Context: an optimization exercise on an open-source flow, tuned for small area. The choices shown serve that exercise and are no tape-out recipe. In this exercise RTL edits were held to simulation tests only and were not proved equivalent to the original. The series may have gaps, and a smaller design here may also do less where the tests do not look. Power is estimated from default activity; no workload was simulated.

==> flow/design.v <==
module tlb #(
  parameter XLEN = 64,
  parameter TLB_ENTRIES = 8   
) (
  input  wire             clk,
  input  wire             reset_n,
  input  wire             lookup_valid,       
  input  wire [XLEN-1:0]  lookup_vaddr,       
  input  wire             lookup_is_store,    
  input  wire             lookup_is_fetch,    
  output wire             lookup_hit,         
  output wire [XLEN-1:0]  lookup_paddr,       
  output wire             lookup_page_fault,  
  input  wire             update_valid,       
  input  wire [XLEN-1:0]  update_vpn,         
  input  wire [XLEN-1:0]  update_ppn,         
  input  wire [7:0]       update_pte,         
  input  wire [XLEN-1:0]  update_level,       
  input  wire [1:0]       privilege_mode,     
  input  wire             mstatus_sum,        
  input  wire             mstatus_mxr,        
  input  wire             translation_enabled,  
  input  wire             flush_all,          
  input  wire             flush_vaddr,        
  input  wire [XLEN-1:0]  flush_addr          
);
  localparam PAGE_SHIFT = 12;   
  localparam PTE_V = 0;   
  localparam PTE_R = 1;   
  localparam PTE_W = 2;   
  localparam PTE_X = 3;   
  localparam PTE_U = 4;   
  localparam PTE_G = 5;   
  localparam PTE_A = 6;   
  localparam PTE_D = 7;   
  reg                   tlb_valid [0:TLB_ENTRIES-1];
  reg [XLEN-1:0]        tlb_vpn   [0:TLB_ENTRIES-1];   
  reg [XLEN-1:0]        tlb_ppn   [0:TLB_ENTRIES-1];   
  reg [7:0]             tlb_pte   [0:TLB_ENTRIES-1];   
  reg [XLEN-1:0]        tlb_level [0:TLB_ENTRIES-1];   
  reg [$clog2(TLB_ENTRIES)-1:0] tlb_replace_idx;
  function [XLEN-1:0] get_full_vpn;
    input [XLEN-1:0] vaddr;
    begin
      if (XLEN == 32) begin
        get_full_vpn = {{(XLEN-20){1'b0}}, vaddr[31:12]};
      end else begin
        get_full_vpn = {{(XLEN-27){1'b0}}, vaddr[38:12]};
      end
    end
  endfunction
  reg tlb_hit_found;
  reg [$clog2(TLB_ENTRIES)-1:0] tlb_hit_idx;
  reg [XLEN-1:0] tlb_ppn_out;
  reg [7:0] tlb_pte_out;
  reg [XLEN-1:0] tlb_level_out;
  integer i;
  always @(*) begin
    tlb_hit_found = 0;
    tlb_hit_idx = 0;
    tlb_ppn_out = 0;
    tlb_pte_out = 0;
    tlb_level_out = 0;
    if (translation_enabled && lookup_valid) begin
      for (i = 0; i < TLB_ENTRIES; i = i + 1) begin
        if (tlb_valid[i] && (tlb_vpn[i] == get_full_vpn(lookup_vaddr))) begin
          tlb_hit_found = 1;
          tlb_hit_idx = i[$clog2(TLB_ENTRIES)-1:0];
          tlb_ppn_out = tlb_ppn[i];
          tlb_pte_out = tlb_pte[i];
          tlb_level_out = tlb_level[i];
        end
      end
    end
  end
  assign lookup_hit = tlb_hit_found;
  function check_permission;
    input [7:0] pte_flags;
    input is_store;
    input is_fetch;
    input [1:0] priv_mode;
    input sum;
    input mxr;
    begin
      check_permission = 1;
      if (!pte_flags[PTE_V]) begin
        check_permission = 0;
      end
      else if (!pte_flags[PTE_R] && !pte_flags[PTE_W] && !pte_flags[PTE_X]) begin
        check_permission = 0;   
      end
      else if (pte_flags[PTE_W] && !pte_flags[PTE_R]) begin
        check_permission = 0;
      end
      else if (priv_mode == 2'b00) begin   
        if (!pte_flags[PTE_U]) begin
          check_permission = 0;   
        end
      end
      else if (priv_mode == 2'b01) begin   
        if (pte_flags[PTE_U] && !sum) begin
          check_permission = 0;   
        end
      end
      if (check_permission) begin
        if (is_fetch) begin
          check_permission = pte_flags[PTE_X];
        end else if (is_store) begin
          check_permission = pte_flags[PTE_W];
        end else begin
          check_permission = pte_flags[PTE_R] || (pte_flags[PTE_X] && mxr);
        end
      end
    end
  endfunction
  wire perm_ok = check_permission(tlb_pte_out, lookup_is_store, lookup_is_fetch,
                                  privilege_mode, mstatus_sum, mstatus_mxr);
  assign lookup_page_fault = tlb_hit_found && !perm_ok;
  function [XLEN-1:0] construct_pa;
    input [XLEN-1:0] ppn;     
    input [XLEN-1:0] vaddr;   
    input [XLEN-1:0] level;   
    begin
      if (XLEN == 32) begin
        case (level)
          0: construct_pa = {ppn[XLEN-PAGE_SHIFT-1:0], vaddr[PAGE_SHIFT-1:0]};      
          1: construct_pa = {ppn[XLEN-PAGE_SHIFT-1:10], vaddr[PAGE_SHIFT+9:0]};     
          default: construct_pa = {ppn[XLEN-PAGE_SHIFT-1:0], vaddr[PAGE_SHIFT-1:0]};
        endcase
      end else begin
        case (level)
          0: construct_pa = {ppn[XLEN-PAGE_SHIFT-1:0], vaddr[PAGE_SHIFT-1:0]};      
          1: construct_pa = {ppn[XLEN-PAGE_SHIFT-1:9], vaddr[PAGE_SHIFT+8:0]};      
          2: construct_pa = {ppn[XLEN-PAGE_SHIFT-1:18], vaddr[PAGE_SHIFT+17:0]};    
          default: construct_pa = {ppn[XLEN-PAGE_SHIFT-1:0], vaddr[PAGE_SHIFT-1:0]};
        endcase
      end
    end
  endfunction
  assign lookup_paddr = construct_pa(tlb_ppn_out, lookup_vaddr, tlb_level_out);
  always @(posedge clk or negedge reset_n) begin
    if (!reset_n) begin
      tlb_replace_idx <= 0;
      for (i = 0; i < TLB_ENTRIES; i = i + 1) begin
        tlb_valid[i] <= 0;
        tlb_vpn[i] <= 0;
        tlb_ppn[i] <= 0;
        tlb_pte[i] <= 0;
        tlb_level[i] <= 0;
      end
    end else begin
      if (flush_all) begin
        for (i = 0; i < TLB_ENTRIES; i = i + 1) begin
          tlb_valid[i] <= 0;
        end
      end else if (flush_vaddr) begin
        for (i = 0; i < TLB_ENTRIES; i = i + 1) begin
          if (tlb_vpn[i] == get_full_vpn(flush_addr)) begin
            tlb_valid[i] <= 0;
          end
        end
      end
      if (update_valid) begin
        tlb_valid[tlb_replace_idx] <= 1;
        tlb_vpn[tlb_replace_idx] <= update_vpn;
        tlb_ppn[tlb_replace_idx] <= update_ppn;
        tlb_pte[tlb_replace_idx] <= update_pte;
        tlb_level[tlb_replace_idx] <= update_level;
        tlb_replace_idx <= tlb_replace_idx + 1;
      end
    end
  end
endmodule
==> flow/run.sh <==
#!/bin/bash
# synth_recipe.tcl (not shown) runs the flow's synth.tcl, then flattens the netlist and writes it again
# the make line also repeats each setting of config.mk as NAME=value (left out here)
make -C /OpenROAD-flow-scripts/flow DESIGN_CONFIG=/design/flow/config.mk WORK_HOME=/design/flow/orfs CLKGATE_MAP_FILE= SYNTH_SCRIPT=/design/flow/synth_recipe.tcl finish
==> flow/config.mk <==
export PLATFORM = sky130hd
export DESIGN_NAME = tlb
export DESIGN_NICKNAME = tlb
export VERILOG_FILES = /design/flow/design.v
export SDC_FILE = /design/flow/constraint.sdc
export NUM_CORES = 4
export LEC_CHECK = 0
export CAP_MARGIN = 20
export CORE_MARGIN = 2
export CORE_UTILIZATION = 40
export SLEW_MARGIN = 20
==> flow/constraint.sdc <==
create_clock -name core_clock -period 12.0 [get_ports {clk}]
set_input_delay 2.4000 -clock core_clock [delete_from_list [all_inputs] [get_ports {clk}]]
set_output_delay 2.4000 -clock core_clock [all_outputs]
set_load 0.01 [all_outputs]
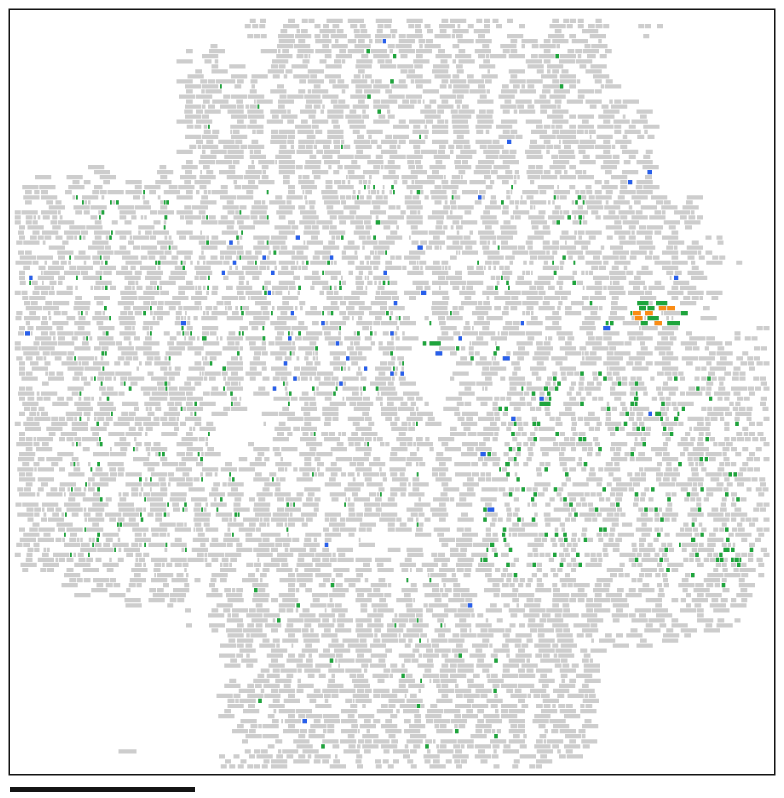
Figure 1: run 1, logic cells by family.
Bar = 100 um.
green -> nand cells  # cells 406, most used nand2_1
blue -> and/or cells  # cells 47, most used and2_1, where centre
orange -> fa/ha/maj cells  # cells 6, most used ha_1, where middle right

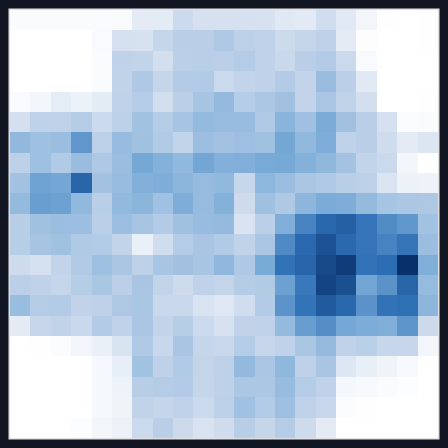
Figure 2: run 1, wire density map.
21 x 21 tiles, from white (low) to dark blue (high), scaled to the fullest tile. Values are wire area over tile area, all layers added.
mean over tiles = 0.19
emptiest ninth of the die = lower left
nearly empty tiles = 14%
densest ninth of the die = middle right
mean routed wirelength per cell: 26.0 um
WL final: 196000 um
total track usage: 0.231

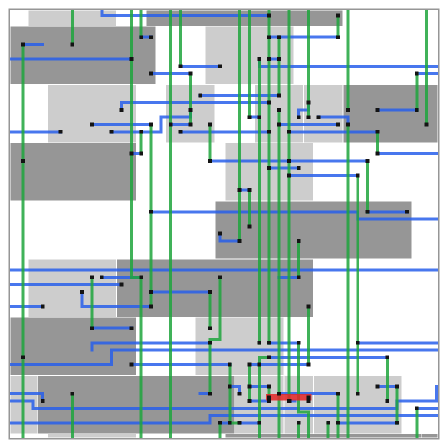
Figure 3: run 1, layout detail.
Window x 93 to 113, y 299 to 319 um. Cells in grey, sequential cells in the stronger grey; small squares are vias.
red -> M3
blue -> M1
green -> M2
sequential cells in the window = 6
netlist names of flops here include = tlb_level (6)
cells with their middle in the window = 17
most frequent = mux2_2 (6), dfrtp_1 (6), nor4_1 (2)

==> summary.txt, run 1 <==
reg2reg end = tlb_ppn[2][46]
invs w/o clock = 20
Synth Flop Type = dfrtp_1
CP Capture Type = output pin
Clock-cell share = 0.0701
Layout Cells excl Fill = 7558
Critical Path End = lookup_paddr[19]
initial core utilization = 0.404
Synth warnings = 6
dpl hpwl = 127000 um
Vias = 42521
DP Worst Slack = 0.963 ns
CTS buffer count = 163
post-synth top area cell = dfrtp_1
main combinational cell family by area after synthesis = multiplexers
dominant kind of cell = registers
GRT met3 Usage = 0.0584
PostCTS Resize Cnt = 0
worst r2r src = tlb_replace_idx[2]
Slew Limit Headroom = 0.184
clock-pin slew on the worst setup and hold paths = 0.06 ns
Compound-Gate Fraction of Synth Area = 0.0397
Max FO, Critical Path = 16
Synth top area share = 0.559
Cell Area, Synth = 66800 um^2
Comb pwr share = 0.260
share of total power in the clock network = 0.263
Final Hold Fails = 0
Yosys cell types = 65
Die W = 413 um
Post-CTS Setup Inserts = 0
PwrDens = 246 nW/um^2
Crit. path cell count = 15
hold path start = tlb_ppn[4][14]
Hold Crit Endpoint = tlb_ppn[4][14]
placed cells = 7257
sequential share of power = 0.478
Slew @ Worst Pin = 1.22 ns
Final Util = 0.470
Power Total = 19100 uW
grt met2 use = 0.358
P_int = 13500 uW
Worst EP required = 9.60 ns
GR met1 Demand/Resource = 0.317
delay-heaviest family, CP = simple AND/OR/NAND/NOR gates
Top Ports = 407
ANT cells = 9
clock buffers = 242
final setup violation count = 0
area grow syn2layout = 16.4%
FFs & Latches = 1491
global-route wire length before repair = 293000 um
gpl congestion = 0.946
antenna violations before repair = 40
Final Cell Area = 77800 um^2
Port-buffer cells = 305
Critical path origin = lookup_vaddr[28]
Sw Ratio = 0.294
H-tree depth = 4
Die Area = 170000 um^2
FF/Latch Area = 37300 um^2
Hold Path Class = reg -> reg
multi-input gate count = 3162
kind of critical path = in -> out
P_leak = 0.0322 uW
Placement Rows = 149
FMAX = 88.8 MHz
sequential share of the synthesized area = 0.559
Sinks on Clock Net = 1491
cells after synthesis = 5000
Layout Nets = 5581
CTS Root Cell = clkbuf_16
clk_skew = 0.0428 ns
Critical Path AT = 8.86 ns
RSZ-0062 raised after global routing = no
initial DRC count = 3309
area occupied by multi-input gates = 28200 um^2
Hold Path Cell Cnt = 1
Final ANT Viol Nets = 0
Critical Path Source Type = input port
drt drc = 0
minimum clock period = 11.26 ns
Synth Area in Adders = 0.00112
tapcell count = 2189
clk latency of the worst-skew pair = 0.82 ns
Syn Nets = 5347
Seq area share = 0.480
placed cell areas = 72200 um^2
setup_tns = 0 ns
layout cells sized above 1 = 0.350
via/cell ratio = 5.63
Slowest Stage Delay on Critical Path = 0.86 ns
number of fill cells = 14752
Buf/Inv on CP = 4
number of synthesized register bits = 1491
Max clock buf depth = 3
final worst path period share = 0.938
multi-input gate share of total cell area = 0.363
largest net degree at the start of global routing = 179
R2R depth = 5
status = complete, no violations
number of synthesized flops with an enable pin = 0
CP cell instances = clkdlybuf4s50_1 > buf_4 > xnor2_1 > nand4_1 > nor3_1 > nand3_4 > nand2_1 > nor2_1 > a2111o_1 > a2111oi_2 > a31oi_1 > nor3_4 > buf_4 > mux2_2 > clkdlybuf4s50_1
busiest grt layer = met2
ys async rst share = 1.00
Signal buf overhead = 0.0507
Congestion Overflow GR = 0
Signal buffers = 396
simple-gate share of the synthesized area = 0.0586
max-slew violations = 0
vias in the first global route = 43613
Critical Path Slowest Stage Cell = clkdlybuf4s50_1
Syn Area/Cell = 13.4 um^2
Reg2Reg Setup Slack = 8.37 ns
Hold-fix buffers, CTS = 0
XOR/XNOR Fraction of Synth Area = 0.0569
Max Cap Viol = 0
Die Y = 413 um
final worst setup slack = 0.743 ns
Core ar. = 165000 um^2
[run 1: cells in the mapped netlist (all sizes together), types with 5 or more instances]
cell,instances
ha,6
buf,102
nand2,161
or4,7
nand3,86
nor3,42
mux2i,73
nand4,148
a21oi,150
o21ai,140
a222oi,21
clkbuf,225
nor2,48
and3,9
mux2,1498
nor4,174
inv,20
a22o,32
dfrtp,1491
a211oi,5
o21a,5
and2,22
o31ai,5
xnor2,433
nand3b,10
o211ai,12
o41ai,8
a31oi,7
[run 1: logic make-up after synthesis]
kind of cell    count (synthesis)
mux                          1571
compound gates                430
simple gates                  721
flops                        1491
xor+xnor                      434
fa+ha+maj                       6
buf+inv                       347
[run 1: flip-flops by register name, summed over array words and instances (netlist names)]
name and flops:
tlb_pte 40, tlb_ppn 416, tlb_replace_idx 3, tlb_level 512, tlb_vpn 512, tlb_valid 8
[run 1: cell usage in the layout, fill, tap and decap left out, types with 5 or more instances in the layout]
| master | count |
|---|---|
| clkbuf_1 | 38 |
| nand4_1 | 148 |
| o211ai_1 | 12 |
| mux2_2 | 1498 |
| buf_4 | 75 |
| nor3_1 | 38 |
| clkdlybuf4s50_1 | 304 |
| nand3b_1 | 10 |
| nand3_1 | 79 |
| xnor2_1 | 433 |
| dfrtp_1 | 1491 |
| diode_2 | 9 |
| and2_1 | 22 |
| a31oi_1 | 7 |
| inv_1 | 20 |
| bufinv_16 | 5 |
| o21a_1 | 5 |
| clkbuf_8 | 40 |
| mux2i_1 | 73 |
| clkbuf_16 | 164 |
| clkinv_16 | 9 |
| a222oi_1 | 21 |
| ha_1 | 6 |
| o31ai_1 | 5 |
| a21oi_1 | 150 |
| buf_12 | 13 |
| clkinv_2 | 24 |
| o21ai_0 | 140 |
| nand2_1 | 155 |
| nand3_4 | 5 |
| a22o_1 | 32 |
| a211oi_1 | 5 |
| or4_1 | 7 |
| nor4_1 | 171 |
| nor2_1 | 47 |
| o41ai_1 | 8 |
[run 1: per-layer routing]
metal,vias to the layer above,routed length (um)
met1,22403,86400
met4,40,5780
li1,18649,-
met3,344,14400
met5,-,270
met2,1085,89400
[run 1: power by group through the flow]
stage	Clock (uW)	Combinational, uW	Sequential (uW)
floorplan	0	3910	8680
global placement	0	4820	9060
detailed placement	0	4980	9180
CTS	5140	4990	9100
global route	5370	5360	9430
finish	5030	4960	9130
Figure 4. Nets reached from selected ports (run 1).
Bar = 100 um.
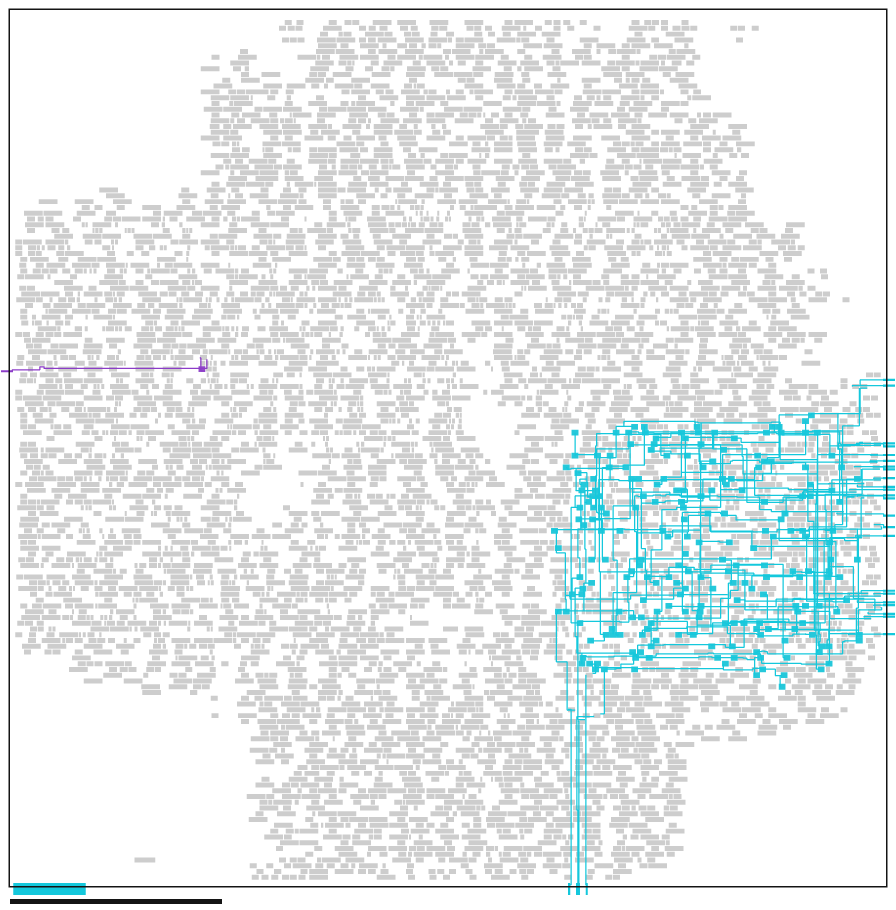

## Run 2: what changed since run 1
==> flow/design.v (replaced) <==
module tlb #(
  parameter XLEN = 64,
  parameter TLB_ENTRIES = 8   
) (
  input  wire             clk,
  input  wire             reset_n,
  input  wire             lookup_valid,       
  input  wire [XLEN-1:0]  lookup_vaddr,       
  input  wire             lookup_is_store,    
  input  wire             lookup_is_fetch,    
  output wire             lookup_hit,         
  output wire [XLEN-1:0]  lookup_paddr,       
  output wire             lookup_page_fault,  
  input  wire             update_valid,       
  input  wire [XLEN-1:0]  update_vpn,         
  input  wire [XLEN-1:0]  update_ppn,         
  input  wire [7:0]       update_pte,         
  input  wire [XLEN-1:0]  update_level,       
  input  wire [1:0]       privilege_mode,     
  input  wire             mstatus_sum,        
  input  wire             mstatus_mxr,        
  input  wire             translation_enabled,  
  input  wire             flush_all,          
  input  wire             flush_vaddr,        
  input  wire [XLEN-1:0]  flush_addr          
);
  localparam NE = 8;
  reg  [NE-1:0] tlb_valid;
  reg  [26:0]   tlb_vpn  [0:NE-1];
  reg  [51:0]   tlb_ppn  [0:NE-1];
  reg  [3:0]    tlb_perm [0:NE-1];   
  reg  [1:0]    tlb_lvl  [0:NE-1];   
  reg  [2:0]    tlb_replace_idx;
  wire upd_vpn_ok = ~|update_vpn[63:27];
  wire upd_lvl_hi0 = ~|update_level[63:2];
  wire upd_l1 = upd_lvl_hi0 & (update_level[1:0] == 2'd1);
  wire upd_l2 = upd_lvl_hi0 & (update_level[1:0] == 2'd2);
  wire pv = update_pte[0], pr = update_pte[1], pw = update_pte[2];
  wire px = update_pte[3], pu = update_pte[4];
  wire upd_bad = ~pv | (~pr & ~pw & ~px) | (pw & ~pr);
  wire [3:0] upd_perm = {pu, px, pw | upd_bad, pr & ~upd_bad};
  wire [1:0] upd_lvl  = {upd_l2, upd_l1 | upd_l2};
  wire          lk_en = lookup_valid & translation_enabled;
  wire [26:0]   lk_vpn = lookup_vaddr[38:12];
  wire [26:0]   fl_vpn = flush_addr[38:12];
  wire [NE-1:0] match;
  wire [NE-1:0] fmatch;
  genvar g;
  generate
    for (g = 0; g < NE; g = g + 1) begin : g_cmp
      assign match[g]  = lk_en & tlb_valid[g] & (tlb_vpn[g] == lk_vpn);
      assign fmatch[g] = (tlb_vpn[g] == fl_vpn);
    end
  endgenerate
  wire [NE-1:0] sel;
  assign sel[NE-1] = match[NE-1];
  generate
    for (g = 0; g < NE-1; g = g + 1) begin : g_sel
      assign sel[g] = match[g] & ~|match[NE-1:g+1];
    end
  endgenerate
  reg [51:0] s_ppn;
  reg [3:0]  s_perm;
  reg [1:0]  s_lvl;
  integer i;
  always @(*) begin
    s_ppn  = 52'd0;
    s_perm = 4'd0;
    s_lvl  = 2'd0;
    for (i = 0; i < NE; i = i + 1) begin
      s_ppn  = s_ppn  | ({52{sel[i]}} & tlb_ppn[i]);
      s_perm = s_perm | ({4{sel[i]}}  & tlb_perm[i]);
      s_lvl  = s_lvl  | ({2{sel[i]}}  & tlb_lvl[i]);
    end
  end
  wire hit = |match;
  assign lookup_hit = hit;
  wire fr = s_perm[0], fw = s_perm[1], fx = s_perm[2], fu = s_perm[3];
  wire f_bad = fw & ~fr;
  wire mode_ok = (privilege_mode == 2'b00) ? fu :
                 (privilege_mode == 2'b01) ? (~fu | mstatus_sum) : 1'b1;
  wire acc_ok = lookup_is_fetch ? fx :
                lookup_is_store ? fw : (fr | (fx & mstatus_mxr));
  wire perm_ok = ~f_bad & mode_ok & acc_ok;
  assign lookup_page_fault = hit & ~perm_ok;
  assign lookup_paddr[11:0]  = lookup_vaddr[11:0];
  assign lookup_paddr[20:12] = s_lvl[0] ? lookup_vaddr[20:12] : s_ppn[8:0];
  assign lookup_paddr[29:21] = s_lvl[1] ? lookup_vaddr[29:21] : s_ppn[17:9];
  assign lookup_paddr[63:30] = s_ppn[51:18];
  always @(posedge clk or negedge reset_n) begin
    if (!reset_n) begin
      tlb_replace_idx <= 3'd0;
      tlb_valid <= {NE{1'b0}};
    end else begin
      for (i = 0; i < NE; i = i + 1) begin
        if (update_valid && tlb_replace_idx == i)
          tlb_valid[i] <= upd_vpn_ok;
        else if (flush_all || (flush_vaddr && fmatch[i]))
          tlb_valid[i] <= 1'b0;
      end
      if (update_valid)
        tlb_replace_idx <= tlb_replace_idx + 3'd1;
    end
  end
  always @(posedge clk) begin
    for (i = 0; i < NE; i = i + 1) begin
      if (update_valid && tlb_replace_idx == i) begin
        tlb_vpn[i]  <= update_vpn[26:0];
        tlb_ppn[i]  <= update_ppn[51:0];
        tlb_perm[i] <= upd_perm;
        tlb_lvl[i]  <= upd_lvl;
      end
    end
  end
endmodule
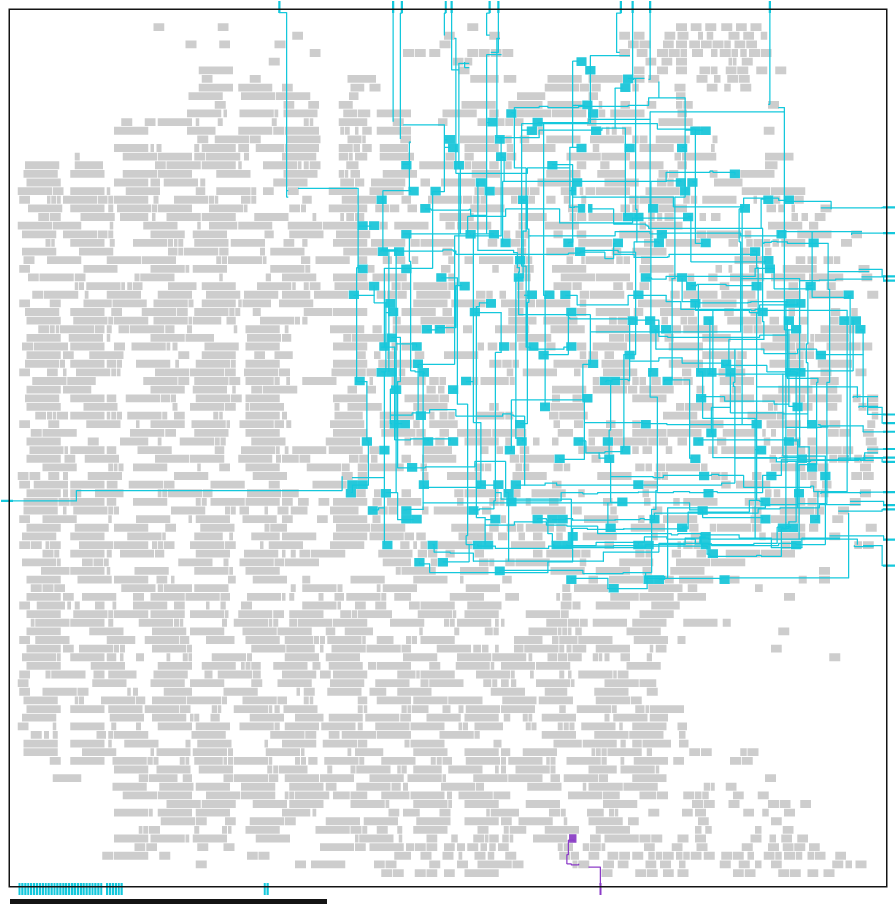
Figure 5: run 2, nets reached from selected ports.
Bar = 100 um.
cyan -> flush_addr  # bits 64, direction input, end cells 217, buffers 33, wire 8230 um
purple -> lookup_page_fault  # bits 1, direction output, end cells 1, buffers 1, wire 23.8 um

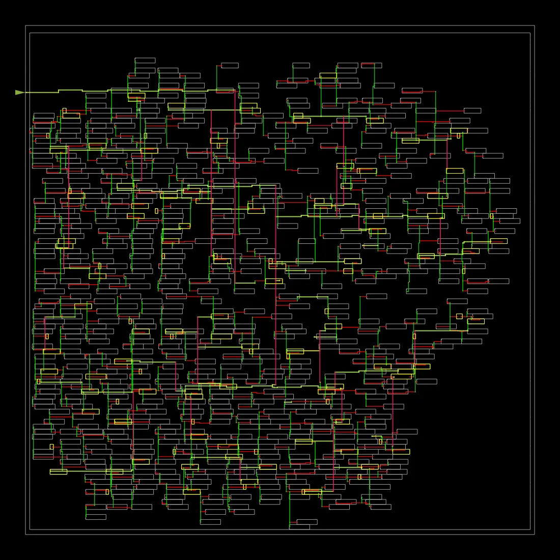
Figure 6: run 2, clock wiring as the flow saved it.
CTS buffer count: 74
clk_skew: 0.0371 ns
clk latency of the worst-skew pair: 0.62 ns
FFs & Latches: 691
Clk power: 2200 uW

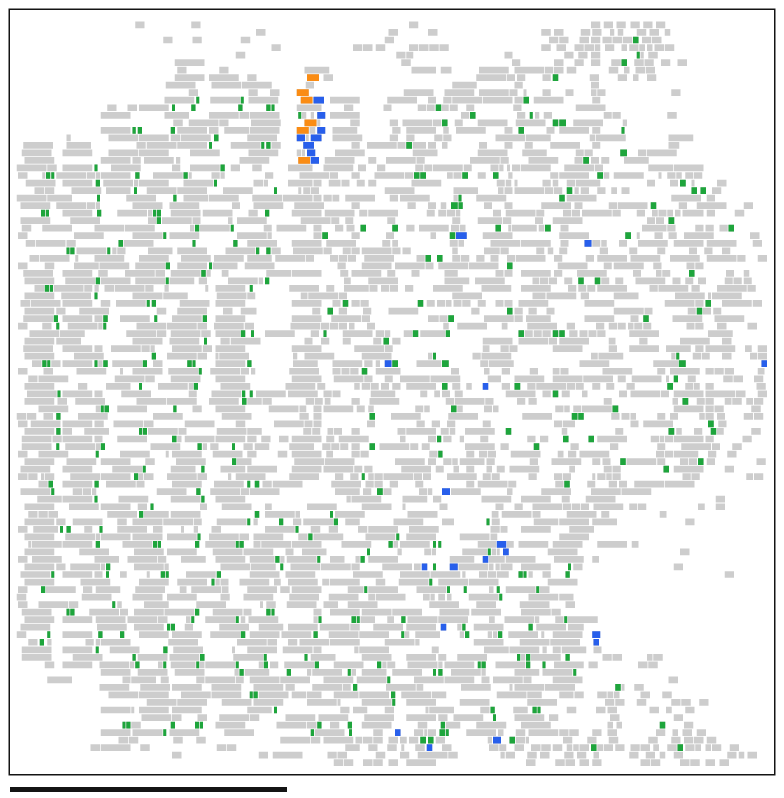
Figure 7: run 2, logic cells by family.
Bar = 100 um.
orange -> fa/ha/maj cells  # cells 6, most used ha_1, where top centre
green -> nand cells  # cells 333, most used nand2_1, where all over the die
blue -> and/or cells  # cells 25, most used and2_4
Layout Cells excl Fill: 3261
multi-input gate share of total cell area: 0.231
most common cell after layout, fill and taps aside: edfxtp_1

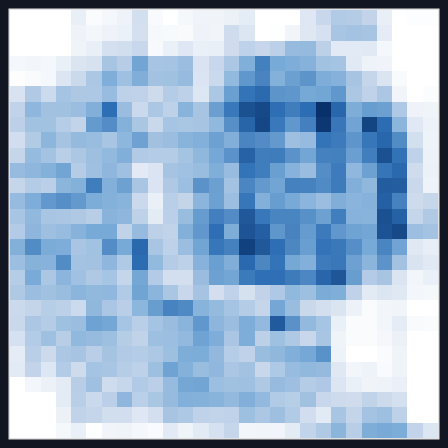
Figure 8: run 2, wire density map.
28 x 28 tiles, from white (low) to dark blue (high), scaled to the fullest tile. Values are wire area over tile area, all layers added.
fullest tile = 0.60
tiles over half the peak = 22%
mean over tiles = 0.21
nearly empty tiles = 7.8%
emptiest ninth of the die = lower right
total track usage: 0.248
mean routed wirelength per cell: 29.7 um
WL final: 96800 um
Vias: 18586

==> run 2 against run 1 <==
Cell count fell by 57%. Flip-flop and latch count fell by 800. Global-route usage rose by 1.8 points. Register-to-register slack improved by 0.99 ns. Routed wire length fell by 51%. Combinational power fell by 86%. Highest routed layer unchanged. Largest power group unchanged. Synthesized cell count fell by 61%. Clock-buffer cell count fell by 151. Fmax rose by 7.3%. Setup slack improved by 0.77 ns. Utilization rose by 2.1 points.
==> summary.txt, run 2 <==
antenna violations before repair = 14 (-65%)
commonest non-fill, non-tap cells in the layout = 680 x edfxtp_1, 305 x clkdlybuf4s50_1, 227 x xnor2_1
PwrDens = 168 nW/um^2 (-32%)
Placement Rows = 99 (-34%)
PostCTS Resize Cnt = 0 (unchanged)
Crit path top cell by count = clkdlybuf4s50_1
Final Hold Fails = 0 (unchanged)
DR pass1 iterations = 19
share of total power in the clock network = 0.365 (+0.102)
worst r2r src = tlb_replace_idx[2]
H-tree depth = 3 (-1)
P_leak = 0.0114 uW (-65%)
Congestion Overflow GR = 0 (unchanged)
max FFs per register = 416
Peak VDD IR = 0.137 mV
Critical Path Source Type = input port
clock-pin slew on the worst setup and hold paths = 0.06 ns (about the same)
area grow syn2layout = 21.3%
Die Y = 276 um (-33%)
final setup violation count = 0 (unchanged)
CP Capture Type = output pin
post-synth top area cell = edfxtp_1
CTS Root Cell = clkbuf_16
Final Util = 0.491 (+0.0210)
final worst setup slack = 1.51 ns (+0.767 ns)
most instantiated cells after synthesis = 680 x edfxtp_1, 227 x xnor2_1, 205 x xor2_1
drt drc = 0 (unchanged)
sequential share of the synthesized area = 0.699 (+0.140)
Slew @ Worst Pin = 1.14 ns (-0.0832 ns)
final worst path period share = 0.874 (-0.0639)
RSZ-0062 raised after global routing = no
Synth Flop Type = edfxtp_1
Critical Path AT = 8.09 ns (-0.77 ns)
Buf/Inv on CP = 4 (unchanged)
Port-buffer cells = 305 (unchanged)
Core ar. = 73100 um^2 (-56%)
DP Worst Slack = 1.57 ns (+0.608 ns)
Sw Ratio = 0.253 (-0.0409)
global-route wire length before repair = 136000 um (-54%)
hold path start = tlb_replace_idx[0]
CP cell instances = clkdlybuf4s50_1 > xor2_1 > nor4_1 > nand4_1 > nor4_2 > inv_1 > nor3_4 > buf_4 > a22oi_1 > and3_1 > nand2b_1 > a31oi_1 > clkdlybuf4s50_1
Reg2Reg Setup Slack = 9.36 ns (+0.99 ns)
most common cell in the netlist = edfxtp_1
Layout Nets = 2598 (-53%)
number of synthesized flops with an enable pin = 680 (+680)
Synth warnings = 5 (-1)
Max clock buf depth = 3 (unchanged)
max-slew violations = 0 (unchanged)
Die Area = 76200 um^2 (-55%)
initial core utilization = 0.405 (+0.00127)
largest net degree at the start of global routing = 68 (-62%)
Slowest Stage Delay on Critical Path = 0.98 ns (+0.12 ns)
via/cell ratio = 5.70 (+1.3%)
vias in the first global route = 18412 (-58%)
kind of critical path = in -> out
dpl hpwl = 62700 um (-50%)
Critical Path Slowest Stage Cell = clkdlybuf4s50_1
Hold Crit Endpoint = tlb_replace_idx[0]
Slew Limit Headroom = 0.237 (+0.0531)
FMAX = 95.3 MHz (+7.3%)
Sinks on Clock Net = 691 (-54%)
Max FO, Critical Path = 46 (+30)
layout cells sized above 1 = 0.0800 (-0.270)
Comb pwr share = 0.116 (-0.144)
Cell Area, Synth = 29600 um^2 (-56%)
synth top area cells = edfxtp_1 69%, xnor2_1 6.7%, xor2_1 6.1%, nand3_1 1.9%, a222oi_1 1.8%
minimum clock period = 10.49 ns (-0.767 ns)
status = complete, no violations
Die W = 276 um (-33%)
Hold Path Cell Cnt = 1 (unchanged)
sequential share of power = 0.519 (+0.041)
Synth top area share = 0.690 (+0.131)
R2R depth = 3 (-2)
cells after synthesis = 1963 (-61%)
Worst EP required = 9.60 ns (about the same)
Syn Nets = 2310 (-57%)
number of synthesized register bits = 691 (-54%)
Hold-fix buffers, CTS = 0 (unchanged)
Final ANT Viol Nets = 0 (unchanged)
Syn Area/Cell = 15.1 um^2 (+13%)
gpl congestion = 0.936 (-1.1%)
P_int = 4500 uW (-67%)
top flop regs = tlb_ppn x416, tlb_vpn x216, tlb_perm x32
Max Cap Viol = 0 (unchanged)
reg2reg end = tlb_vpn[0][7]
delay-heaviest family, CP = simple AND/OR/NAND/NOR gates
Yosys cell types = 49 (-25%)
setup_tns = 0 ns (unchanged)
Top Ports = 407 (unchanged)
ys async rst share = 0.0159 (-0.984)
Post-CTS Setup Inserts = 0 (unchanged)
initial DRC count = 2133 (-36%)
most flop-heavy register = tlb_ppn
Hold Path Class = reg -> reg
Sw Pwr = 1530 uW
TritonCTS clock tree = done
==> run 2: area by class of cell <==
type | instances | area [um^2]
multi-input combinational | 1130 | 8290
clock buffer | 91 | 1980
sequential | 691 | 20700
antenna | 3 | 7.51
tap | 959 | 1200
inverter | 9 | 33.8
timing repair buffer | 345 | 3350
fill | 6189 | 37200
clock inverter | 33 | 340
==> run 2: per-layer routing <==
layer	track usage	vias up	part of all wire
li1	-	8097	-
met3	0.0592	141	0.081
met1	0.333	9496	0.41
met5	0	-	0.0014
met4	0.0731	20	0.027
met2	0.403	832	0.48
==> run 2: how the worst max path moves through the flow <==
| stage | from | endpoint | slack, ns | cells after the start |
|---|---|---|---|---|
| 2_1_floorplan | lookup_vaddr[13] | lookup_paddr[12] | 4.62 | 12 |
| 3_3_place_gp | lookup_vaddr[35] | lookup_page_fault | 1.30 | 13 |
| 3_5_place_dp | lookup_vaddr[35] | lookup_page_fault | 1.57 | 13 |
| 4_1_cts | lookup_vaddr[35] | lookup_page_fault | 1.54 | 13 |
| 5_1_grt | lookup_vaddr[35] | lookup_page_fault | 1.41 | 13 |
| 6_report | lookup_vaddr[35] | lookup_page_fault | 1.51 | 13 |
==> run 2: logic make-up after synthesis <==
kind of cell | after synthesis | synth area share
buffers and inverters | 142 | 0.0235
and+or+nand+nor | 468 | 0.0842
adders and majority gates | 6 | 0.00254
muxes | 21 | 0.0103
AOI/OAI and AO/OA | 203 | 0.0526
DFF | 691 | 0.699
xor gates and xnor gates | 432 | 0.128
==> run 2: power groups by stage <==
| stage | sequential (uW) | clock (uW) | combinational, uW |
|---|---|---|---|
| CTS | 3130 | 2230 | 703 |
| finish | 3130 | 2200 | 700 |
| global route | 3150 | 2320 | 738 |
| floorplan | 3170 | 0 | 348 |
| detailed placement | 3170 | 0 | 699 |
| global placement | 3160 | 0 | 696 |
==> run 2: through the flow <==
| stage | std cells | hold slack (ns) | power (uW) | cell area (um^2) |
|---|---|---|---|---|
| global route | 3261 | 0.569 | 6210 | 35900 |
| finish | 3261 | 0.551 | 6020 | 35900 |
| global placement | 3134 | 0.520 | 3860 | 33600 |
| detailed placement | 3134 | 0.541 | 3870 | 33600 |
| floorplan | 1963 | 0.494 | 3520 | 29600 |
| CTS | 3258 | 0.549 | 6060 | 35900 |
==> run 2: worst register-to-register path, stage by stage, from the launching register on <==
cell	delay [ns]
dfrtp_1	0.45
nor2b_1	0.24
and2_4	0.56
buf_4	0.90
Figure 9. Layout detail (run 2).
Window x 59 to 79, y 197 to 217 um. Cells in grey, sequential cells in the stronger grey; small squares are vias.
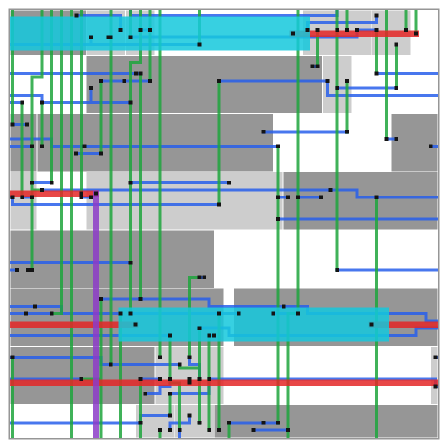

## Run 3: what changed since run 2
--- a/flow/design.v
+++ b/flow/design.v
@@ -30,4 +30,3 @@
   reg  [51:0]   tlb_ppn  [0:NE-1];
-  reg  [3:0]    tlb_perm [0:NE-1];   
-  reg  [1:0]    tlb_lvl  [0:NE-1];   
+  reg  [3:0]    tlb_kind [0:NE-1];   
   reg  [2:0]    tlb_replace_idx;
@@ -40,4 +39,6 @@
   wire upd_bad = ~pv | (~pr & ~pw & ~px) | (pw & ~pr);
-  wire [3:0] upd_perm = {pu, px, pw | upd_bad, pr & ~upd_bad};
-  wire [1:0] upd_lvl  = {upd_l2, upd_l1 | upd_l2};
+  wire [3:0] upd_perm = {pu & ~upd_bad, px & ~upd_bad, pw | upd_bad, pr & ~upd_bad};
+  wire       upd_sup  = upd_l1 | upd_l2;
+  wire [3:0] upd_kind = upd_sup ? {upd_l2, 3'b110} : upd_perm;
+  wire [51:0] upd_ppn = {update_ppn[51:4], upd_sup ? upd_perm : update_ppn[3:0]};
   wire          lk_en = lookup_valid & translation_enabled;
@@ -62,4 +63,3 @@
   reg [51:0] s_ppn;
-  reg [3:0]  s_perm;
-  reg [1:0]  s_lvl;
+  reg [3:0]  s_kind;
   integer i;
@@ -67,10 +67,11 @@
     s_ppn  = 52'd0;
-    s_perm = 4'd0;
-    s_lvl  = 2'd0;
+    s_kind = 4'd0;
     for (i = 0; i < NE; i = i + 1) begin
       s_ppn  = s_ppn  | ({52{sel[i]}} & tlb_ppn[i]);
-      s_perm = s_perm | ({4{sel[i]}}  & tlb_perm[i]);
-      s_lvl  = s_lvl  | ({2{sel[i]}}  & tlb_lvl[i]);
+      s_kind = s_kind | ({4{sel[i]}}  & tlb_kind[i]);
     end
   end
+  wire       s_sup  = ~s_kind[0] & s_kind[1] & s_kind[2];   
+  wire       s_l2   = s_sup & s_kind[3];
+  wire [3:0] s_perm = s_sup ? s_ppn[3:0] : s_kind;
   wire hit = |match;
@@ -86,4 +87,4 @@
   assign lookup_paddr[11:0]  = lookup_vaddr[11:0];
-  assign lookup_paddr[20:12] = s_lvl[0] ? lookup_vaddr[20:12] : s_ppn[8:0];
-  assign lookup_paddr[29:21] = s_lvl[1] ? lookup_vaddr[29:21] : s_ppn[17:9];
+  assign lookup_paddr[20:12] = s_sup ? lookup_vaddr[20:12] : s_ppn[8:0];
+  assign lookup_paddr[29:21] = s_l2 ? lookup_vaddr[29:21] : s_ppn[17:9];
   assign lookup_paddr[63:30] = s_ppn[51:18];
@@ -108,5 +109,4 @@
         tlb_vpn[i]  <= update_vpn[26:0];
-        tlb_ppn[i]  <= update_ppn[51:0];
-        tlb_perm[i] <= upd_perm;
-        tlb_lvl[i]  <= upd_lvl;
+        tlb_ppn[i]  <= upd_ppn;
+        tlb_kind[i] <= upd_kind;
       end
==> flow/flow/run.sh (new file) <==
#!/bin/bash
bash standard.sh > standard.log 2>&1
==> flow/standard.sh (new file) <==
#!/bin/bash
# synth_recipe.tcl (not shown) runs the flow's synth.tcl, then flattens the netlist and writes it again
# the make line also repeats each setting of config.mk as NAME=value (left out here)
make -C /OpenROAD-flow-scripts/flow DESIGN_CONFIG=/design/flow/config.mk WORK_HOME=/design/flow/orfs CLKGATE_MAP_FILE= SYNTH_SCRIPT=/design/flow/synth_recipe.tcl "${@:-finish}"
removed: flow/run.sh
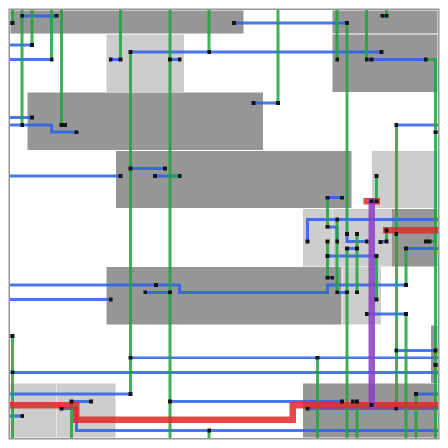
Figure 10: run 3, layout detail.
Window x 59 to 79, y 196 to 216 um. Cells in grey, sequential cells in the stronger grey; small squares are vias.
green -> M2
red -> M3
purple -> M4
blue -> M1
most frequent = edfxtp_1 (4), buf_4 (2)
netlist names of flops here include = tlb_ppn (4)
cells with their middle in the window = 10
sequential cells in the window = 4

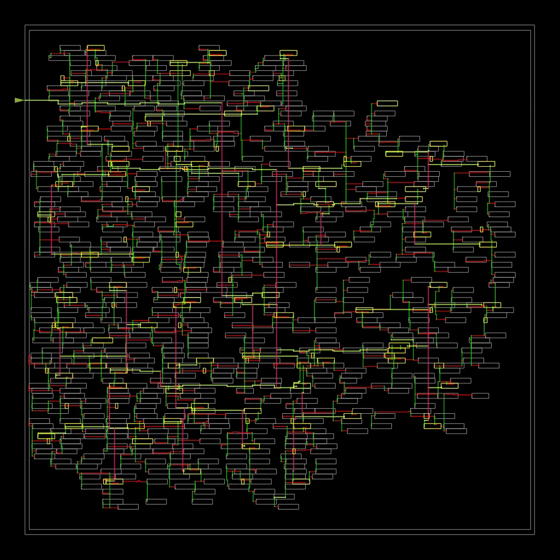
Figure 11: run 3, clock wiring as the flow saved it.
FFs & Latches: 675
clk latency of the worst-skew pair: 0.63 ns
Sinks on Clock Net: 675
Clk power: 2220 uW

==> run 3 against run 2 <==
Non-clock buffer count shrank 6. Clock-buffer cell count is the same. Setup slack lost 0.14 ns. Still clean. Clock power is essentially flat. Final area shrank 0.83%. Synthesized cell count grew 0.31%. Critical path depth grew 2. Sequential share of layout area shrank 0.87 points. Fmax shrank 1.3%. Largest power group unchanged. First-iteration DRC count shrank 6.7%.
==> summary.txt, run 3 <==
Final Hold Fails = 0 (unchanged)
Slew @ Worst Pin = 1.13 ns (-0.00988 ns)
FMAX = 94.1 MHz (-1.3%)
initial core utilization = 0.403 (-0.00213)
Cell Area, Synth = 29300 um^2 (-0.86%)
Critical Path Slowest Stage Cell = clkdlybuf4s50_1
minimum clock period = 10.63 ns (+0.140 ns)
Core ar. = 72800 um^2 (-0.34%)
dpl hpwl = 60900 um (-2.9%)
ys async rst share = 0.0163 (+0.000377)
Worst EP required = 9.60 ns (about the same)
clk_skew = 0.0264 ns (-0.0107 ns)
most common cell after layout, fill and taps aside = edfxtp_1
Final ANT Viol Nets = 0 (unchanged)
smallest hold slack = 0.527 ns (-0.0243 ns)
total track usage = 0.244 (-0.00440)
max-slew violations = 0 (unchanged)
max FFs per register = 416 (unchanged)
Synth top area share = 0.679 (-0.0104)
setup_tns = 0 ns (unchanged)
CP cell instances = clkdlybuf4s50_1 > xnor2_1 > nand4_1 > nor3_1 > and3_2 > nor3_1 > buf_4 > a21boi_0 > a2111oi_2 > nor3_2 > o21ai_2 > buf_4 > nor2_1 > a31oi_1 > clkdlybuf4s50_1
synth top area cells = edfxtp_1 68%, xnor2_1 7.2%, xor2_1 5.8%, a22oi_1 2.3%, nor4_1 1.8%
Vias = 18591 (+0.027%)
Port-buffer cells = 305 (unchanged)
RSZ-0062 raised after global routing = no
most flop-heavy register = tlb_ppn
Placement Rows = 99 (unchanged)
mean routed wirelength per cell = 28.6 um (-3.6%)
Max FO, Critical Path = 20 (-57%)
status = complete, no violations
Congestion Overflow GR = 0 (unchanged)
cells after synthesis = 1969 (+0.31%)
Syn Nets = 2316 (+0.26%)
Slew Limit Headroom = 0.242 (+0.00486)
sequential share of the synthesized area = 0.689 (-0.0103)
H-tree depth = 3 (unchanged)
Syn Area/Cell = 14.9 um^2 (-1.2%)
P_leak = 0.0112 uW (-1.4%)
Top Ports = 407 (unchanged)
Synth Flop Type = edfxtp_1
Hold Path Cell Cnt = 1 (unchanged)
number of synthesized flops with an enable pin = 664 (-2.4%)
CP Capture Type = output pin
drt drc = 0 (unchanged)
via/cell ratio = 5.67 (-0.49%)
kind of critical path = in -> out
PwrDens = 167 nW/um^2 (-0.30%)
Slowest Stage Delay on Critical Path = 0.75 ns (-0.23 ns)
Die Y = 275 um (-0.43%)
PostCTS Resize Cnt = 0 (unchanged)
Layout Nets = 2605 (+0.27%)
WL final = 93800 um (-3.1%)
initial DRC count = 1991 (-6.7%)
Die W = 275 um (-0.43%)
top flop regs = tlb_ppn x416, tlb_vpn x216, tlb_kind x32
Power Total = 5960 uW (-1.1%)
vias in the first global route = 18687 (+1.5%)
CTS Root Cell = clkbuf_16
Final Util = 0.489 (-0.00242)
Critical Path AT = 8.23 ns (+0.14 ns)
area grow syn2layout = 21.3% (about the same)
final worst path period share = 0.886 (+0.0116)
layout cells sized above 1 = 0.0747 (-0.00537)
number of synthesized register bits = 675 (-2.3%)
most common cell in the netlist = edfxtp_1
antenna violations before repair = 15 (+1)
global-route wire length before repair = 131000 um (-3.6%)
Yosys cell types = 75 (+53%)
Critical Path Source Type = input port
most instantiated cells after synthesis = 664 x edfxtp_1, 241 x xnor2_1, 193 x xor2_1
post-synth top area cell = edfxtp_1
DP Worst Slack = 1.42 ns (-0.151 ns)
final worst setup slack = 1.37 ns (-0.140 ns)
Hold-fix buffers, CTS = 0 (unchanged)
clock-pin slew on the worst setup and hold paths = 0.05 ns (about the same)
commonest non-fill, non-tap cells in the layout = 664 x edfxtp_1, 305 x clkdlybuf4s50_1, 241 x xnor2_1
final setup violation count = 0 (unchanged)
Synth warnings = 4 (-1)
DR pass1 iterations = 5 (-14)
Hold Path Class = reg -> reg
Max Cap Viol = 0 (unchanged)
largest net degree at the start of global routing = 89 (+31%)
Peak VDD IR = 0.133 mV (-3.1%)
CTS buffer count = 72 (-2.7%)
gpl congestion = 0.941 (+0.60%)
TritonCTS clock tree = done
Post-CTS Setup Inserts = 0 (unchanged)
R2R depth = 3 (unchanged)
Die Area = 75600 um^2 (-0.85%)
Max clock buf depth = 3 (unchanged)
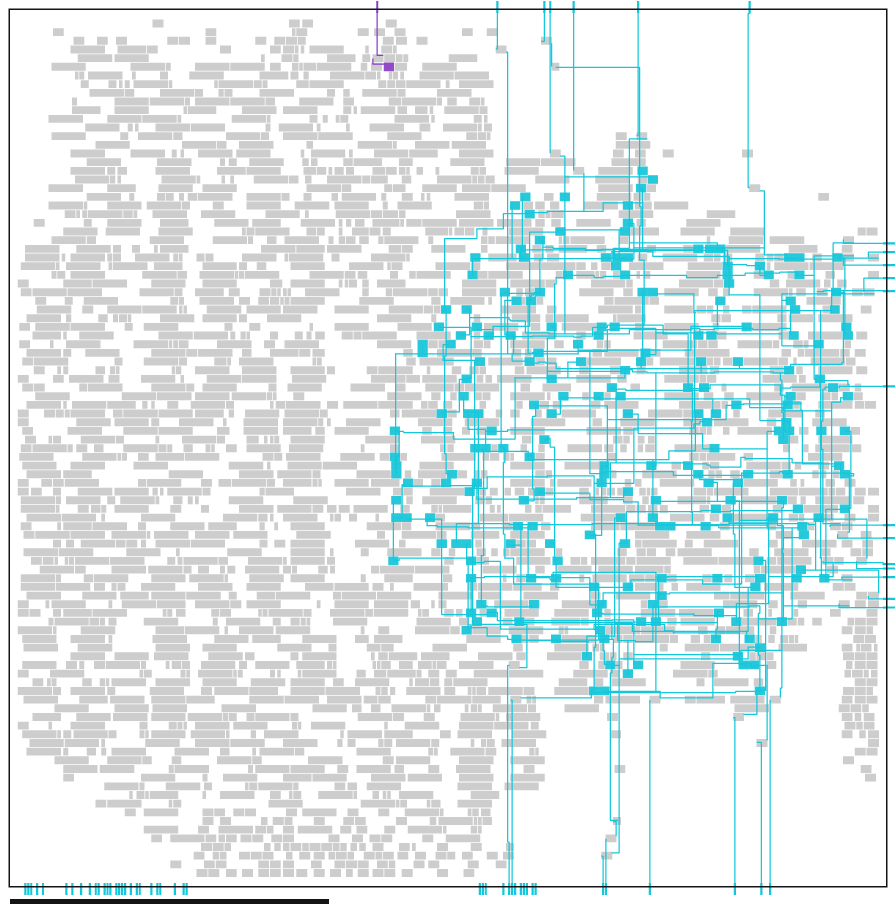
Figure 12: run 3, nets reached from selected ports.
Bar = 100 um.
cyan -> flush_addr  # bits 64, direction input, end cells 216, buffers 29, wire 7700 um
purple -> lookup_page_fault  # bits 1, direction output, end cells 1, buffers 1, wire 21.0 um

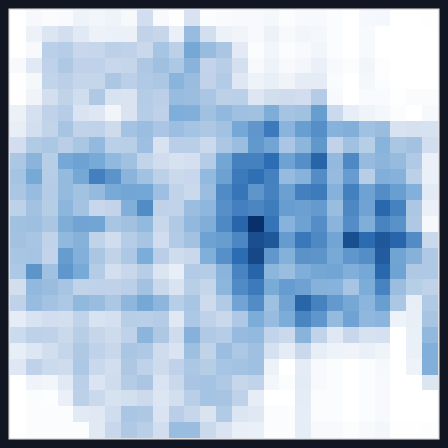
Figure 13: run 3, wire density map.
27 x 27 tiles, from white (low) to dark blue (high), scaled to the fullest tile. Values are wire area over tile area, all layers added.
nearly empty tiles = 12%
tiles over half the peak = 17%
fullest tile = 0.72

==> run 3: cell type report <==
| type | count | area (um^2) |
|---|---|---|
| Antenna cell | 2 | 5.00 |
| Clock buffer | 91 | 1910 |
| Clock inverter | 42 | 449 |
| Fill cell | 6250 | 37200 |
| Inverter | 16 | 60.1 |
| Multi-Input combinational cell | 1154 | 8450 |
| Sequential cell | 675 | 20200 |
| Tap cell | 959 | 1200 |
| Timing Repair Buffer | 339 | 3310 |
==> run 3: kinds of logic after synthesis <==
family | synth area share
multiplexers | 0.00567
buffers and inverters | 0.0252
AND/OR/NAND/NOR | 0.0814
adder cells (fa/ha/maj) | 0.00256
AO/OA/AOI/OAI | 0.0668
flip-flops | 0.689
XOR/XNOR | 0.130
==> run 3: power breakdown <==
group / switching, uW / total [uW] / internal, uW / leakage [uW]
Sequential: 117 / 3060 / 2940 / 0.00618
Clock: 944 / 2220 / 1270 / 0.00113
Combinational: 456 / 680 / 224 / 0.00394
Total: 1520 / 5960 / 4440 / 0.0112
==> run 3: layer usage <==
layer	vias up	wire (um)	GRT usage
met5	-	99	0
met3	189	8640	0.0606
met1	9414	36700	0.312
li1	8122	-	-
met2	850	44600	0.402
met4	16	3740	0.0906
==> run 3: path summary, 6_finish.rpt <==
check | startpoint | end | slack, ns
max | lookup_vaddr[33] | lookup_paddr[25] | 1.37
min | tlb_replace_idx[0] | tlb_replace_idx[0] | 0.53
max reg2reg | tlb_replace_idx[2] | tlb_ppn[2][0] | 9.44
min reg2reg | tlb_replace_idx[0] | tlb_replace_idx[0] | 0.53
max in group asynchronous | reset_n | tlb_replace_idx[0] | 9.16
min in group asynchronous | reset_n | tlb_valid[5] | 2.28
==> run 3: stage by stage <==
step	cell area, um^2	std cells
after global placement	33200	3143
after floorplan	29300	1969
after global routing	35600	3276
after detailed placement	33200	3143
final	35600	3278
after CTS	35600	3276
==> run 3: critical path, delay by kind of cell <==
kind / cells / cell delay [ns]
buffers and inverters: 4 / 1.84
and+or+nand+nor: 6 / 1.98
AOI/OAI and AO/OA: 4 / 1.34
xor gates and xnor gates: 1 / 0.64
Figure 14. Logic cells by family (run 3).
Bar = 100 um.
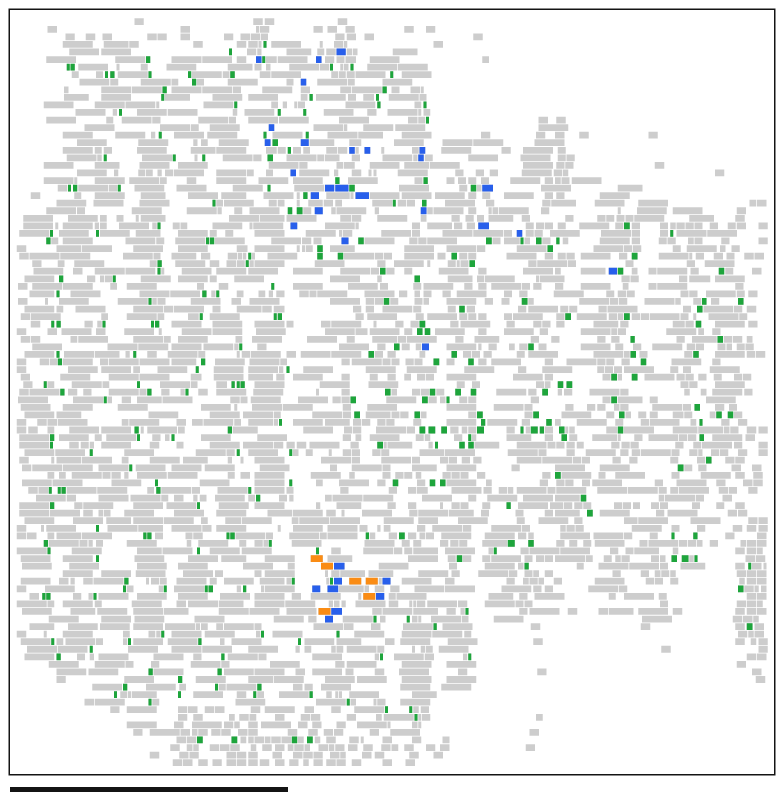

## Run 4: what changed since run 3
==> flow/flow/run.sh (replaced) <==
#!/bin/bash
# Standard ORFS layout with two changes that only affect area:
#  - ports are buffered with the smallest buffer (sky130_fd_sc_hd__buf_1)
#  - CTS uses small leaf clock buffers in clusters of at most 9 flip-flops,
#    and inserts no dummy loads
# Each step's full log stays in orfs/logs/; make's own output goes to make.log.
set -euo pipefail
bash standard.sh \
  BUFFER_PORTS_ARGS="-buffer_cell sky130_fd_sc_hd__buf_1" \
  CTS_ARGS="-sink_clustering_enable -repair_clock_nets -dont_use_dummy_load -buf_list {sky130_fd_sc_hd__clkbuf_4} -root_buf sky130_fd_sc_hd__clkbuf_16 -tree_buf sky130_fd_sc_hd__clkbuf_8 -sink_clustering_size 9 -sink_clustering_max_diameter 80" \
  finish > make.log 2>&1
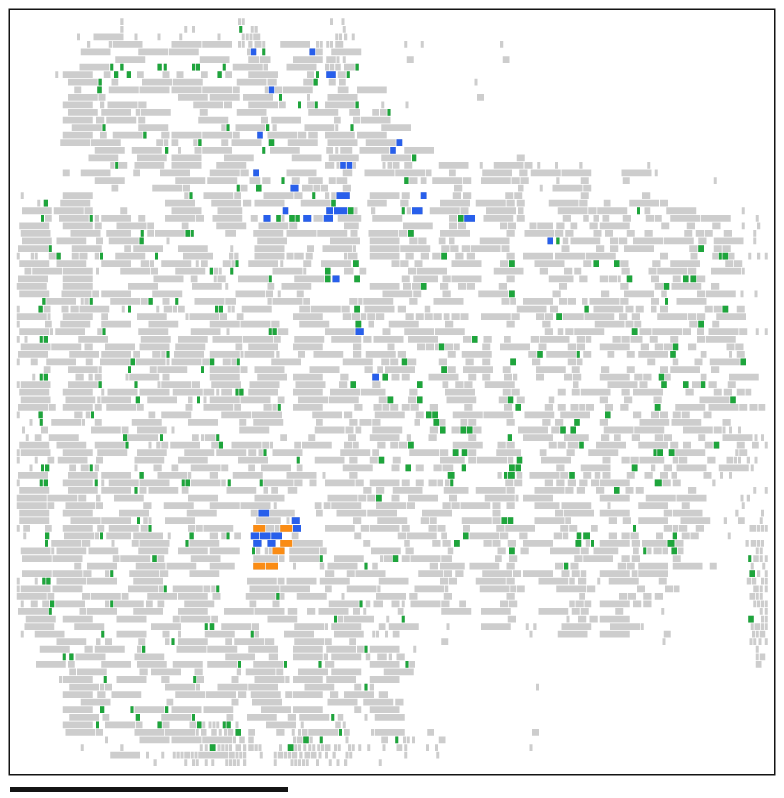
Figure 15: run 4, logic cells by family.
Bar = 100 um.
orange -> fa/ha/maj cells  # cells 6, most used ha_1
blue -> and/or cells  # cells 33, most used and2_1
green -> nand cells  # cells 274, most used nand2_1, where all over the die
Layout Cells excl Fill: 3244
multi-input gate share of total cell area: 0.262

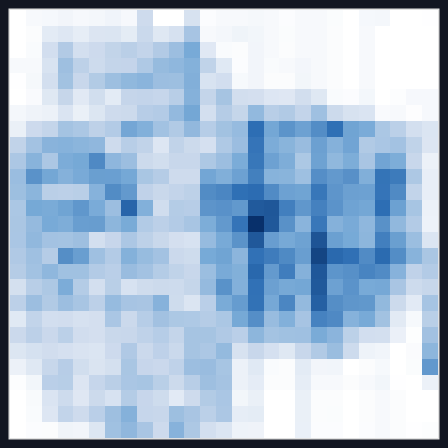
Figure 16: run 4, wire density map.
27 x 27 tiles, from white (low) to dark blue (high), scaled to the fullest tile. Values are wire area over tile area, all layers added.
mean over tiles = 0.21
emptiest ninth of the die = upper right
tiles over half the peak = 18%
nearly empty tiles = 12%
mean routed wirelength per cell: 28.9 um
Vias: 18831

==> run 4 against run 3 <==
Clock-buffer cell count decreased by 7. Clock skew increased by 0.017 ns. Via count increased by 1.3%. Sequential power about the same. Die area unchanged. Highest routed layer unchanged. Cell count decreased by 1.0%. First-iteration DRC count decreased by 9.9%. Hold slack improved by 0.023 ns. Flip-flop and latch count unchanged. Register-to-register slack got worse by 0.09 ns. Routed wire length about the same.
==> summary.txt, run 4 <==
Hold Crit Endpoint = tlb_replace_idx[0]
Hold Path Class = reg -> reg
met2 wire length = 44600 um (about the same)
sequential share of power = 0.629 (+0.116)
max FFs per register = 416 (unchanged)
smallest hold slack = 0.550 ns (+0.0227 ns)
most instantiated cells after synthesis = 664 x edfxtp_1, 241 x xnor2_1, 193 x xor2_1
dpl hpwl = 62100 um (+2.0%)
placed cells = 3156 (+0.41%)
Die Y = 275 um (unchanged)
WL final = 93800 um (about the same)
largest net degree at the start of global routing = 83 (-6.7%)
vias in the first global route = 18708 (+0.11%)
worst r2r src = tlb_replace_idx[0]
Slew @ Worst Pin = 1.20 ns (+0.0672 ns)
ys async rst share = 0.0163 (unchanged)
CP Capture Type = output pin
CTS buffer count = 84 (+17%)
Top Ports = 407 (unchanged)
max-slew violations = 0 (unchanged)
clock-pin slew on the worst setup and hold paths = 0.09 ns (+0.04 ns)
Hold Path Cell Cnt = 1 (unchanged)
Die W = 275 um (unchanged)
via/cell ratio = 5.80 (+2.4%)
initial DRC count = 1794 (-9.9%)
total track usage = 0.245 (+0.00115)
area grow syn2layout = 9.78%
Sw Ratio = 0.273 (+0.0183)
Syn Nets = 2316 (unchanged)
Sinks on Clock Net = 675 (unchanged)
minimum clock period = 9.96 ns (-0.672 ns)
share of total power in the clock network = 0.241 (-0.131)
Port-buffer cells = 305 (unchanged)
Post-CTS Setup Inserts = 0 (unchanged)
kind of critical path = in -> out
R2R depth = 5 (+2)
Synth top area share = 0.679 (unchanged)
Sw Pwr = 1330 uW (-13%)
gpl congestion = 0.959 (+1.8%)
area occupied by multi-input gates = 8450 um^2 (unchanged)
Final Cell Area = 32200 um^2 (-9.5%)
CTS Root Cell = clkbuf_16
PwrDens = 151 nW/um^2 (-9.9%)
FF/Latch Area = 20200 um^2 (unchanged)
PostCTS Resize Cnt = 0 (unchanged)
sequential share of the synthesized area = 0.689 (unchanged)
layout cells sized above 1 = 0.0767 (+0.00206)
Met1 Wirelength = 36700 um (+0.15%)
top flop regs = tlb_ppn x416, tlb_vpn x216, tlb_kind x32
P_leak = 0.00984 uW (-13%)
Critical Path AT = 7.56 ns (-0.67 ns)
initial core utilization = 0.403 (unchanged)
final worst path period share = 0.830 (-0.0560)
most common cell after layout, fill and taps aside = edfxtp_1
Reg2Reg Setup Slack = 9.35 ns (-0.09 ns)
Synth warnings = 4 (unchanged)
status = complete, no violations
Worst EP required = 9.60 ns (about the same)
Slew Limit Headroom = 0.201 (-0.0407)
drt drc = 0 (unchanged)
global-route wire length before repair = 131000 um (about the same)
antenna violations before repair = 15 (unchanged)
P_int = 3530 uW (-20%)
FMAX = 100 MHz (+6.7%)
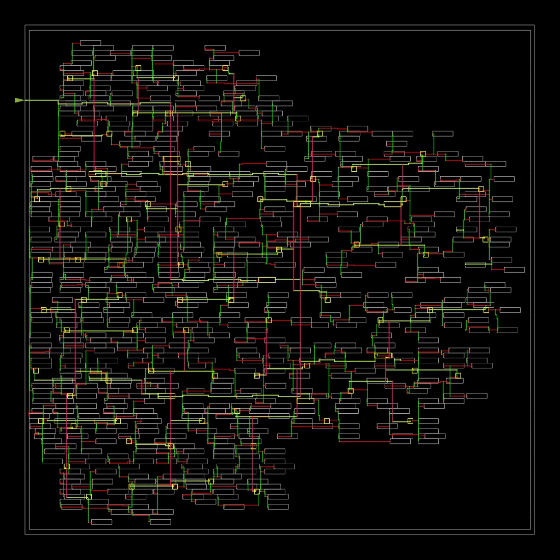
Figure 17: run 4, clock wiring as the flow saved it.
clock buffers: 84
clk latency of the worst-skew pair: 0.61 ns
clk_skew: 0.0438 ns

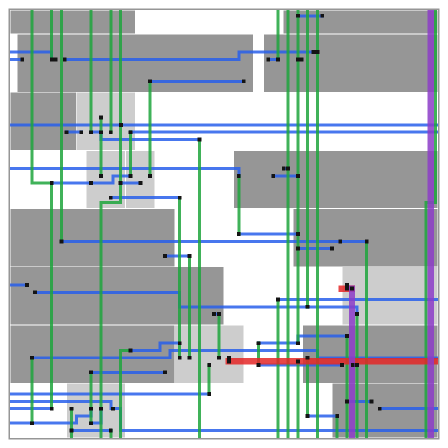
Figure 18: run 4, layout detail.
Window x 59 to 79, y 196 to 216 um. Cells in grey, sequential cells in the stronger grey; small squares are vias.
purple -> M4
green -> M2
red -> M3
blue -> M1
netlist names of flops here include = tlb_ppn (8)
cells with their middle in the window = 13
sequential cells in the window = 8
most frequent = edfxtp_1 (8), a22oi_1 (2)

run 4: how the worst max path moves through the flow:
stage	startpoint	endpoint	slack (ns)
after CTS	lookup_vaddr[31]	lookup_paddr[29]	2.13
after detailed placement	lookup_vaddr[31]	lookup_paddr[29]	2.14
after floorplan	lookup_vaddr[36]	lookup_paddr[28]	4.35
after global placement	lookup_vaddr[19]	lookup_page_fault	2.18
final	lookup_vaddr[31]	lookup_paddr[29]	2.04
after global routing	lookup_vaddr[19]	lookup_paddr[29]	1.83
run 4: layer usage:
layer | vias up | global-route usage
met3 | 196 | 0.0587
met1 | 9566 | 0.314
met2 | 918 | 0.406
met4 | 22 | 0.0920
met5 | - | 0
li1 | 8129 | -
run 4: layout make-up:
type | instances | share of cell area
timing repair buffer | 352 | 0.0465
tap | 959 | 0.0372
antenna | 4 | 0.000311
clock buffer | 84 | 0.0245
inverter | 16 | 0.00186
sequential | 675 | 0.627
multi-input combinational | 1154 | 0.262
run 4: critical path: stages:
cell	delay [ns]
buf_1	0.77
xor2_1	0.27
nor4_1	0.93
nand2_1	0.25
nor3_4	0.22
buf_4	0.35
or4b_4	0.23
nor2_4	0.04
buf_4	0.34
and2_1	0.32
o21ai_2	0.78
nor2_1	0.09
a31oi_1	0.22
buf_1	0.29
run 4: cells by family after synthesis:
| group | after synthesis | share of synthesized area |
|---|---|---|
| buf+inv | 140 | 0.0252 |
| xor+xnor | 434 | 0.130 |
| simple gates | 434 | 0.0814 |
| compound gates | 265 | 0.0668 |
| fa+ha+maj | 6 | 0.00256 |
| flops | 675 | 0.689 |
| mux | 15 | 0.00567 |
run 4: stage by stage:
stage                     utilization  power (uW)
after floorplan                     -        3450
after global placement          0.431        3720
after detailed placement        0.431        3740
after CTS                       0.442        4880
after global routing            0.442        5020
final                           0.442        4860
run 4: power by group through the flow:
stage / logic, uW / registers [uW] / clock network (uW)
final: 634 / 3050 / 1170
after detailed placement: 635 / 3110 / 0
after global routing: 670 / 3080 / 1280
after global placement: 629 / 3090 / 0
after CTS: 638 / 3050 / 1200
after floorplan: 352 / 3100 / 0
Figure 19. Nets reached from selected ports (run 4).
Bar = 100 um.
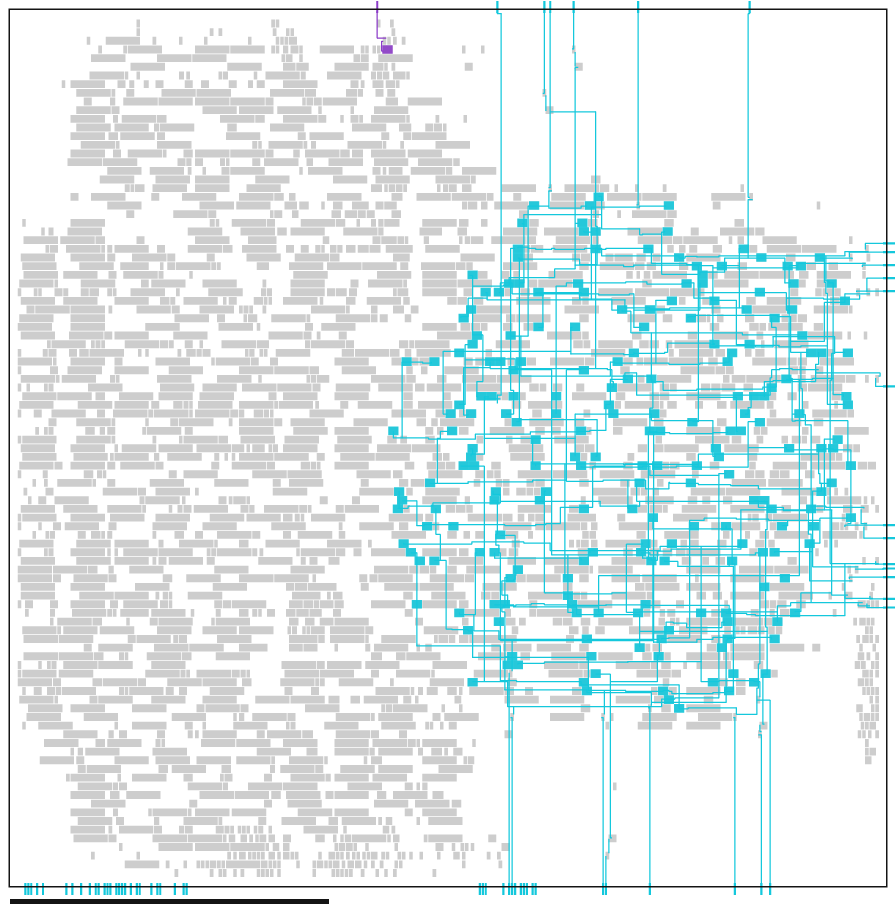

## Run 5: what changed since run 4
--- a/flow/config.mk
+++ b/flow/config.mk
@@ -9,3 +9,3 @@
 export CORE_MARGIN = 2
-export CORE_UTILIZATION = 40
+export CORE_UTILIZATION = 70
 export SLEW_MARGIN = 20
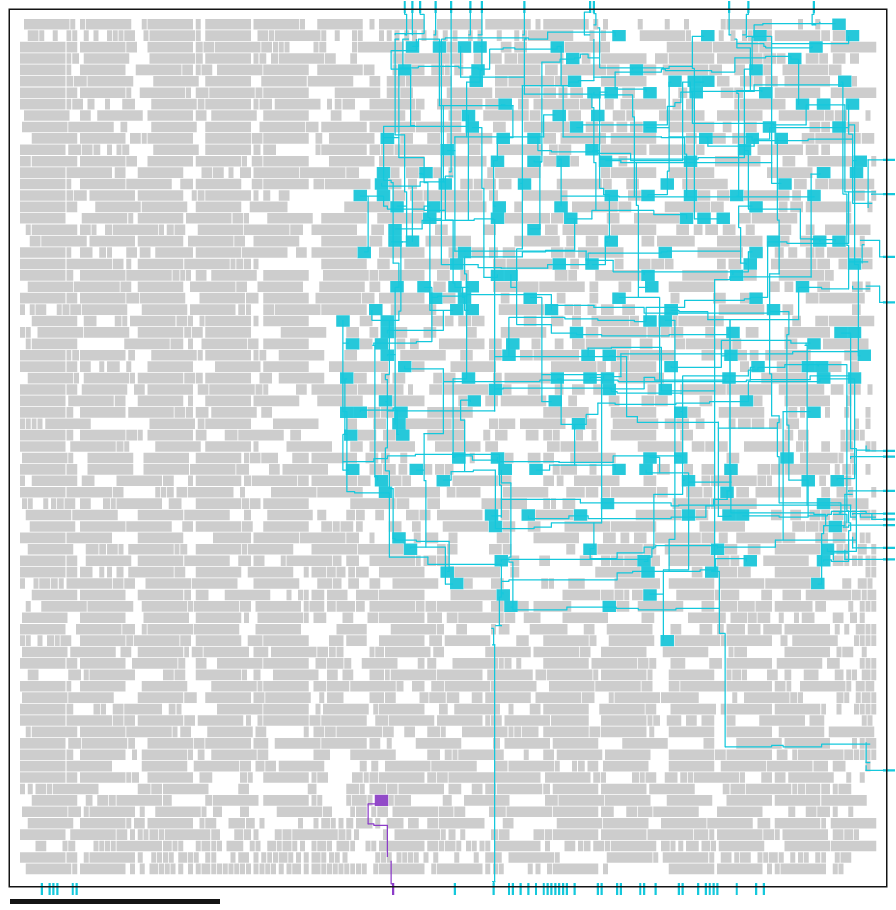
Figure 20: run 5, nets reached from selected ports.
Bar = 50 um.
cyan -> flush_addr  # bits 64, direction input, end cells 216, buffers 33, wire 5930 um
purple -> lookup_page_fault  # bits 1, direction output, end cells 1, buffers 1, wire 25.1 um
Port-buffer cells: 305
Top Ports: 407

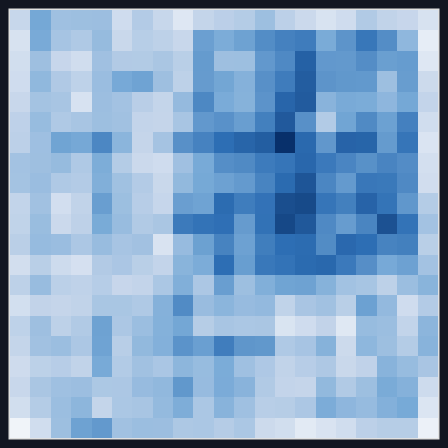
Figure 21: run 5, wire density map.
21 x 21 tiles, from white (low) to dark blue (high), scaled to the fullest tile. Values are wire area over tile area, all layers added.
tiles over half the peak = 33%
fullest tile = 0.78
densest ninth of the die = middle right
mean over tiles = 0.34

==> run 5 against run 4 <==
First-iteration DRC count is 54% higher. Clock skew is 0.0040 ns lower. Total power is 0.68% lower. Cell count is 13% lower. Hold slack better by 0.021 ns. Clock-buffer cell count stayed put. Largest cell class unchanged.
==> summary.txt, run 5 <==
antenna violations before repair = 3 (-12)
Critical Path AT = 7.59 ns (+0.03 ns)
via/cell ratio = 6.73 (+16%)
Synth top area share = 0.679 (unchanged)
largest net degree at the start of global routing = 59 (-29%)
Cell Area, Synth = 29300 um^2
placed cells = 2730 (-13%)
Die Y = 209 um (-24%)
layout cells sized above 1 = 0.0743 (-0.00244)
gpl congestion = 1.02 (+6.7%)
Final Cell Area = 31600 um^2 (-1.8%)
kind of critical path = in -> out
max FFs per register = 416 (unchanged)
Syn Nets = 2316 (unchanged)
WL final = 85500 um (-8.9%)
Synth Flop Type = edfxtp_1
R2R depth = 6 (+1)
Critical Path Slowest Stage Cell = nor4_1
initial DRC count = 2762 (+54%)
Max FO, Critical Path = 25
clock-pin slew on the worst setup and hold paths = 0.10 ns (about the same)
Slowest Stage Delay on Critical Path = 0.77 ns (-0.16 ns)
area grow syn2layout = 7.82%
ys async rst share = 0.0163 (unchanged)
max-slew violations = 0 (unchanged)
most common cell after layout, fill and taps aside = edfxtp_1
status = complete, no violations
TritonCTS clock tree = done
Final Util = 0.759 (+0.317)
global-route wire length before repair = 121000 um (-7.8%)
final worst setup slack = 2.01 ns
Post-CTS Setup Inserts = 0 (unchanged)
Die Area = 43600 um^2
Layout Cells excl Fill = 2816 (-13%)
CTS Root Cell = clkbuf_16
Die W = 209 um (-24%)
CP Capture Type = output pin
CP cell instances = buf_1 > buf_4 > xor2_1 > nor4_1 > nand3_1 > or3_1 > nor4b_4 > and2_2 > a222oi_1 > nor3b_1 > a221oi_1 > a211oi_1 > o31a_1 > buf_1
Sinks on Clock Net = 675 (unchanged)
final worst path period share = 0.832 (+0.00243)
total track usage = 0.391 (+0.146)
number of synthesized register bits = 675
Hold Path Class = reg -> reg
FMAX = 100 MHz (-0.29%)
vias in the first global route = 18332 (-2.0%)
Slew @ Worst Pin = 1.16 ns (-0.0349 ns)
Hold Crit Endpoint = tlb_replace_idx[0]
minimum clock period = 9.99 ns (+0.0292 ns)
P_leak = 0.00981 uW (-0.30%)
drt drc = 0 (unchanged)
PwrDens = 153 nW/um^2 (+1.1%)
initial core utilization = 0.704 (+0.301)
Vias = 18953 (+0.65%)
hold path start = tlb_replace_idx[0]
Slew Limit Headroom = 0.217 (+0.0161)
most flop-heavy register = tlb_ppn
dpl hpwl = 56300 um (-9.3%)
Hold Path Cell Cnt = 1 (unchanged)
sequential share of the synthesized area = 0.689 (unchanged)
Critical path origin = lookup_vaddr[18]
delay-heaviest family, CP = simple AND/OR/NAND/NOR gates
most common cell in the netlist = edfxtp_1
Synth warnings = 4 (unchanged)
PostCTS Resize Cnt = 0 (unchanged)
Buf/Inv on CP = 3 (-1)
Reg2Reg Setup Slack = 9.33 ns (-0.02 ns)
Yosys cell types = 75
mean routed wirelength per cell = 30.3 um (+4.9%)
Worst EP required = 9.60 ns (about the same)
top flop regs = tlb_ppn x416, tlb_vpn x216, tlb_kind x32
RSZ-0062 raised after global routing = no
worst r2r src = tlb_vpn[7][13]
Crit path top cell by count = buf_1
most instantiated cells after synthesis = 664 x edfxtp_1, 241 x xnor2_1, 193 x xor2_1
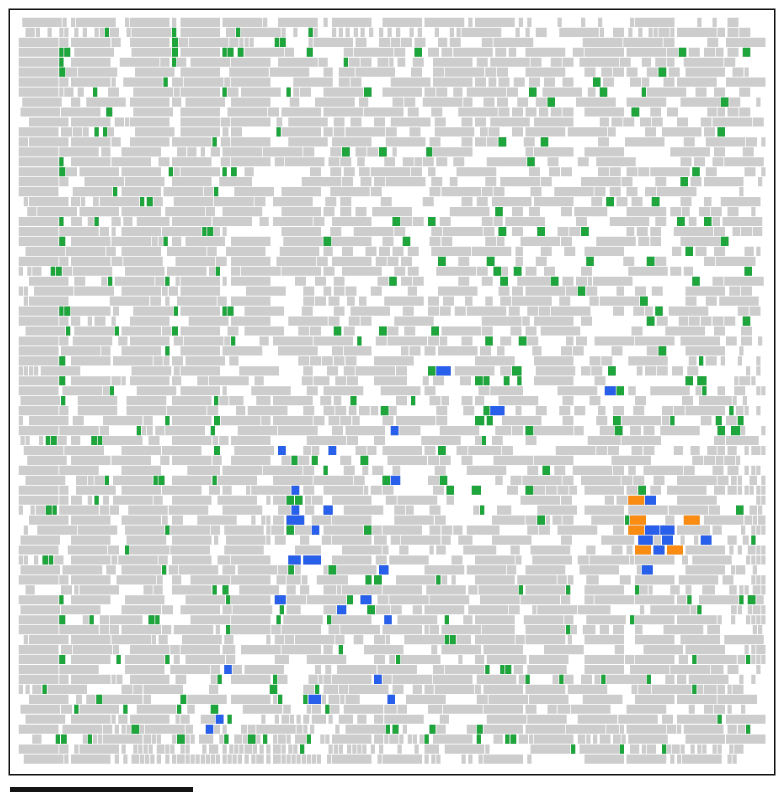
Figure 22: run 5, logic cells by family.
Bar = 50 um.
blue -> and/or cells  # cells 33, most used and2_1
orange -> fa/ha/maj cells  # cells 6, most used ha_1
green -> nand cells  # cells 274, most used nand2_1, where all over the die

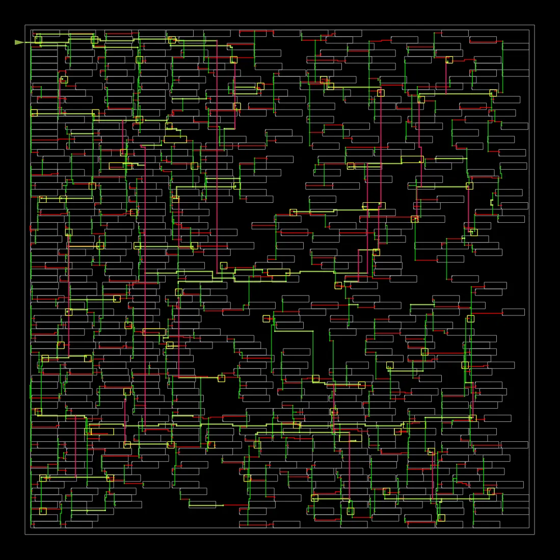
Figure 23: run 5, clock wiring as the flow saved it.
clk latency of the worst-skew pair: 0.60 ns
CTS buffer count: 84
Clk power: 1140 uW
clk_skew: 0.0398 ns

-- run 5: cell types whose count changed in the layout (fill, tap and decap cells not counted), sizes merged --
cell / before / now
diode: 4 / 2
buf: 352 / 346
-- run 5: area by class of cell --
| class | count | area [um^2] |
|---|---|---|
| flip-flops and latches | 675 | 20200 |
| inverters | 16 | 60.1 |
| repair buffers | 346 | 1450 |
| clock buffers | 84 | 788 |
| fillers | 2564 | 10000 |
| well taps | 539 | 674 |
| multi-input cells | 1154 | 8450 |
| diodes | 2 | 5.00 |
-- run 5: cells by family after synthesis --
logic type	after synthesis	synth area share
buffers and inverters	140	0.0252
multiplexers	15	0.00567
adder cells (fa/ha/maj)	6	0.00256
flip-flops	675	0.689
AO/OA/AOI/OAI	265	0.0668
XOR/XNOR	434	0.130
AND/OR/NAND/NOR	434	0.0814
-- run 5: report_power, final --
| part | switching [uW] | internal (uW) |
|---|---|---|
| clock | 712 | 426 |
| sequential | 120 | 2930 |
| combinational | 463 | 172 |
| total | 1290 | 3530 |
-- run 5: metrics by stage --
step / hold WS, ns / total power (uW)
floorplan: 0.491 / 3450
detailed placement: 0.549 / 3720
finish: 0.570 / 4830
global route: 0.593 / 4960
CTS: 0.566 / 4820
global placement: 0.513 / 3700
-- run 5: worst max path at each step --
stage | depth (start not counted) | to | slack [ns]
2_1_floorplan | 13 | lookup_paddr[28] | 4.35
3_3_place_gp | 14 | lookup_paddr[21] | 2.25
3_5_place_dp | 14 | lookup_paddr[21] | 2.25
4_1_cts | 14 | lookup_paddr[21] | 2.26
5_1_grt | 14 | lookup_page_fault | 1.92
6_report | 14 | lookup_page_fault | 2.01
-- run 5: routing by layer --
layer,vias up,global-route usage,share of wire
met4,4,0.200,0.056
met1,9346,0.521,0.36
met5,-,0,0.00033
met2,1263,0.611,0.47
met3,243,0.0954,0.12
li1,8097,-,-
Figure 24. Layout detail (run 5).
Window x 42 to 62, y 147 to 167 um. Cells in grey, sequential cells in the stronger grey; small squares are vias.
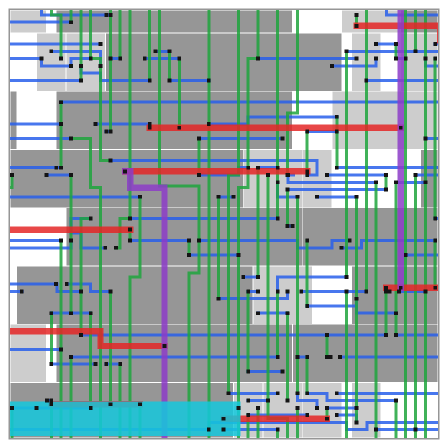

## Run 6: what changed since run 5
==> flow/flow/run.sh (replaced) <==
#!/bin/bash
# Standard ORFS layout with two changes that only affect area:
#  - ports are buffered with the smallest buffer (sky130_fd_sc_hd__buf_1)
#  - CTS uses small clock buffers and inserts no dummy loads
# Each step's full log stays in orfs/logs/; make's own output goes to make.log.
set -euo pipefail
bash standard.sh \
  BUFFER_PORTS_ARGS="-buffer_cell sky130_fd_sc_hd__buf_1" \
  CTS_ARGS="-sink_clustering_enable -repair_clock_nets -dont_use_dummy_load -buf_list {sky130_fd_sc_hd__clkbuf_4 sky130_fd_sc_hd__clkbuf_8}" \
  finish > make.log 2>&1
--- a/flow/config.mk
+++ b/flow/config.mk
@@ -9,3 +9,3 @@
 export CORE_MARGIN = 2
-export CORE_UTILIZATION = 70
+export CORE_UTILIZATION = 40
 export SLEW_MARGIN = 20
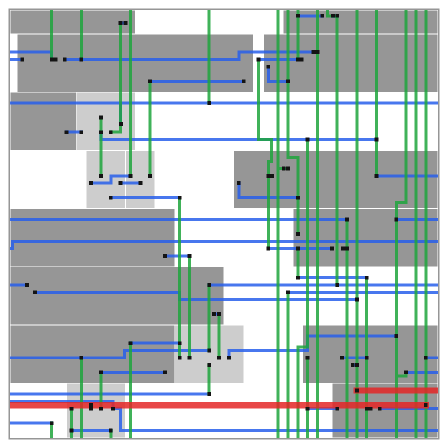
Figure 25: run 6, layout detail.
Window x 59 to 79, y 196 to 216 um. Cells in grey, sequential cells in the stronger grey; small squares are vias.
red -> M3
green -> M2
blue -> M1
netlist names of flops here include = tlb_ppn (8)
most frequent = edfxtp_1 (8), a22oi_1 (2)
cells with their middle in the window = 13
sequential cells in the window = 8

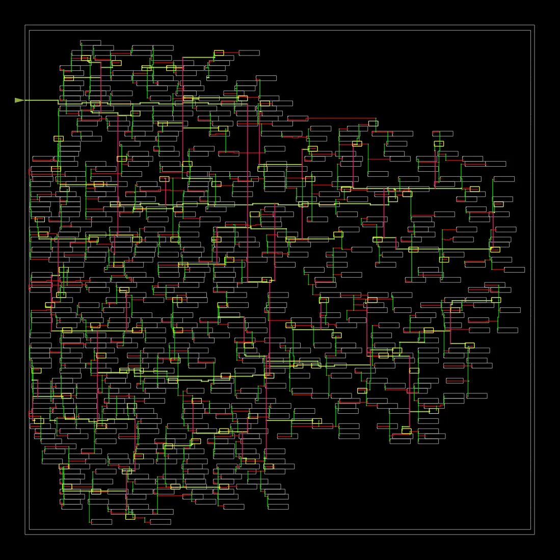
Figure 26: run 6, clock wiring as the flow saved it.
CTS buffer count: 109
clk latency of the worst-skew pair: 0.75 ns

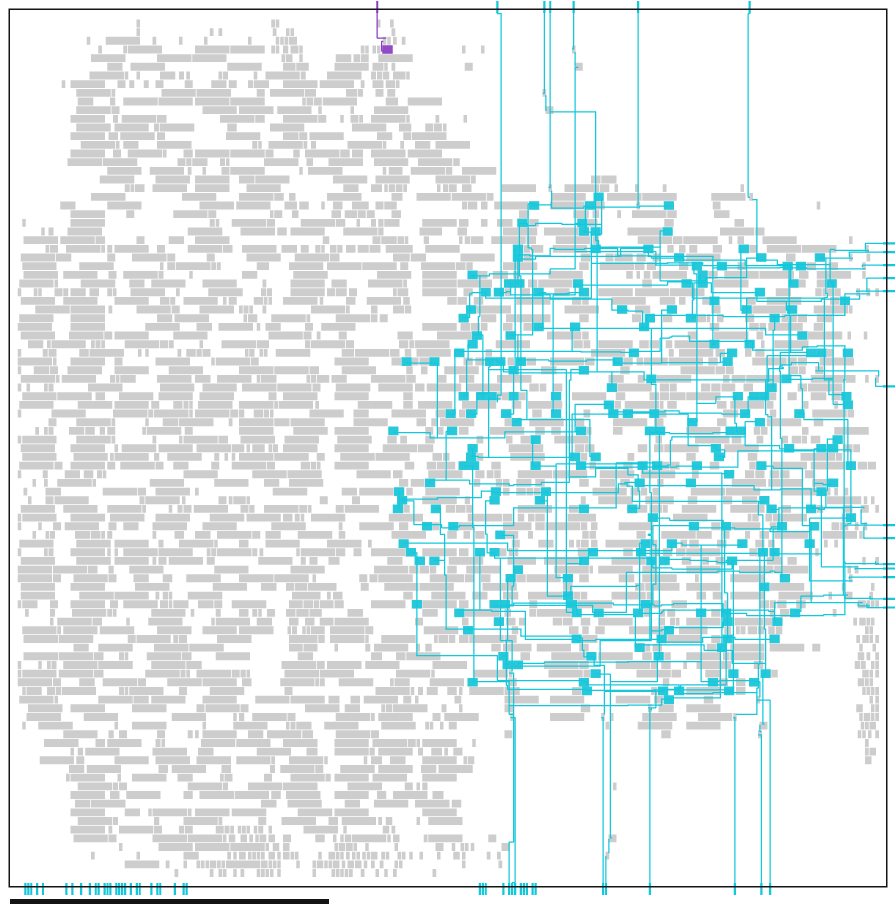
Figure 27: run 6, nets reached from selected ports.
Bar = 100 um.
purple -> lookup_page_fault  # bits 1, direction output, end cells 1, buffers 1, wire 15.1 um
cyan -> flush_addr  # bits 64, direction input, end cells 216, buffers 35, wire 7450 um

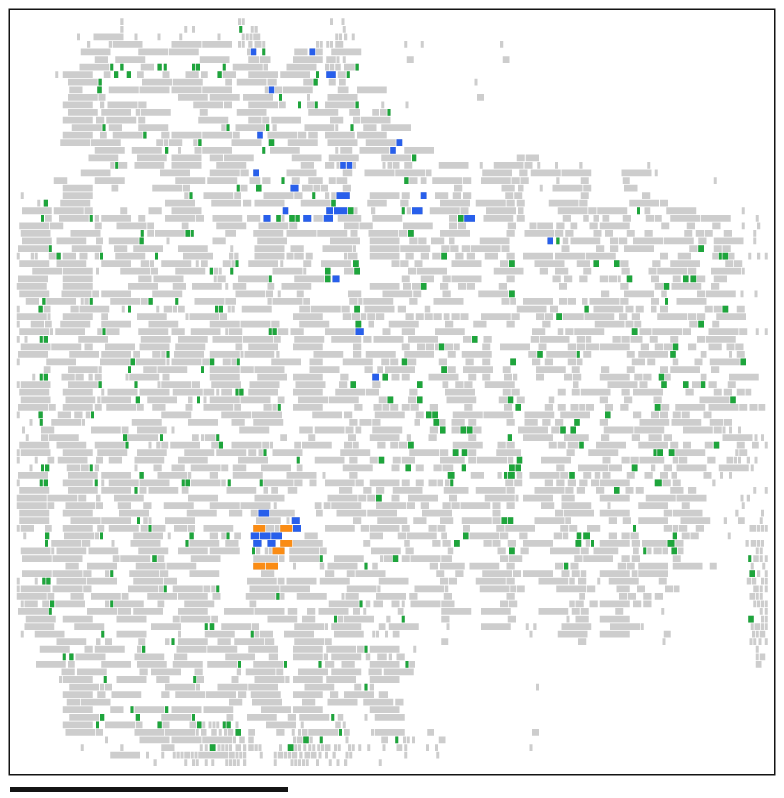
Figure 28: run 6, logic cells by family.
Bar = 100 um.
orange -> fa/ha/maj cells  # cells 6, most used ha_1
green -> nand cells  # cells 274, most used nand2_1, where all over the die
blue -> and/or cells  # cells 33, most used and2_1

==> run 6 against run 5 <==
Non-clock buffer count is 6 higher. Clock skew rose by 0.048 ns. Synthesized area is the same. Sequential share of layout area decreased by 2.5 points. Cell count rose by 16%. Global-route usage shrank 15 points. Die area grew 73%. Routed wire length rose by 9.8%. Total power increased by 9.6%. Synthesized cell count did not move. Critical path type unchanged.
==> summary.txt, run 6 <==
RSZ-0062 raised after global routing = no
Synth top area share = 0.679 (unchanged)
Die Y = 275 um (+32%)
Layout Cells excl Fill = 3268 (+16%)
Syn Area/Cell = 14.9 um^2
kind of critical path = in -> out
Final Hold Fails = 0
most common cell in the netlist = edfxtp_1
clock-pin slew on the worst setup and hold paths = 0.05 ns (-0.05 ns)
number of synthesized flops with an enable pin = 664
Critical Path Source Type = input port
via/cell ratio = 5.76 (-14%)
setup_tns = 0 ns
sequential share of the synthesized area = 0.689 (unchanged)
Critical Path AT = 7.48 ns (-0.11 ns)
max-slew violations = 0 (unchanged)
Top Ports = 407 (unchanged)
status = complete, no violations
CP cell instances = buf_1 > xor2_1 > nor4_1 > nand2_1 > nor3_4 > buf_4 > or4b_4 > nor2_4 > buf_4 > and2_1 > o21ai_2 > nor2_1 > a31oi_1 > buf_1
gpl congestion = 0.959 (-6.3%)
Placement Rows = 99
area occupied by multi-input gates = 8450 um^2 (unchanged)
Syn Nets = 2316 (unchanged)
Post-CTS Setup Inserts = 0 (unchanged)
Core ar. = 72800 um^2
worst r2r src = tlb_replace_idx[0]
most common cell after layout, fill and taps aside = edfxtp_1
top flop regs = tlb_ppn x416, tlb_vpn x216, tlb_kind x32
CP Capture Type = output pin
Slowest Stage Delay on Critical Path = 0.88 ns (+0.11 ns)
Vias = 18819 (-0.71%)
vias in the first global route = 18878 (+3.0%)
Slew @ Worst Pin = 1.23 ns (+0.0642 ns)
antenna violations before repair = 15 (+12)
commonest non-fill, non-tap cells in the layout = 664 x edfxtp_1, 304 x buf_1, 241 x xnor2_1
area grow syn2layout = 12.2%
final worst path period share = 0.823 (-0.00906)
final setup violation count = 0
Worst EP required = 9.60 ns (about the same)
Final ANT Viol Nets = 0
number of fill cells = 6538 (+150%)
layout cells sized above 1 = 0.0872 (+0.0129)
minimum clock period = 9.88 ns (-0.109 ns)
placed cells = 3156 (+16%)
PwrDens = 161 nW/um^2 (+5.3%)
Port-buffer cells = 305 (unchanged)
Layout Nets = 2655
Buf/Inv on CP = 4 (+1)
Congestion Overflow GR = 0
Die Area = 75600 um^2 (+73%)
PostCTS Resize Cnt = 0 (unchanged)
Max clock buf depth = 3
Max Cap Viol = 0
Critical Path Slowest Stage Cell = nor4_1
mean routed wirelength per cell = 28.7 um (-5.4%)
post-synth top area cell = edfxtp_1
Hold-fix buffers, CTS = 0
WL final = 93800 um (+9.8%)
cells after synthesis = 1969
hold path start = tlb_replace_idx[0]
Max FO, Critical Path = 54 (+120%)
number of synthesized register bits = 675 (unchanged)
Die W = 275 um (+32%)
largest net degree at the start of global routing = 83 (+41%)
Critical path origin = lookup_vaddr[31]
Synth warnings = 4 (unchanged)
FMAX = 101 MHz (+1.1%)
total track usage = 0.245 (-0.146)
Peak VDD IR = 0.0923 mV
Hold Path Class = reg -> reg
most instantiated cells after synthesis = 664 x edfxtp_1, 241 x xnor2_1, 193 x xor2_1
most flop-heavy register = tlb_ppn
DR pass1 iterations = 7
CTS Root Cell = clkbuf_8
delay-heaviest family, CP = simple AND/OR/NAND/NOR gates
dpl hpwl = 62100 um (+10%)
TritonCTS clock tree = done
Sinks on Clock Net = 675 (unchanged)
H-tree depth = 3
Cell Area, Synth = 29300 um^2 (unchanged)
drt drc = 0 (unchanged)
Yosys cell types = 75 (unchanged)
global-route wire length before repair = 131000 um (+8.6%)
max FFs per register = 416 (unchanged)
ys async rst share = 0.0163 (unchanged)
Slew Limit Headroom = 0.182 (-0.0357)
initial core utilization = 0.403 (-0.301)
initial DRC count = 1811 (-34%)
FF/Latch Area = 20200 um^2 (unchanged)
clk_skew = 0.0875 ns (+0.0477 ns)
P_leak = 0.0102 uW (+3.7%)
synth top area cells = edfxtp_1 68%, xnor2_1 7.2%, xor2_1 5.8%, a22oi_1 2.3%, nor4_1 1.8%
Synth Flop Type = edfxtp_1
[run 6: cell counts after synthesis]
No cell type changed its count.
[run 6: cells by family (layout without fill, tap and decap cells)]
group	count (synthesis)	after routing	share of synthesized area
AO/OA/AOI/OAI	265	265	0.0668
XOR/XNOR	434	434	0.130
buffers and inverters	140	477	0.0252
AND/OR/NAND/NOR	434	434	0.0814
adder cells (fa/ha/maj)	6	6	0.00256
other	0	3	0
multiplexers	15	15	0.00567
flip-flops	675	675	0.689
[run 6: area by class of cell]
type                    count  share of cell area
well taps                 959              0.0364
flip-flops and latches    675               0.614
multi-input cells        1154               0.257
inverters                  16             0.00182
diodes                      3            0.000228
clock buffers             109              0.0456
repair buffers            352              0.0455
[run 6: worst paths after layout]
check	to	slack [ns]	cells after the start
worst max-delay path	lookup_paddr[29]	2.12	14
worst min-delay path	tlb_replace_idx[0]	0.54	1
worst max register to register	tlb_valid[6]	9.33	5
worst min register to register	tlb_replace_idx[0]	0.54	1
max in group asynchronous	tlb_valid[2]	9.43	1
min in group asynchronous	tlb_replace_idx[1]	1.90	1
[run 6: power breakdown]
part / switching (uW) / internal (uW)
combinational: 462 / 173
sequential: 120 / 2940
clock: 798 / 793
total: 1380 / 3910
[run 6: per-layer routing]
metal / track usage / vias up / wire length (um)
li1: - / 8130 / -
met1: 0.311 / 9584 / 36900
met2: 0.409 / 874 / 44900
met3: 0.0601 / 207 / 8250
met4: 0.0893 / 24 / 3590
met5: 0 / - / 161
[run 6: per-stage QoR]
step / area, um^2 / setup slack (ns) / total power, uW / util / hold slack [ns]
after detailed placement: 31400 / 2.14 / 3740 / 0.431 / 0.528
after global placement: 31400 / 2.18 / 3720 / 0.431 / 0.515
after floorplan: 29300 / 4.35 / 3450 / - / 0.491
after global routing: 32900 / 1.89 / 5470 / 0.452 / 0.575
after CTS: 32900 / 2.13 / 5320 / 0.452 / 0.539
final: 32900 / 2.12 / 5290 / 0.452 / 0.544
Figure 29. Wire density map (run 6).
27 x 27 tiles, from white (low) to dark blue (high), scaled to the fullest tile. Values are wire area over tile area, all layers added.
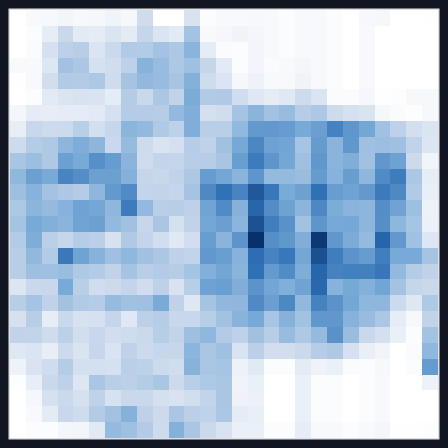

## Run 7: what changed since run 6
==> flow/flow/run.sh (replaced) <==
#!/bin/bash
# Standard ORFS layout with two changes that only affect area:
#  - ports are buffered with the smallest buffer (sky130_fd_sc_hd__buf_1)
#  - CTS uses small leaf clock buffers in clusters of at most 9 flip-flops,
#    and inserts no dummy loads
# Each step's full log stays in orfs/logs/; make's own output goes to make.log.
set -euo pipefail
bash standard.sh \
  BUFFER_PORTS_ARGS="-buffer_cell sky130_fd_sc_hd__buf_1" \
  CTS_ARGS="-sink_clustering_enable -repair_clock_nets -dont_use_dummy_load -buf_list {sky130_fd_sc_hd__clkbuf_8} -root_buf sky130_fd_sc_hd__clkbuf_16 -tree_buf sky130_fd_sc_hd__clkbuf_8 -sink_clustering_size 14 -sink_clustering_max_diameter 80" \
  finish > make.log 2>&1
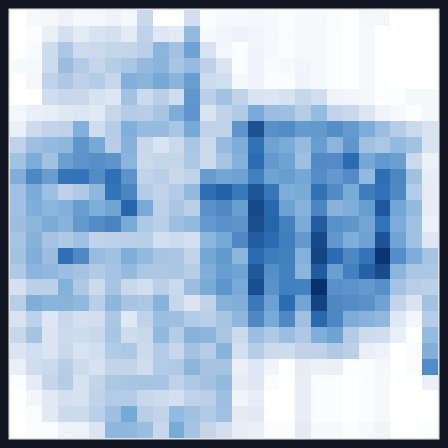
Figure 30: run 7, wire density map.
27 x 27 tiles, from white (low) to dark blue (high), scaled to the fullest tile. Values are wire area over tile area, all layers added.
fullest tile = 0.66
tiles over half the peak = 21%
nearly empty tiles = 8.9%
mean over tiles = 0.21
emptiest ninth of the die = upper right

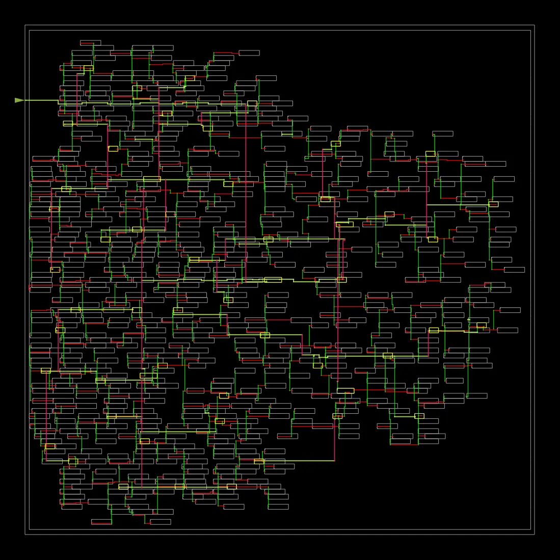
Figure 31: run 7, clock wiring as the flow saved it.
clk latency of the worst-skew pair: 0.59 ns
CTS buffer count: 54
clock buffers: 54

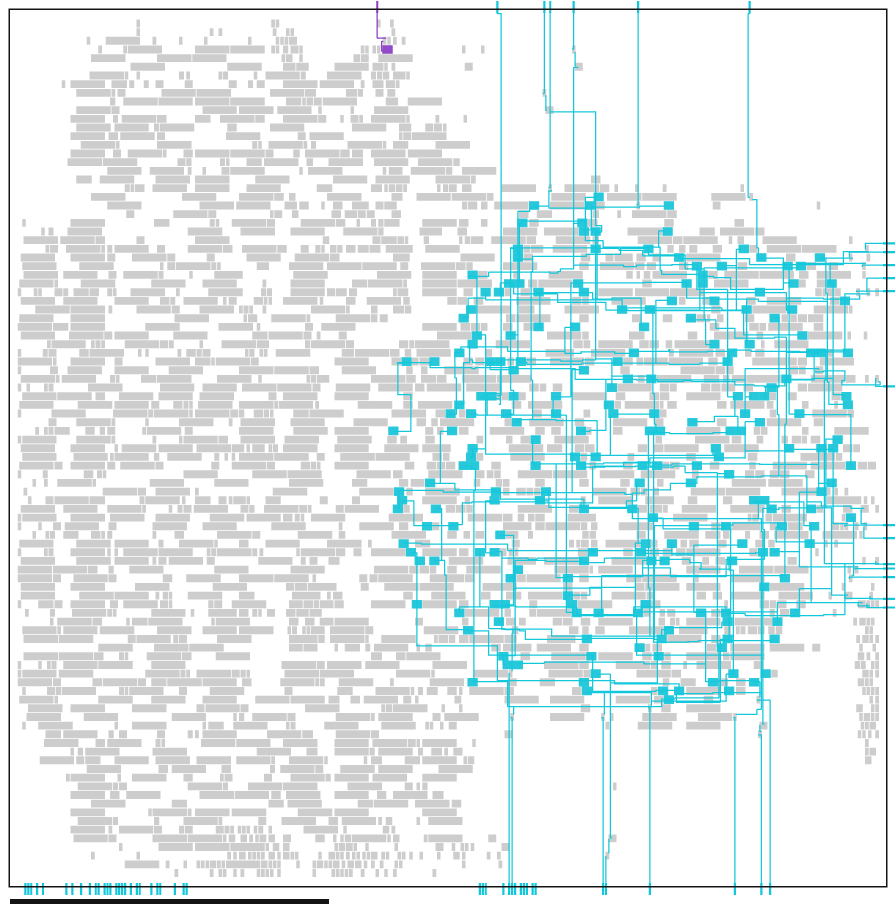
Figure 32: run 7, nets reached from selected ports.
Bar = 100 um.
cyan -> flush_addr  # bits 64, direction input, end cells 216, buffers 35, wire 7480 um
purple -> lookup_page_fault  # bits 1, direction output, end cells 1, buffers 1, wire 15.1 um

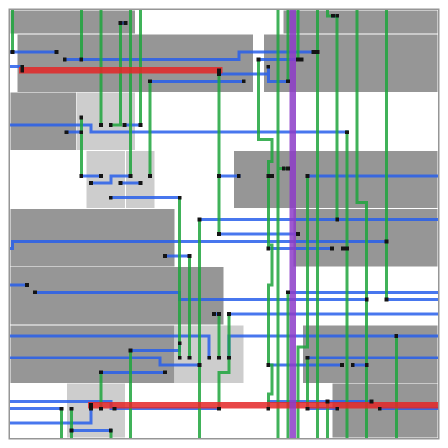
Figure 33: run 7, layout detail.
Window x 59 to 79, y 196 to 216 um. Cells in grey, sequential cells in the stronger grey; small squares are vias.
blue -> M1
red -> M3
green -> M2
purple -> M4
most frequent = edfxtp_1 (8), a22oi_1 (2)
sequential cells in the window = 8
cells with their middle in the window = 13
netlist names of flops here include = tlb_ppn (8)

==> run 7 against run 6 <==
Still clean on timing, DRC and antenna. Register-to-register slack is essentially flat. Non-clock buffer count did not move. Fmax increased by 0.39%. Utilization is 0.96 points lower. Clock-buffer cell count decreased by 55. Global-route usage decreased by 0.28 points. Hold slack gained 0.0033 ns. Die area stayed put. Sequential share of layout area grew 1.3 points. Flip-flop and latch count unchanged. First-iteration DRC count down 5.1%.
==> summary.txt, run 7 <==
Layout Nets = 2600 (-2.1%)
CTS Root Cell = clkbuf_16
Hold-fix buffers, CTS = 0 (unchanged)
FMAX = 102 MHz (+0.39%)
mean routed wirelength per cell = 29.0 um (+0.97%)
Die Y = 275 um (unchanged)
Synth warnings = 4 (unchanged)
number of synthesized register bits = 675 (unchanged)
Die Area = 75600 um^2 (unchanged)
synth top area cells = edfxtp_1 68%, xnor2_1 7.2%, xor2_1 5.8%, a22oi_1 2.3%, nor4_1 1.8%
drt drc = 0 (unchanged)
max-slew violations = 0 (unchanged)
most common cell after layout, fill and taps aside = edfxtp_1
Critical Path Source Type = input port
kind of critical path = in -> out
Reg2Reg Setup Slack = 9.33 ns (about the same)
CP Capture Type = output pin
via/cell ratio = 5.74 (-0.39%)
antenna violations before repair = 15 (unchanged)
worst r2r src = tlb_replace_idx[0]
Max Cap Viol = 0 (unchanged)
area grow syn2layout = 9.82%
number of fill cells = 6559 (+0.32%)
Top Ports = 407 (unchanged)
H-tree depth = 2 (-1)
Die W = 275 um (unchanged)
Hold Crit Endpoint = tlb_replace_idx[0]
global-route wire length before repair = 130000 um (-1.1%)
Port-buffer cells = 305 (unchanged)
ys async rst share = 0.0163 (unchanged)
Max FO, Critical Path = 54 (unchanged)
sequential share of the synthesized area = 0.689 (unchanged)
Final Hold Fails = 0 (unchanged)
initial core utilization = 0.403 (unchanged)
TritonCTS clock tree = done
Synth top area share = 0.679 (unchanged)
most flop-heavy register = tlb_ppn
most common cell in the netlist = edfxtp_1
Hold Path Class = reg -> reg
Power Total = 4850 uW (-8.3%)
vias in the first global route = 18387 (-2.6%)
Syn Nets = 2316 (unchanged)
max FFs per register = 416 (unchanged)
PwrDens = 150 nW/um^2 (-6.3%)
final setup violation count = 0 (unchanged)
layout cells sized above 1 = 0.0644 (-0.0227)
Cell Area, Synth = 29300 um^2 (unchanged)
gpl congestion = 0.959 (unchanged)
R2R depth = 5 (unchanged)
PostCTS Resize Cnt = 0 (unchanged)
Slew @ Worst Pin = 1.22 ns (-0.00874 ns)
initial DRC count = 1718 (-5.1%)
clock-pin slew on the worst setup and hold paths = 0.09 ns (+0.04 ns)
Peak VDD IR = 0.114 mV (+23%)
final worst path period share = 0.820 (-0.00319)
total track usage = 0.242 (-0.00282)
number of synthesized flops with an enable pin = 664 (unchanged)
cells after synthesis = 1969 (unchanged)
Hold Path Cell Cnt = 1 (unchanged)
hold path start = tlb_replace_idx[0]
post-synth top area cell = edfxtp_1
Yosys cell types = 75 (unchanged)
P_leak = 0.00979 uW (-3.7%)
Critical Path AT = 7.44 ns (-0.04 ns)
reg2reg end = tlb_valid[6]
Syn Area/Cell = 14.9 um^2 (unchanged)
Synth Flop Type = edfxtp_1
DR pass1 iterations = 5 (-2)
most instantiated cells after synthesis = 664 x edfxtp_1, 241 x xnor2_1, 193 x xor2_1
Congestion Overflow GR = 0 (unchanged)
clk_skew = 0.0394 ns (-0.0481 ns)
Vias = 18435 (-2.0%)
Placement Rows = 99 (unchanged)
Slew Limit Headroom = 0.188 (+0.00583)
status = complete, no violations
dpl hpwl = 62100 um (unchanged)
WL final = 93100 um (-0.70%)
Final ANT Viol Nets = 0 (unchanged)
setup_tns = 0 ns (unchanged)
minimum clock period = 9.84 ns (-0.0383 ns)
Sinks on Clock Net = 675 (unchanged)
[run 7: cells by family (layout without fill, tap and decap cells)]
logic type | after synthesis | count (layout) | synth area share
other | 0 | 4 | 0
xor gates and xnor gates | 434 | 434 | 0.130
adders and majority gates | 6 | 6 | 0.00256
DFF | 675 | 675 | 0.689
buffers and inverters | 140 | 422 | 0.0252
and+or+nand+nor | 434 | 434 | 0.0814
muxes | 15 | 15 | 0.00567
AOI/OAI and AO/OA | 265 | 265 | 0.0668
[run 7: how the worst max path moves through the flow]
| stage | cells after the start | from | slack [ns] | endpoint |
|---|---|---|---|---|
| 6_report | 14 | lookup_vaddr[31] | 2.16 | lookup_paddr[29] |
| 5_1_grt | 14 | lookup_vaddr[19] | 1.83 | lookup_paddr[29] |
| 4_1_cts | 14 | lookup_vaddr[31] | 2.14 | lookup_paddr[29] |
| 3_5_place_dp | 14 | lookup_vaddr[31] | 2.14 | lookup_paddr[29] |
| 3_3_place_gp | 15 | lookup_vaddr[19] | 2.18 | lookup_page_fault |
| 2_1_floorplan | 13 | lookup_vaddr[36] | 4.35 | lookup_paddr[28] |
[run 7: worst max-delay path, stage by stage]
cell	delay (ns)
buf_1	0.77
xor2_1	0.26
nor4_1	0.84
nand2_1	0.24
nor3_4	0.21
buf_4	0.37
or4b_4	0.24
nor2_4	0.04
buf_4	0.34
and2_1	0.31
o21ai_2	0.74
nor2_1	0.09
a31oi_1	0.21
buf_1	0.31
[run 7: final cells by class]
cell class / instances / area, um^2 / share of cell area
tap: 959 / 1200 / 0.0372
sequential: 675 / 20200 / 0.627
timing repair buffer: 352 / 1500 / 0.0465
inverter: 16 / 60.1 / 0.00186
clock buffer: 54 / 800 / 0.0248
multi-input combinational: 1154 / 8450 / 0.262
antenna: 4 / 10.0 / 0.000311
[run 7: stage by stage]
stage	setup WS (ns)	cells	utilization	cell area, um^2
2_1_floorplan	4.35	1969	-	29300
4_1_cts	2.14	3210	0.442	32200
3_5_place_dp	2.14	3156	0.431	31400
3_3_place_gp	2.18	3156	0.431	31400
5_1_grt	1.83	3213	0.442	32200
6_report	2.16	3214	0.443	32200
[run 7: power by group]
part	switching [uW]	internal [uW]
combinational	461	173
sequential	120	2930
clock	719	442
[run 7: layer usage]
layer  GRT usage  part of all wire
met1       0.313              0.40
met2       0.403              0.48
met3      0.0510             0.087
met4      0.0920             0.039
met5           0            0.0017
Figure 34. Logic cells by family (run 7).
Bar = 100 um.
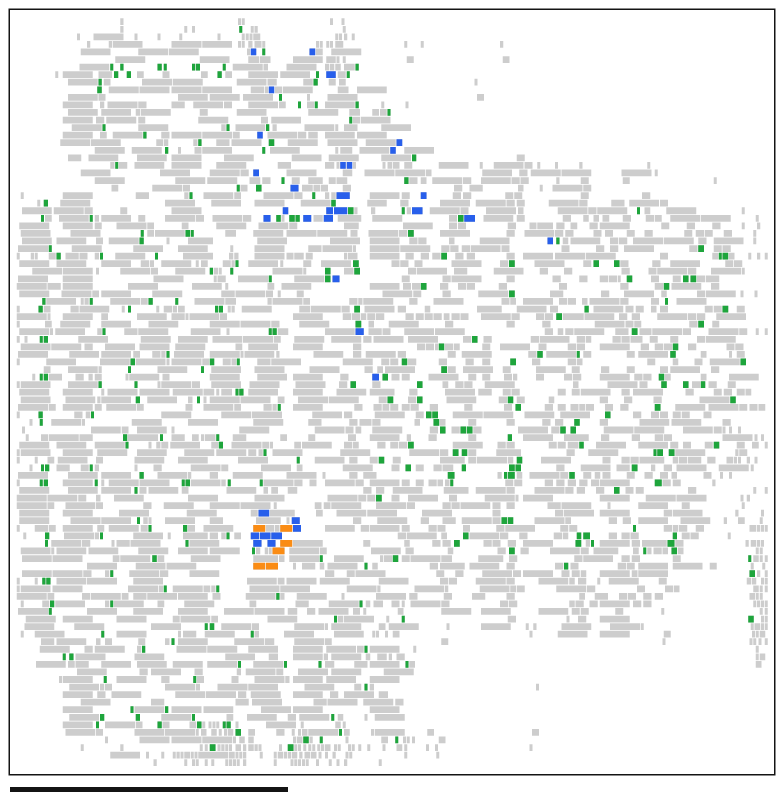

## Run 8: what changed since run 7
--- a/flow/config.mk
+++ b/flow/config.mk
@@ -9,3 +9,3 @@
 export CORE_MARGIN = 2
-export CORE_UTILIZATION = 40
+export CORE_UTILIZATION = 70
 export SLEW_MARGIN = 20
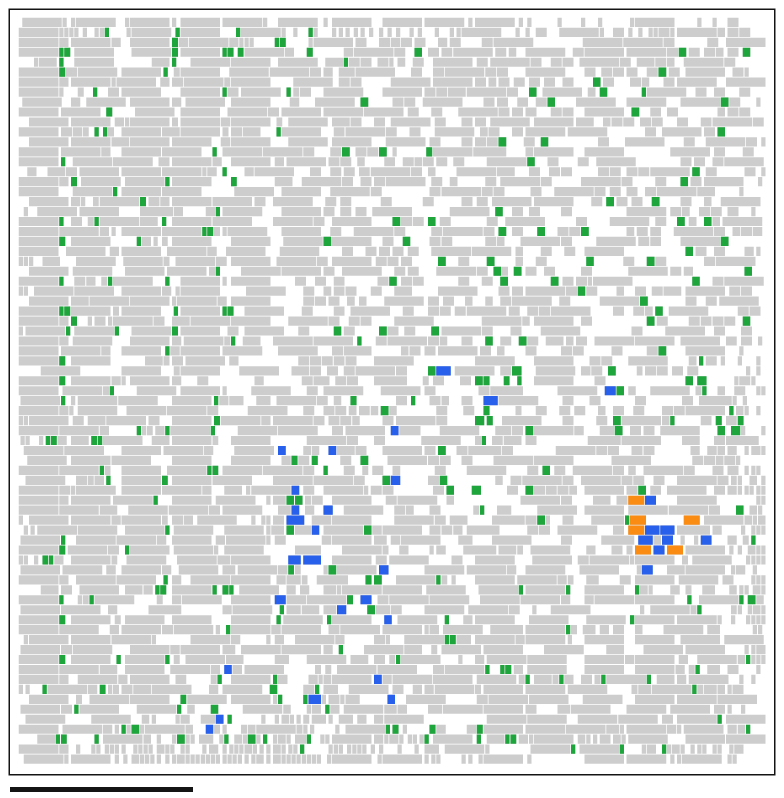
Figure 35: run 8, logic cells by family.
Bar = 50 um.
green -> nand cells  # cells 274, most used nand2_1, where all over the die
orange -> fa/ha/maj cells  # cells 6, most used ha_1
blue -> and/or cells  # cells 33, most used and2_1
Layout Cells excl Fill: 2787
multi-input gate share of total cell area: 0.267

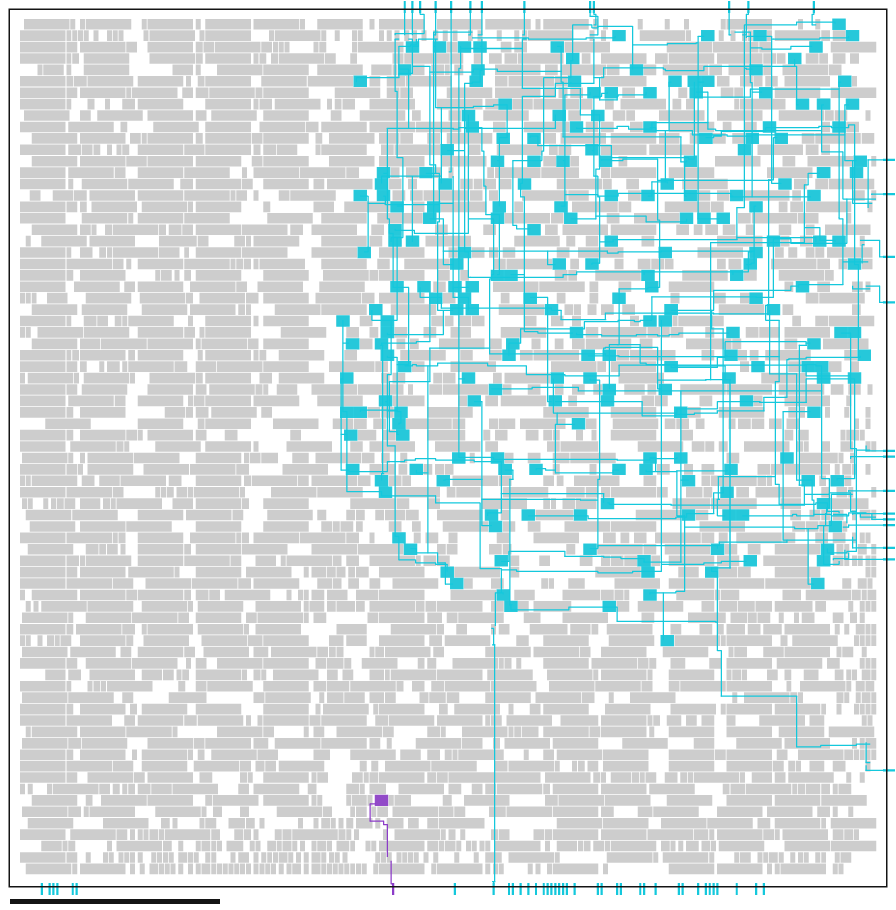
Figure 36: run 8, nets reached from selected ports.
Bar = 50 um.
cyan -> flush_addr  # bits 64, direction input, end cells 216, buffers 33, wire 5910 um
purple -> lookup_page_fault  # bits 1, direction output, end cells 1, buffers 1, wire 24.2 um

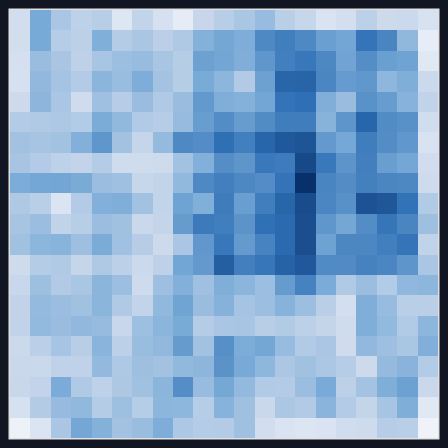
Figure 37: run 8, wire density map.
21 x 21 tiles, from white (low) to dark blue (high), scaled to the fullest tile. Values are wire area over tile area, all layers added.
tiles over half the peak = 30%
fullest tile = 0.78
mean over tiles = 0.34
densest ninth of the die = middle right
WL final: 85600 um
mean routed wirelength per cell: 30.7 um
total track usage: 0.391
Vias: 18990

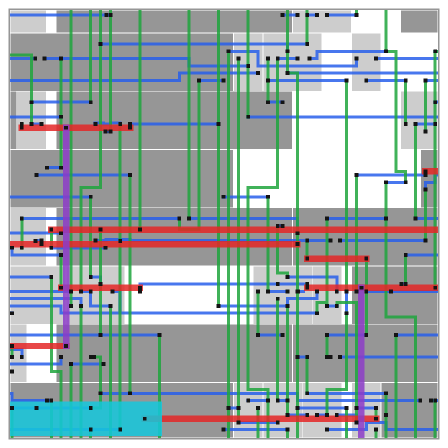
Figure 38: run 8, layout detail.
Window x 42 to 62, y 147 to 167 um. Cells in grey, sequential cells in the stronger grey; small squares are vias.
blue -> M1
red -> M3
green -> M2
cyan -> M5
purple -> M4
netlist names of flops here include = tlb_ppn (8)
cells with their middle in the window = 22
most frequent = edfxtp_1 (8), nand2_1 (5), a22oi_1 (4)
sequential cells in the window = 8

==> run 8 against run 7 <==
Still clean on timing, DRC and antenna. Die area is 42% lower. Non-clock buffer count is 6 lower. Critical path depth stayed put. First-iteration DRC count is 59% higher. Clock power hardly changed. Flip-flop and latch count stayed put. Critical endpoint is now lookup_page_fault.
==> summary.txt, run 8 <==
status = complete, no violations
Synth warnings = 4 (unchanged)
Final ANT Viol Nets = 0 (unchanged)
cells after synthesis = 1969 (unchanged)
H-tree depth = 2 (unchanged)
GR met1 Demand/Resource = 0.525 (+0.212)
area occupied by multi-input gates = 8450 um^2 (unchanged)
Critical Path Slowest Stage Cell = nor4_1
Synth Flop Type = edfxtp_1
setup_tns = 0 ns (unchanged)
clock-pin slew on the worst setup and hold paths = 0.09 ns (about the same)
sequential share of power = 0.633 (+0.003)
max FFs per register = 416 (unchanged)
DR pass1 iterations = 8 (+3)
Max Cap Viol = 0 (unchanged)
sequential share of the synthesized area = 0.689 (unchanged)
Met1 Wirelength = 30600 um (-17%)
most common cell in the netlist = edfxtp_1
P_leak = 0.00976 uW (-0.30%)
most common cell after layout, fill and taps aside = edfxtp_1
Port-buffer cells = 305 (unchanged)
clk_skew = 0.0718 ns (+0.0324 ns)
PostCTS Resize Cnt = 0 (unchanged)
DP Worst Slack = 2.25 ns (+0.115 ns)
final worst path period share = 0.836 (+0.0160)
minimum clock period = 10.03 ns (+0.192 ns)
most instantiated cells after synthesis = 664 x edfxtp_1, 241 x xnor2_1, 193 x xor2_1
share of total power in the clock network = 0.236 (-0.004)
FF/Latch Area = 20200 um^2 (unchanged)
FMAX = 99.7 MHz (-1.9%)
number of fill cells = 2564 (-61%)
Critical Path Source Type = input port
Sw Pwr = 1280 uW (-1.7%)
Critical Path AT = 7.63 ns (+0.19 ns)
CP Capture Type = output pin
delay-heaviest family, CP = simple AND/OR/NAND/NOR gates
initial core utilization = 0.704 (+0.301)
CP cell instances = buf_1 > buf_4 > xor2_1 > nor4_1 > nand3_1 > or3_1 > nor4b_4 > and2_2 > a222oi_1 > nor3b_1 > a221oi_1 > a211oi_1 > o31a_1 > buf_1
final worst setup slack = 1.97 ns (-0.192 ns)
met3 routed WL = 10100 um (+25%)
Slowest Stage Delay on Critical Path = 0.80 ns (-0.04 ns)
Sw Ratio = 0.265 (-0.00327)
Die W = 209 um (-24%)
area grow syn2layout = 7.87%
busiest grt layer = met2
Layout Nets = 2594 (-0.23%)
number of synthesized flops with an enable pin = 664 (unchanged)
Buf/Inv on CP = 3 (-1)
CTS buffer count = 54 (unchanged)
Congestion Overflow GR = 0 (unchanged)
via/cell ratio = 6.81 (+19%)
Placement Rows = 75 (-24%)
Crit path top cell by count = buf_1
Comb pwr share = 0.131 (about the same)
drt drc = 0 (unchanged)
Cell Area, Synth = 29300 um^2 (unchanged)
global-route wire length before repair = 121000 um (-6.8%)
Hold-fix buffers, CTS = 0 (unchanged)
initial DRC count = 2737 (+59%)
dpl hpwl = 56300 um (-9.3%)
ys async rst share = 0.0163 (unchanged)
vias in the first global route = 18133 (-1.4%)
Slew @ Worst Pin = 1.14 ns (-0.0764 ns)
clk latency of the worst-skew pair = 0.58 ns (about the same)
grt met2 use = 0.624 (+0.221)
Sinks on Clock Net = 675 (unchanged)
Syn Nets = 2316 (unchanged)
post-synth top area cell = edfxtp_1
final setup violation count = 0 (unchanged)
Hold Path Class = reg -> reg
Synth top area share = 0.679 (unchanged)
Peak VDD IR = 0.154 mV (+35%)
met2 wire length = 40700 um (-8.3%)
Yosys cell types = 75 (unchanged)
Slew Limit Headroom = 0.232 (+0.0439)
TritonCTS clock tree = done
layout cells sized above 1 = 0.0619 (-0.00250)
==> run 8: cell counts after synthesis <==
Identical to the previous run, type by type.
==> run 8: per-stage QoR <==
| step | power, uW | hold WS, ns | util | instances | area, um^2 |
|---|---|---|---|---|---|
| after floorplan | 3450 | 0.491 | - | 1969 | 29300 |
| after global placement | 3700 | 0.513 | 0.740 | 2730 | 30800 |
| final | 4830 | 0.567 | 0.760 | 2787 | 31700 |
| after global routing | 4950 | 0.592 | 0.760 | 2785 | 31700 |
| after CTS | 4820 | 0.565 | 0.759 | 2784 | 31600 |
| after detailed placement | 3720 | 0.549 | 0.740 | 2730 | 30800 |
==> run 8: final cells by class <==
| class | instances | share of cell area |
|---|---|---|
| repair buffers | 346 | 0.0459 |
| flip-flops and latches | 675 | 0.639 |
| multi-input cells | 1154 | 0.267 |
| diodes | 3 | 0.000237 |
| clock buffers | 54 | 0.0253 |
| inverters | 16 | 0.00190 |
| well taps | 539 | 0.0213 |
==> run 8: kinds of logic after synthesis <==
kind of cell	Yosys count	share of synthesized area
AND/OR/NAND/NOR	434	0.0814
adder cells (fa/ha/maj)	6	0.00256
XOR/XNOR	434	0.130
multiplexers	15	0.00567
buffers and inverters	140	0.0252
flip-flops	675	0.689
AO/OA/AOI/OAI	265	0.0668
==> run 8: path summary, 6_finish.rpt <==
check / endpoint / slack, ns / startpoint / cells after the start
setup / recovery: lookup_page_fault / 1.97 / lookup_vaddr[18] / 14
hold / removal: tlb_replace_idx[0] / 0.57 / tlb_replace_idx[0] / 1
setup reg to reg: tlb_vpn[0][3] / 9.37 / tlb_replace_idx[2] / 3
hold reg to reg: tlb_replace_idx[0] / 0.57 / tlb_replace_idx[0] / 1
max in group asynchronous: tlb_valid[0] / 9.57 / reset_n / 1
min in group asynchronous: tlb_valid[7] / 1.88 / reset_n / 1
==> run 8: worst register-to-register path: stages, from the launching register on <==
cell,delay (ns)
dfrtp_1,0.46
nor2b_1,0.25
and2_4,0.70
buf_4,0.79
==> run 8: power groups by stage <==
stage                     combinational [uW]  sequential [uW]  clock [uW]
final                                    634             3060        1140
after global routing                     660             3070        1210
after CTS                                626             3050        1140
after detailed placement                 622             3100           0
after global placement                   612             3090           0
after floorplan                          352             3100           0

## re-timing with driven ports
How much do the figures lean on ideal ports? The routed layouts below were timed once more, with nothing changed but the port constraints.
Step 1, drivers: a clkbuf_16 drives clk and a buf_2 each remaining input, both assumed.
Step 2 moves the port delays by t, midway between the first and last clock arrival at a register: inputs arrive t later, outputs are due t later. That takes back most of the time a late clock gives input paths.
a / b / c = ideal ports / drivers / drivers and shift; a / b = the first two.
run | t, ns | setup WS [ns] | worst setup path at the end | worst data-port slew with drivers (ns) | pins driven straight from the clock port
run 1 | 0.883 | 0.743 / 0.716 / 0.716 | input to output | 0.21 | 1
run 2 | 0.668 | 1.510 / 1.484 / 1.484 | input to output | 0.12 | 1
run 3 | 0.683 | 1.370 / 1.334 / 1.334 | input to output | 0.12 | 1
run 4 | 0.653 | 2.042 / 2.010 / 2.010 | input to output | 0.16 | 1
run 5 | 0.635 | 2.013 / 1.982 / 1.982 | input to output | 0.08 | 1
run 6 | 0.755 | 2.121 / 2.089 / 2.089 | input to output | 0.15 | 1
run 7 | 0.643 | 2.160 / 2.127 / 2.127 | input to output | 0.15 | 1
run 8 | 0.611 | 1.968 / 1.937 / 1.937 | input to output | 0.09 | 1
After both steps setup and hold are still met in every run listed. The setup slack of run 3, which loses most, moves by -0.036 ns with the drivers and by -0.036 ns with both steps.
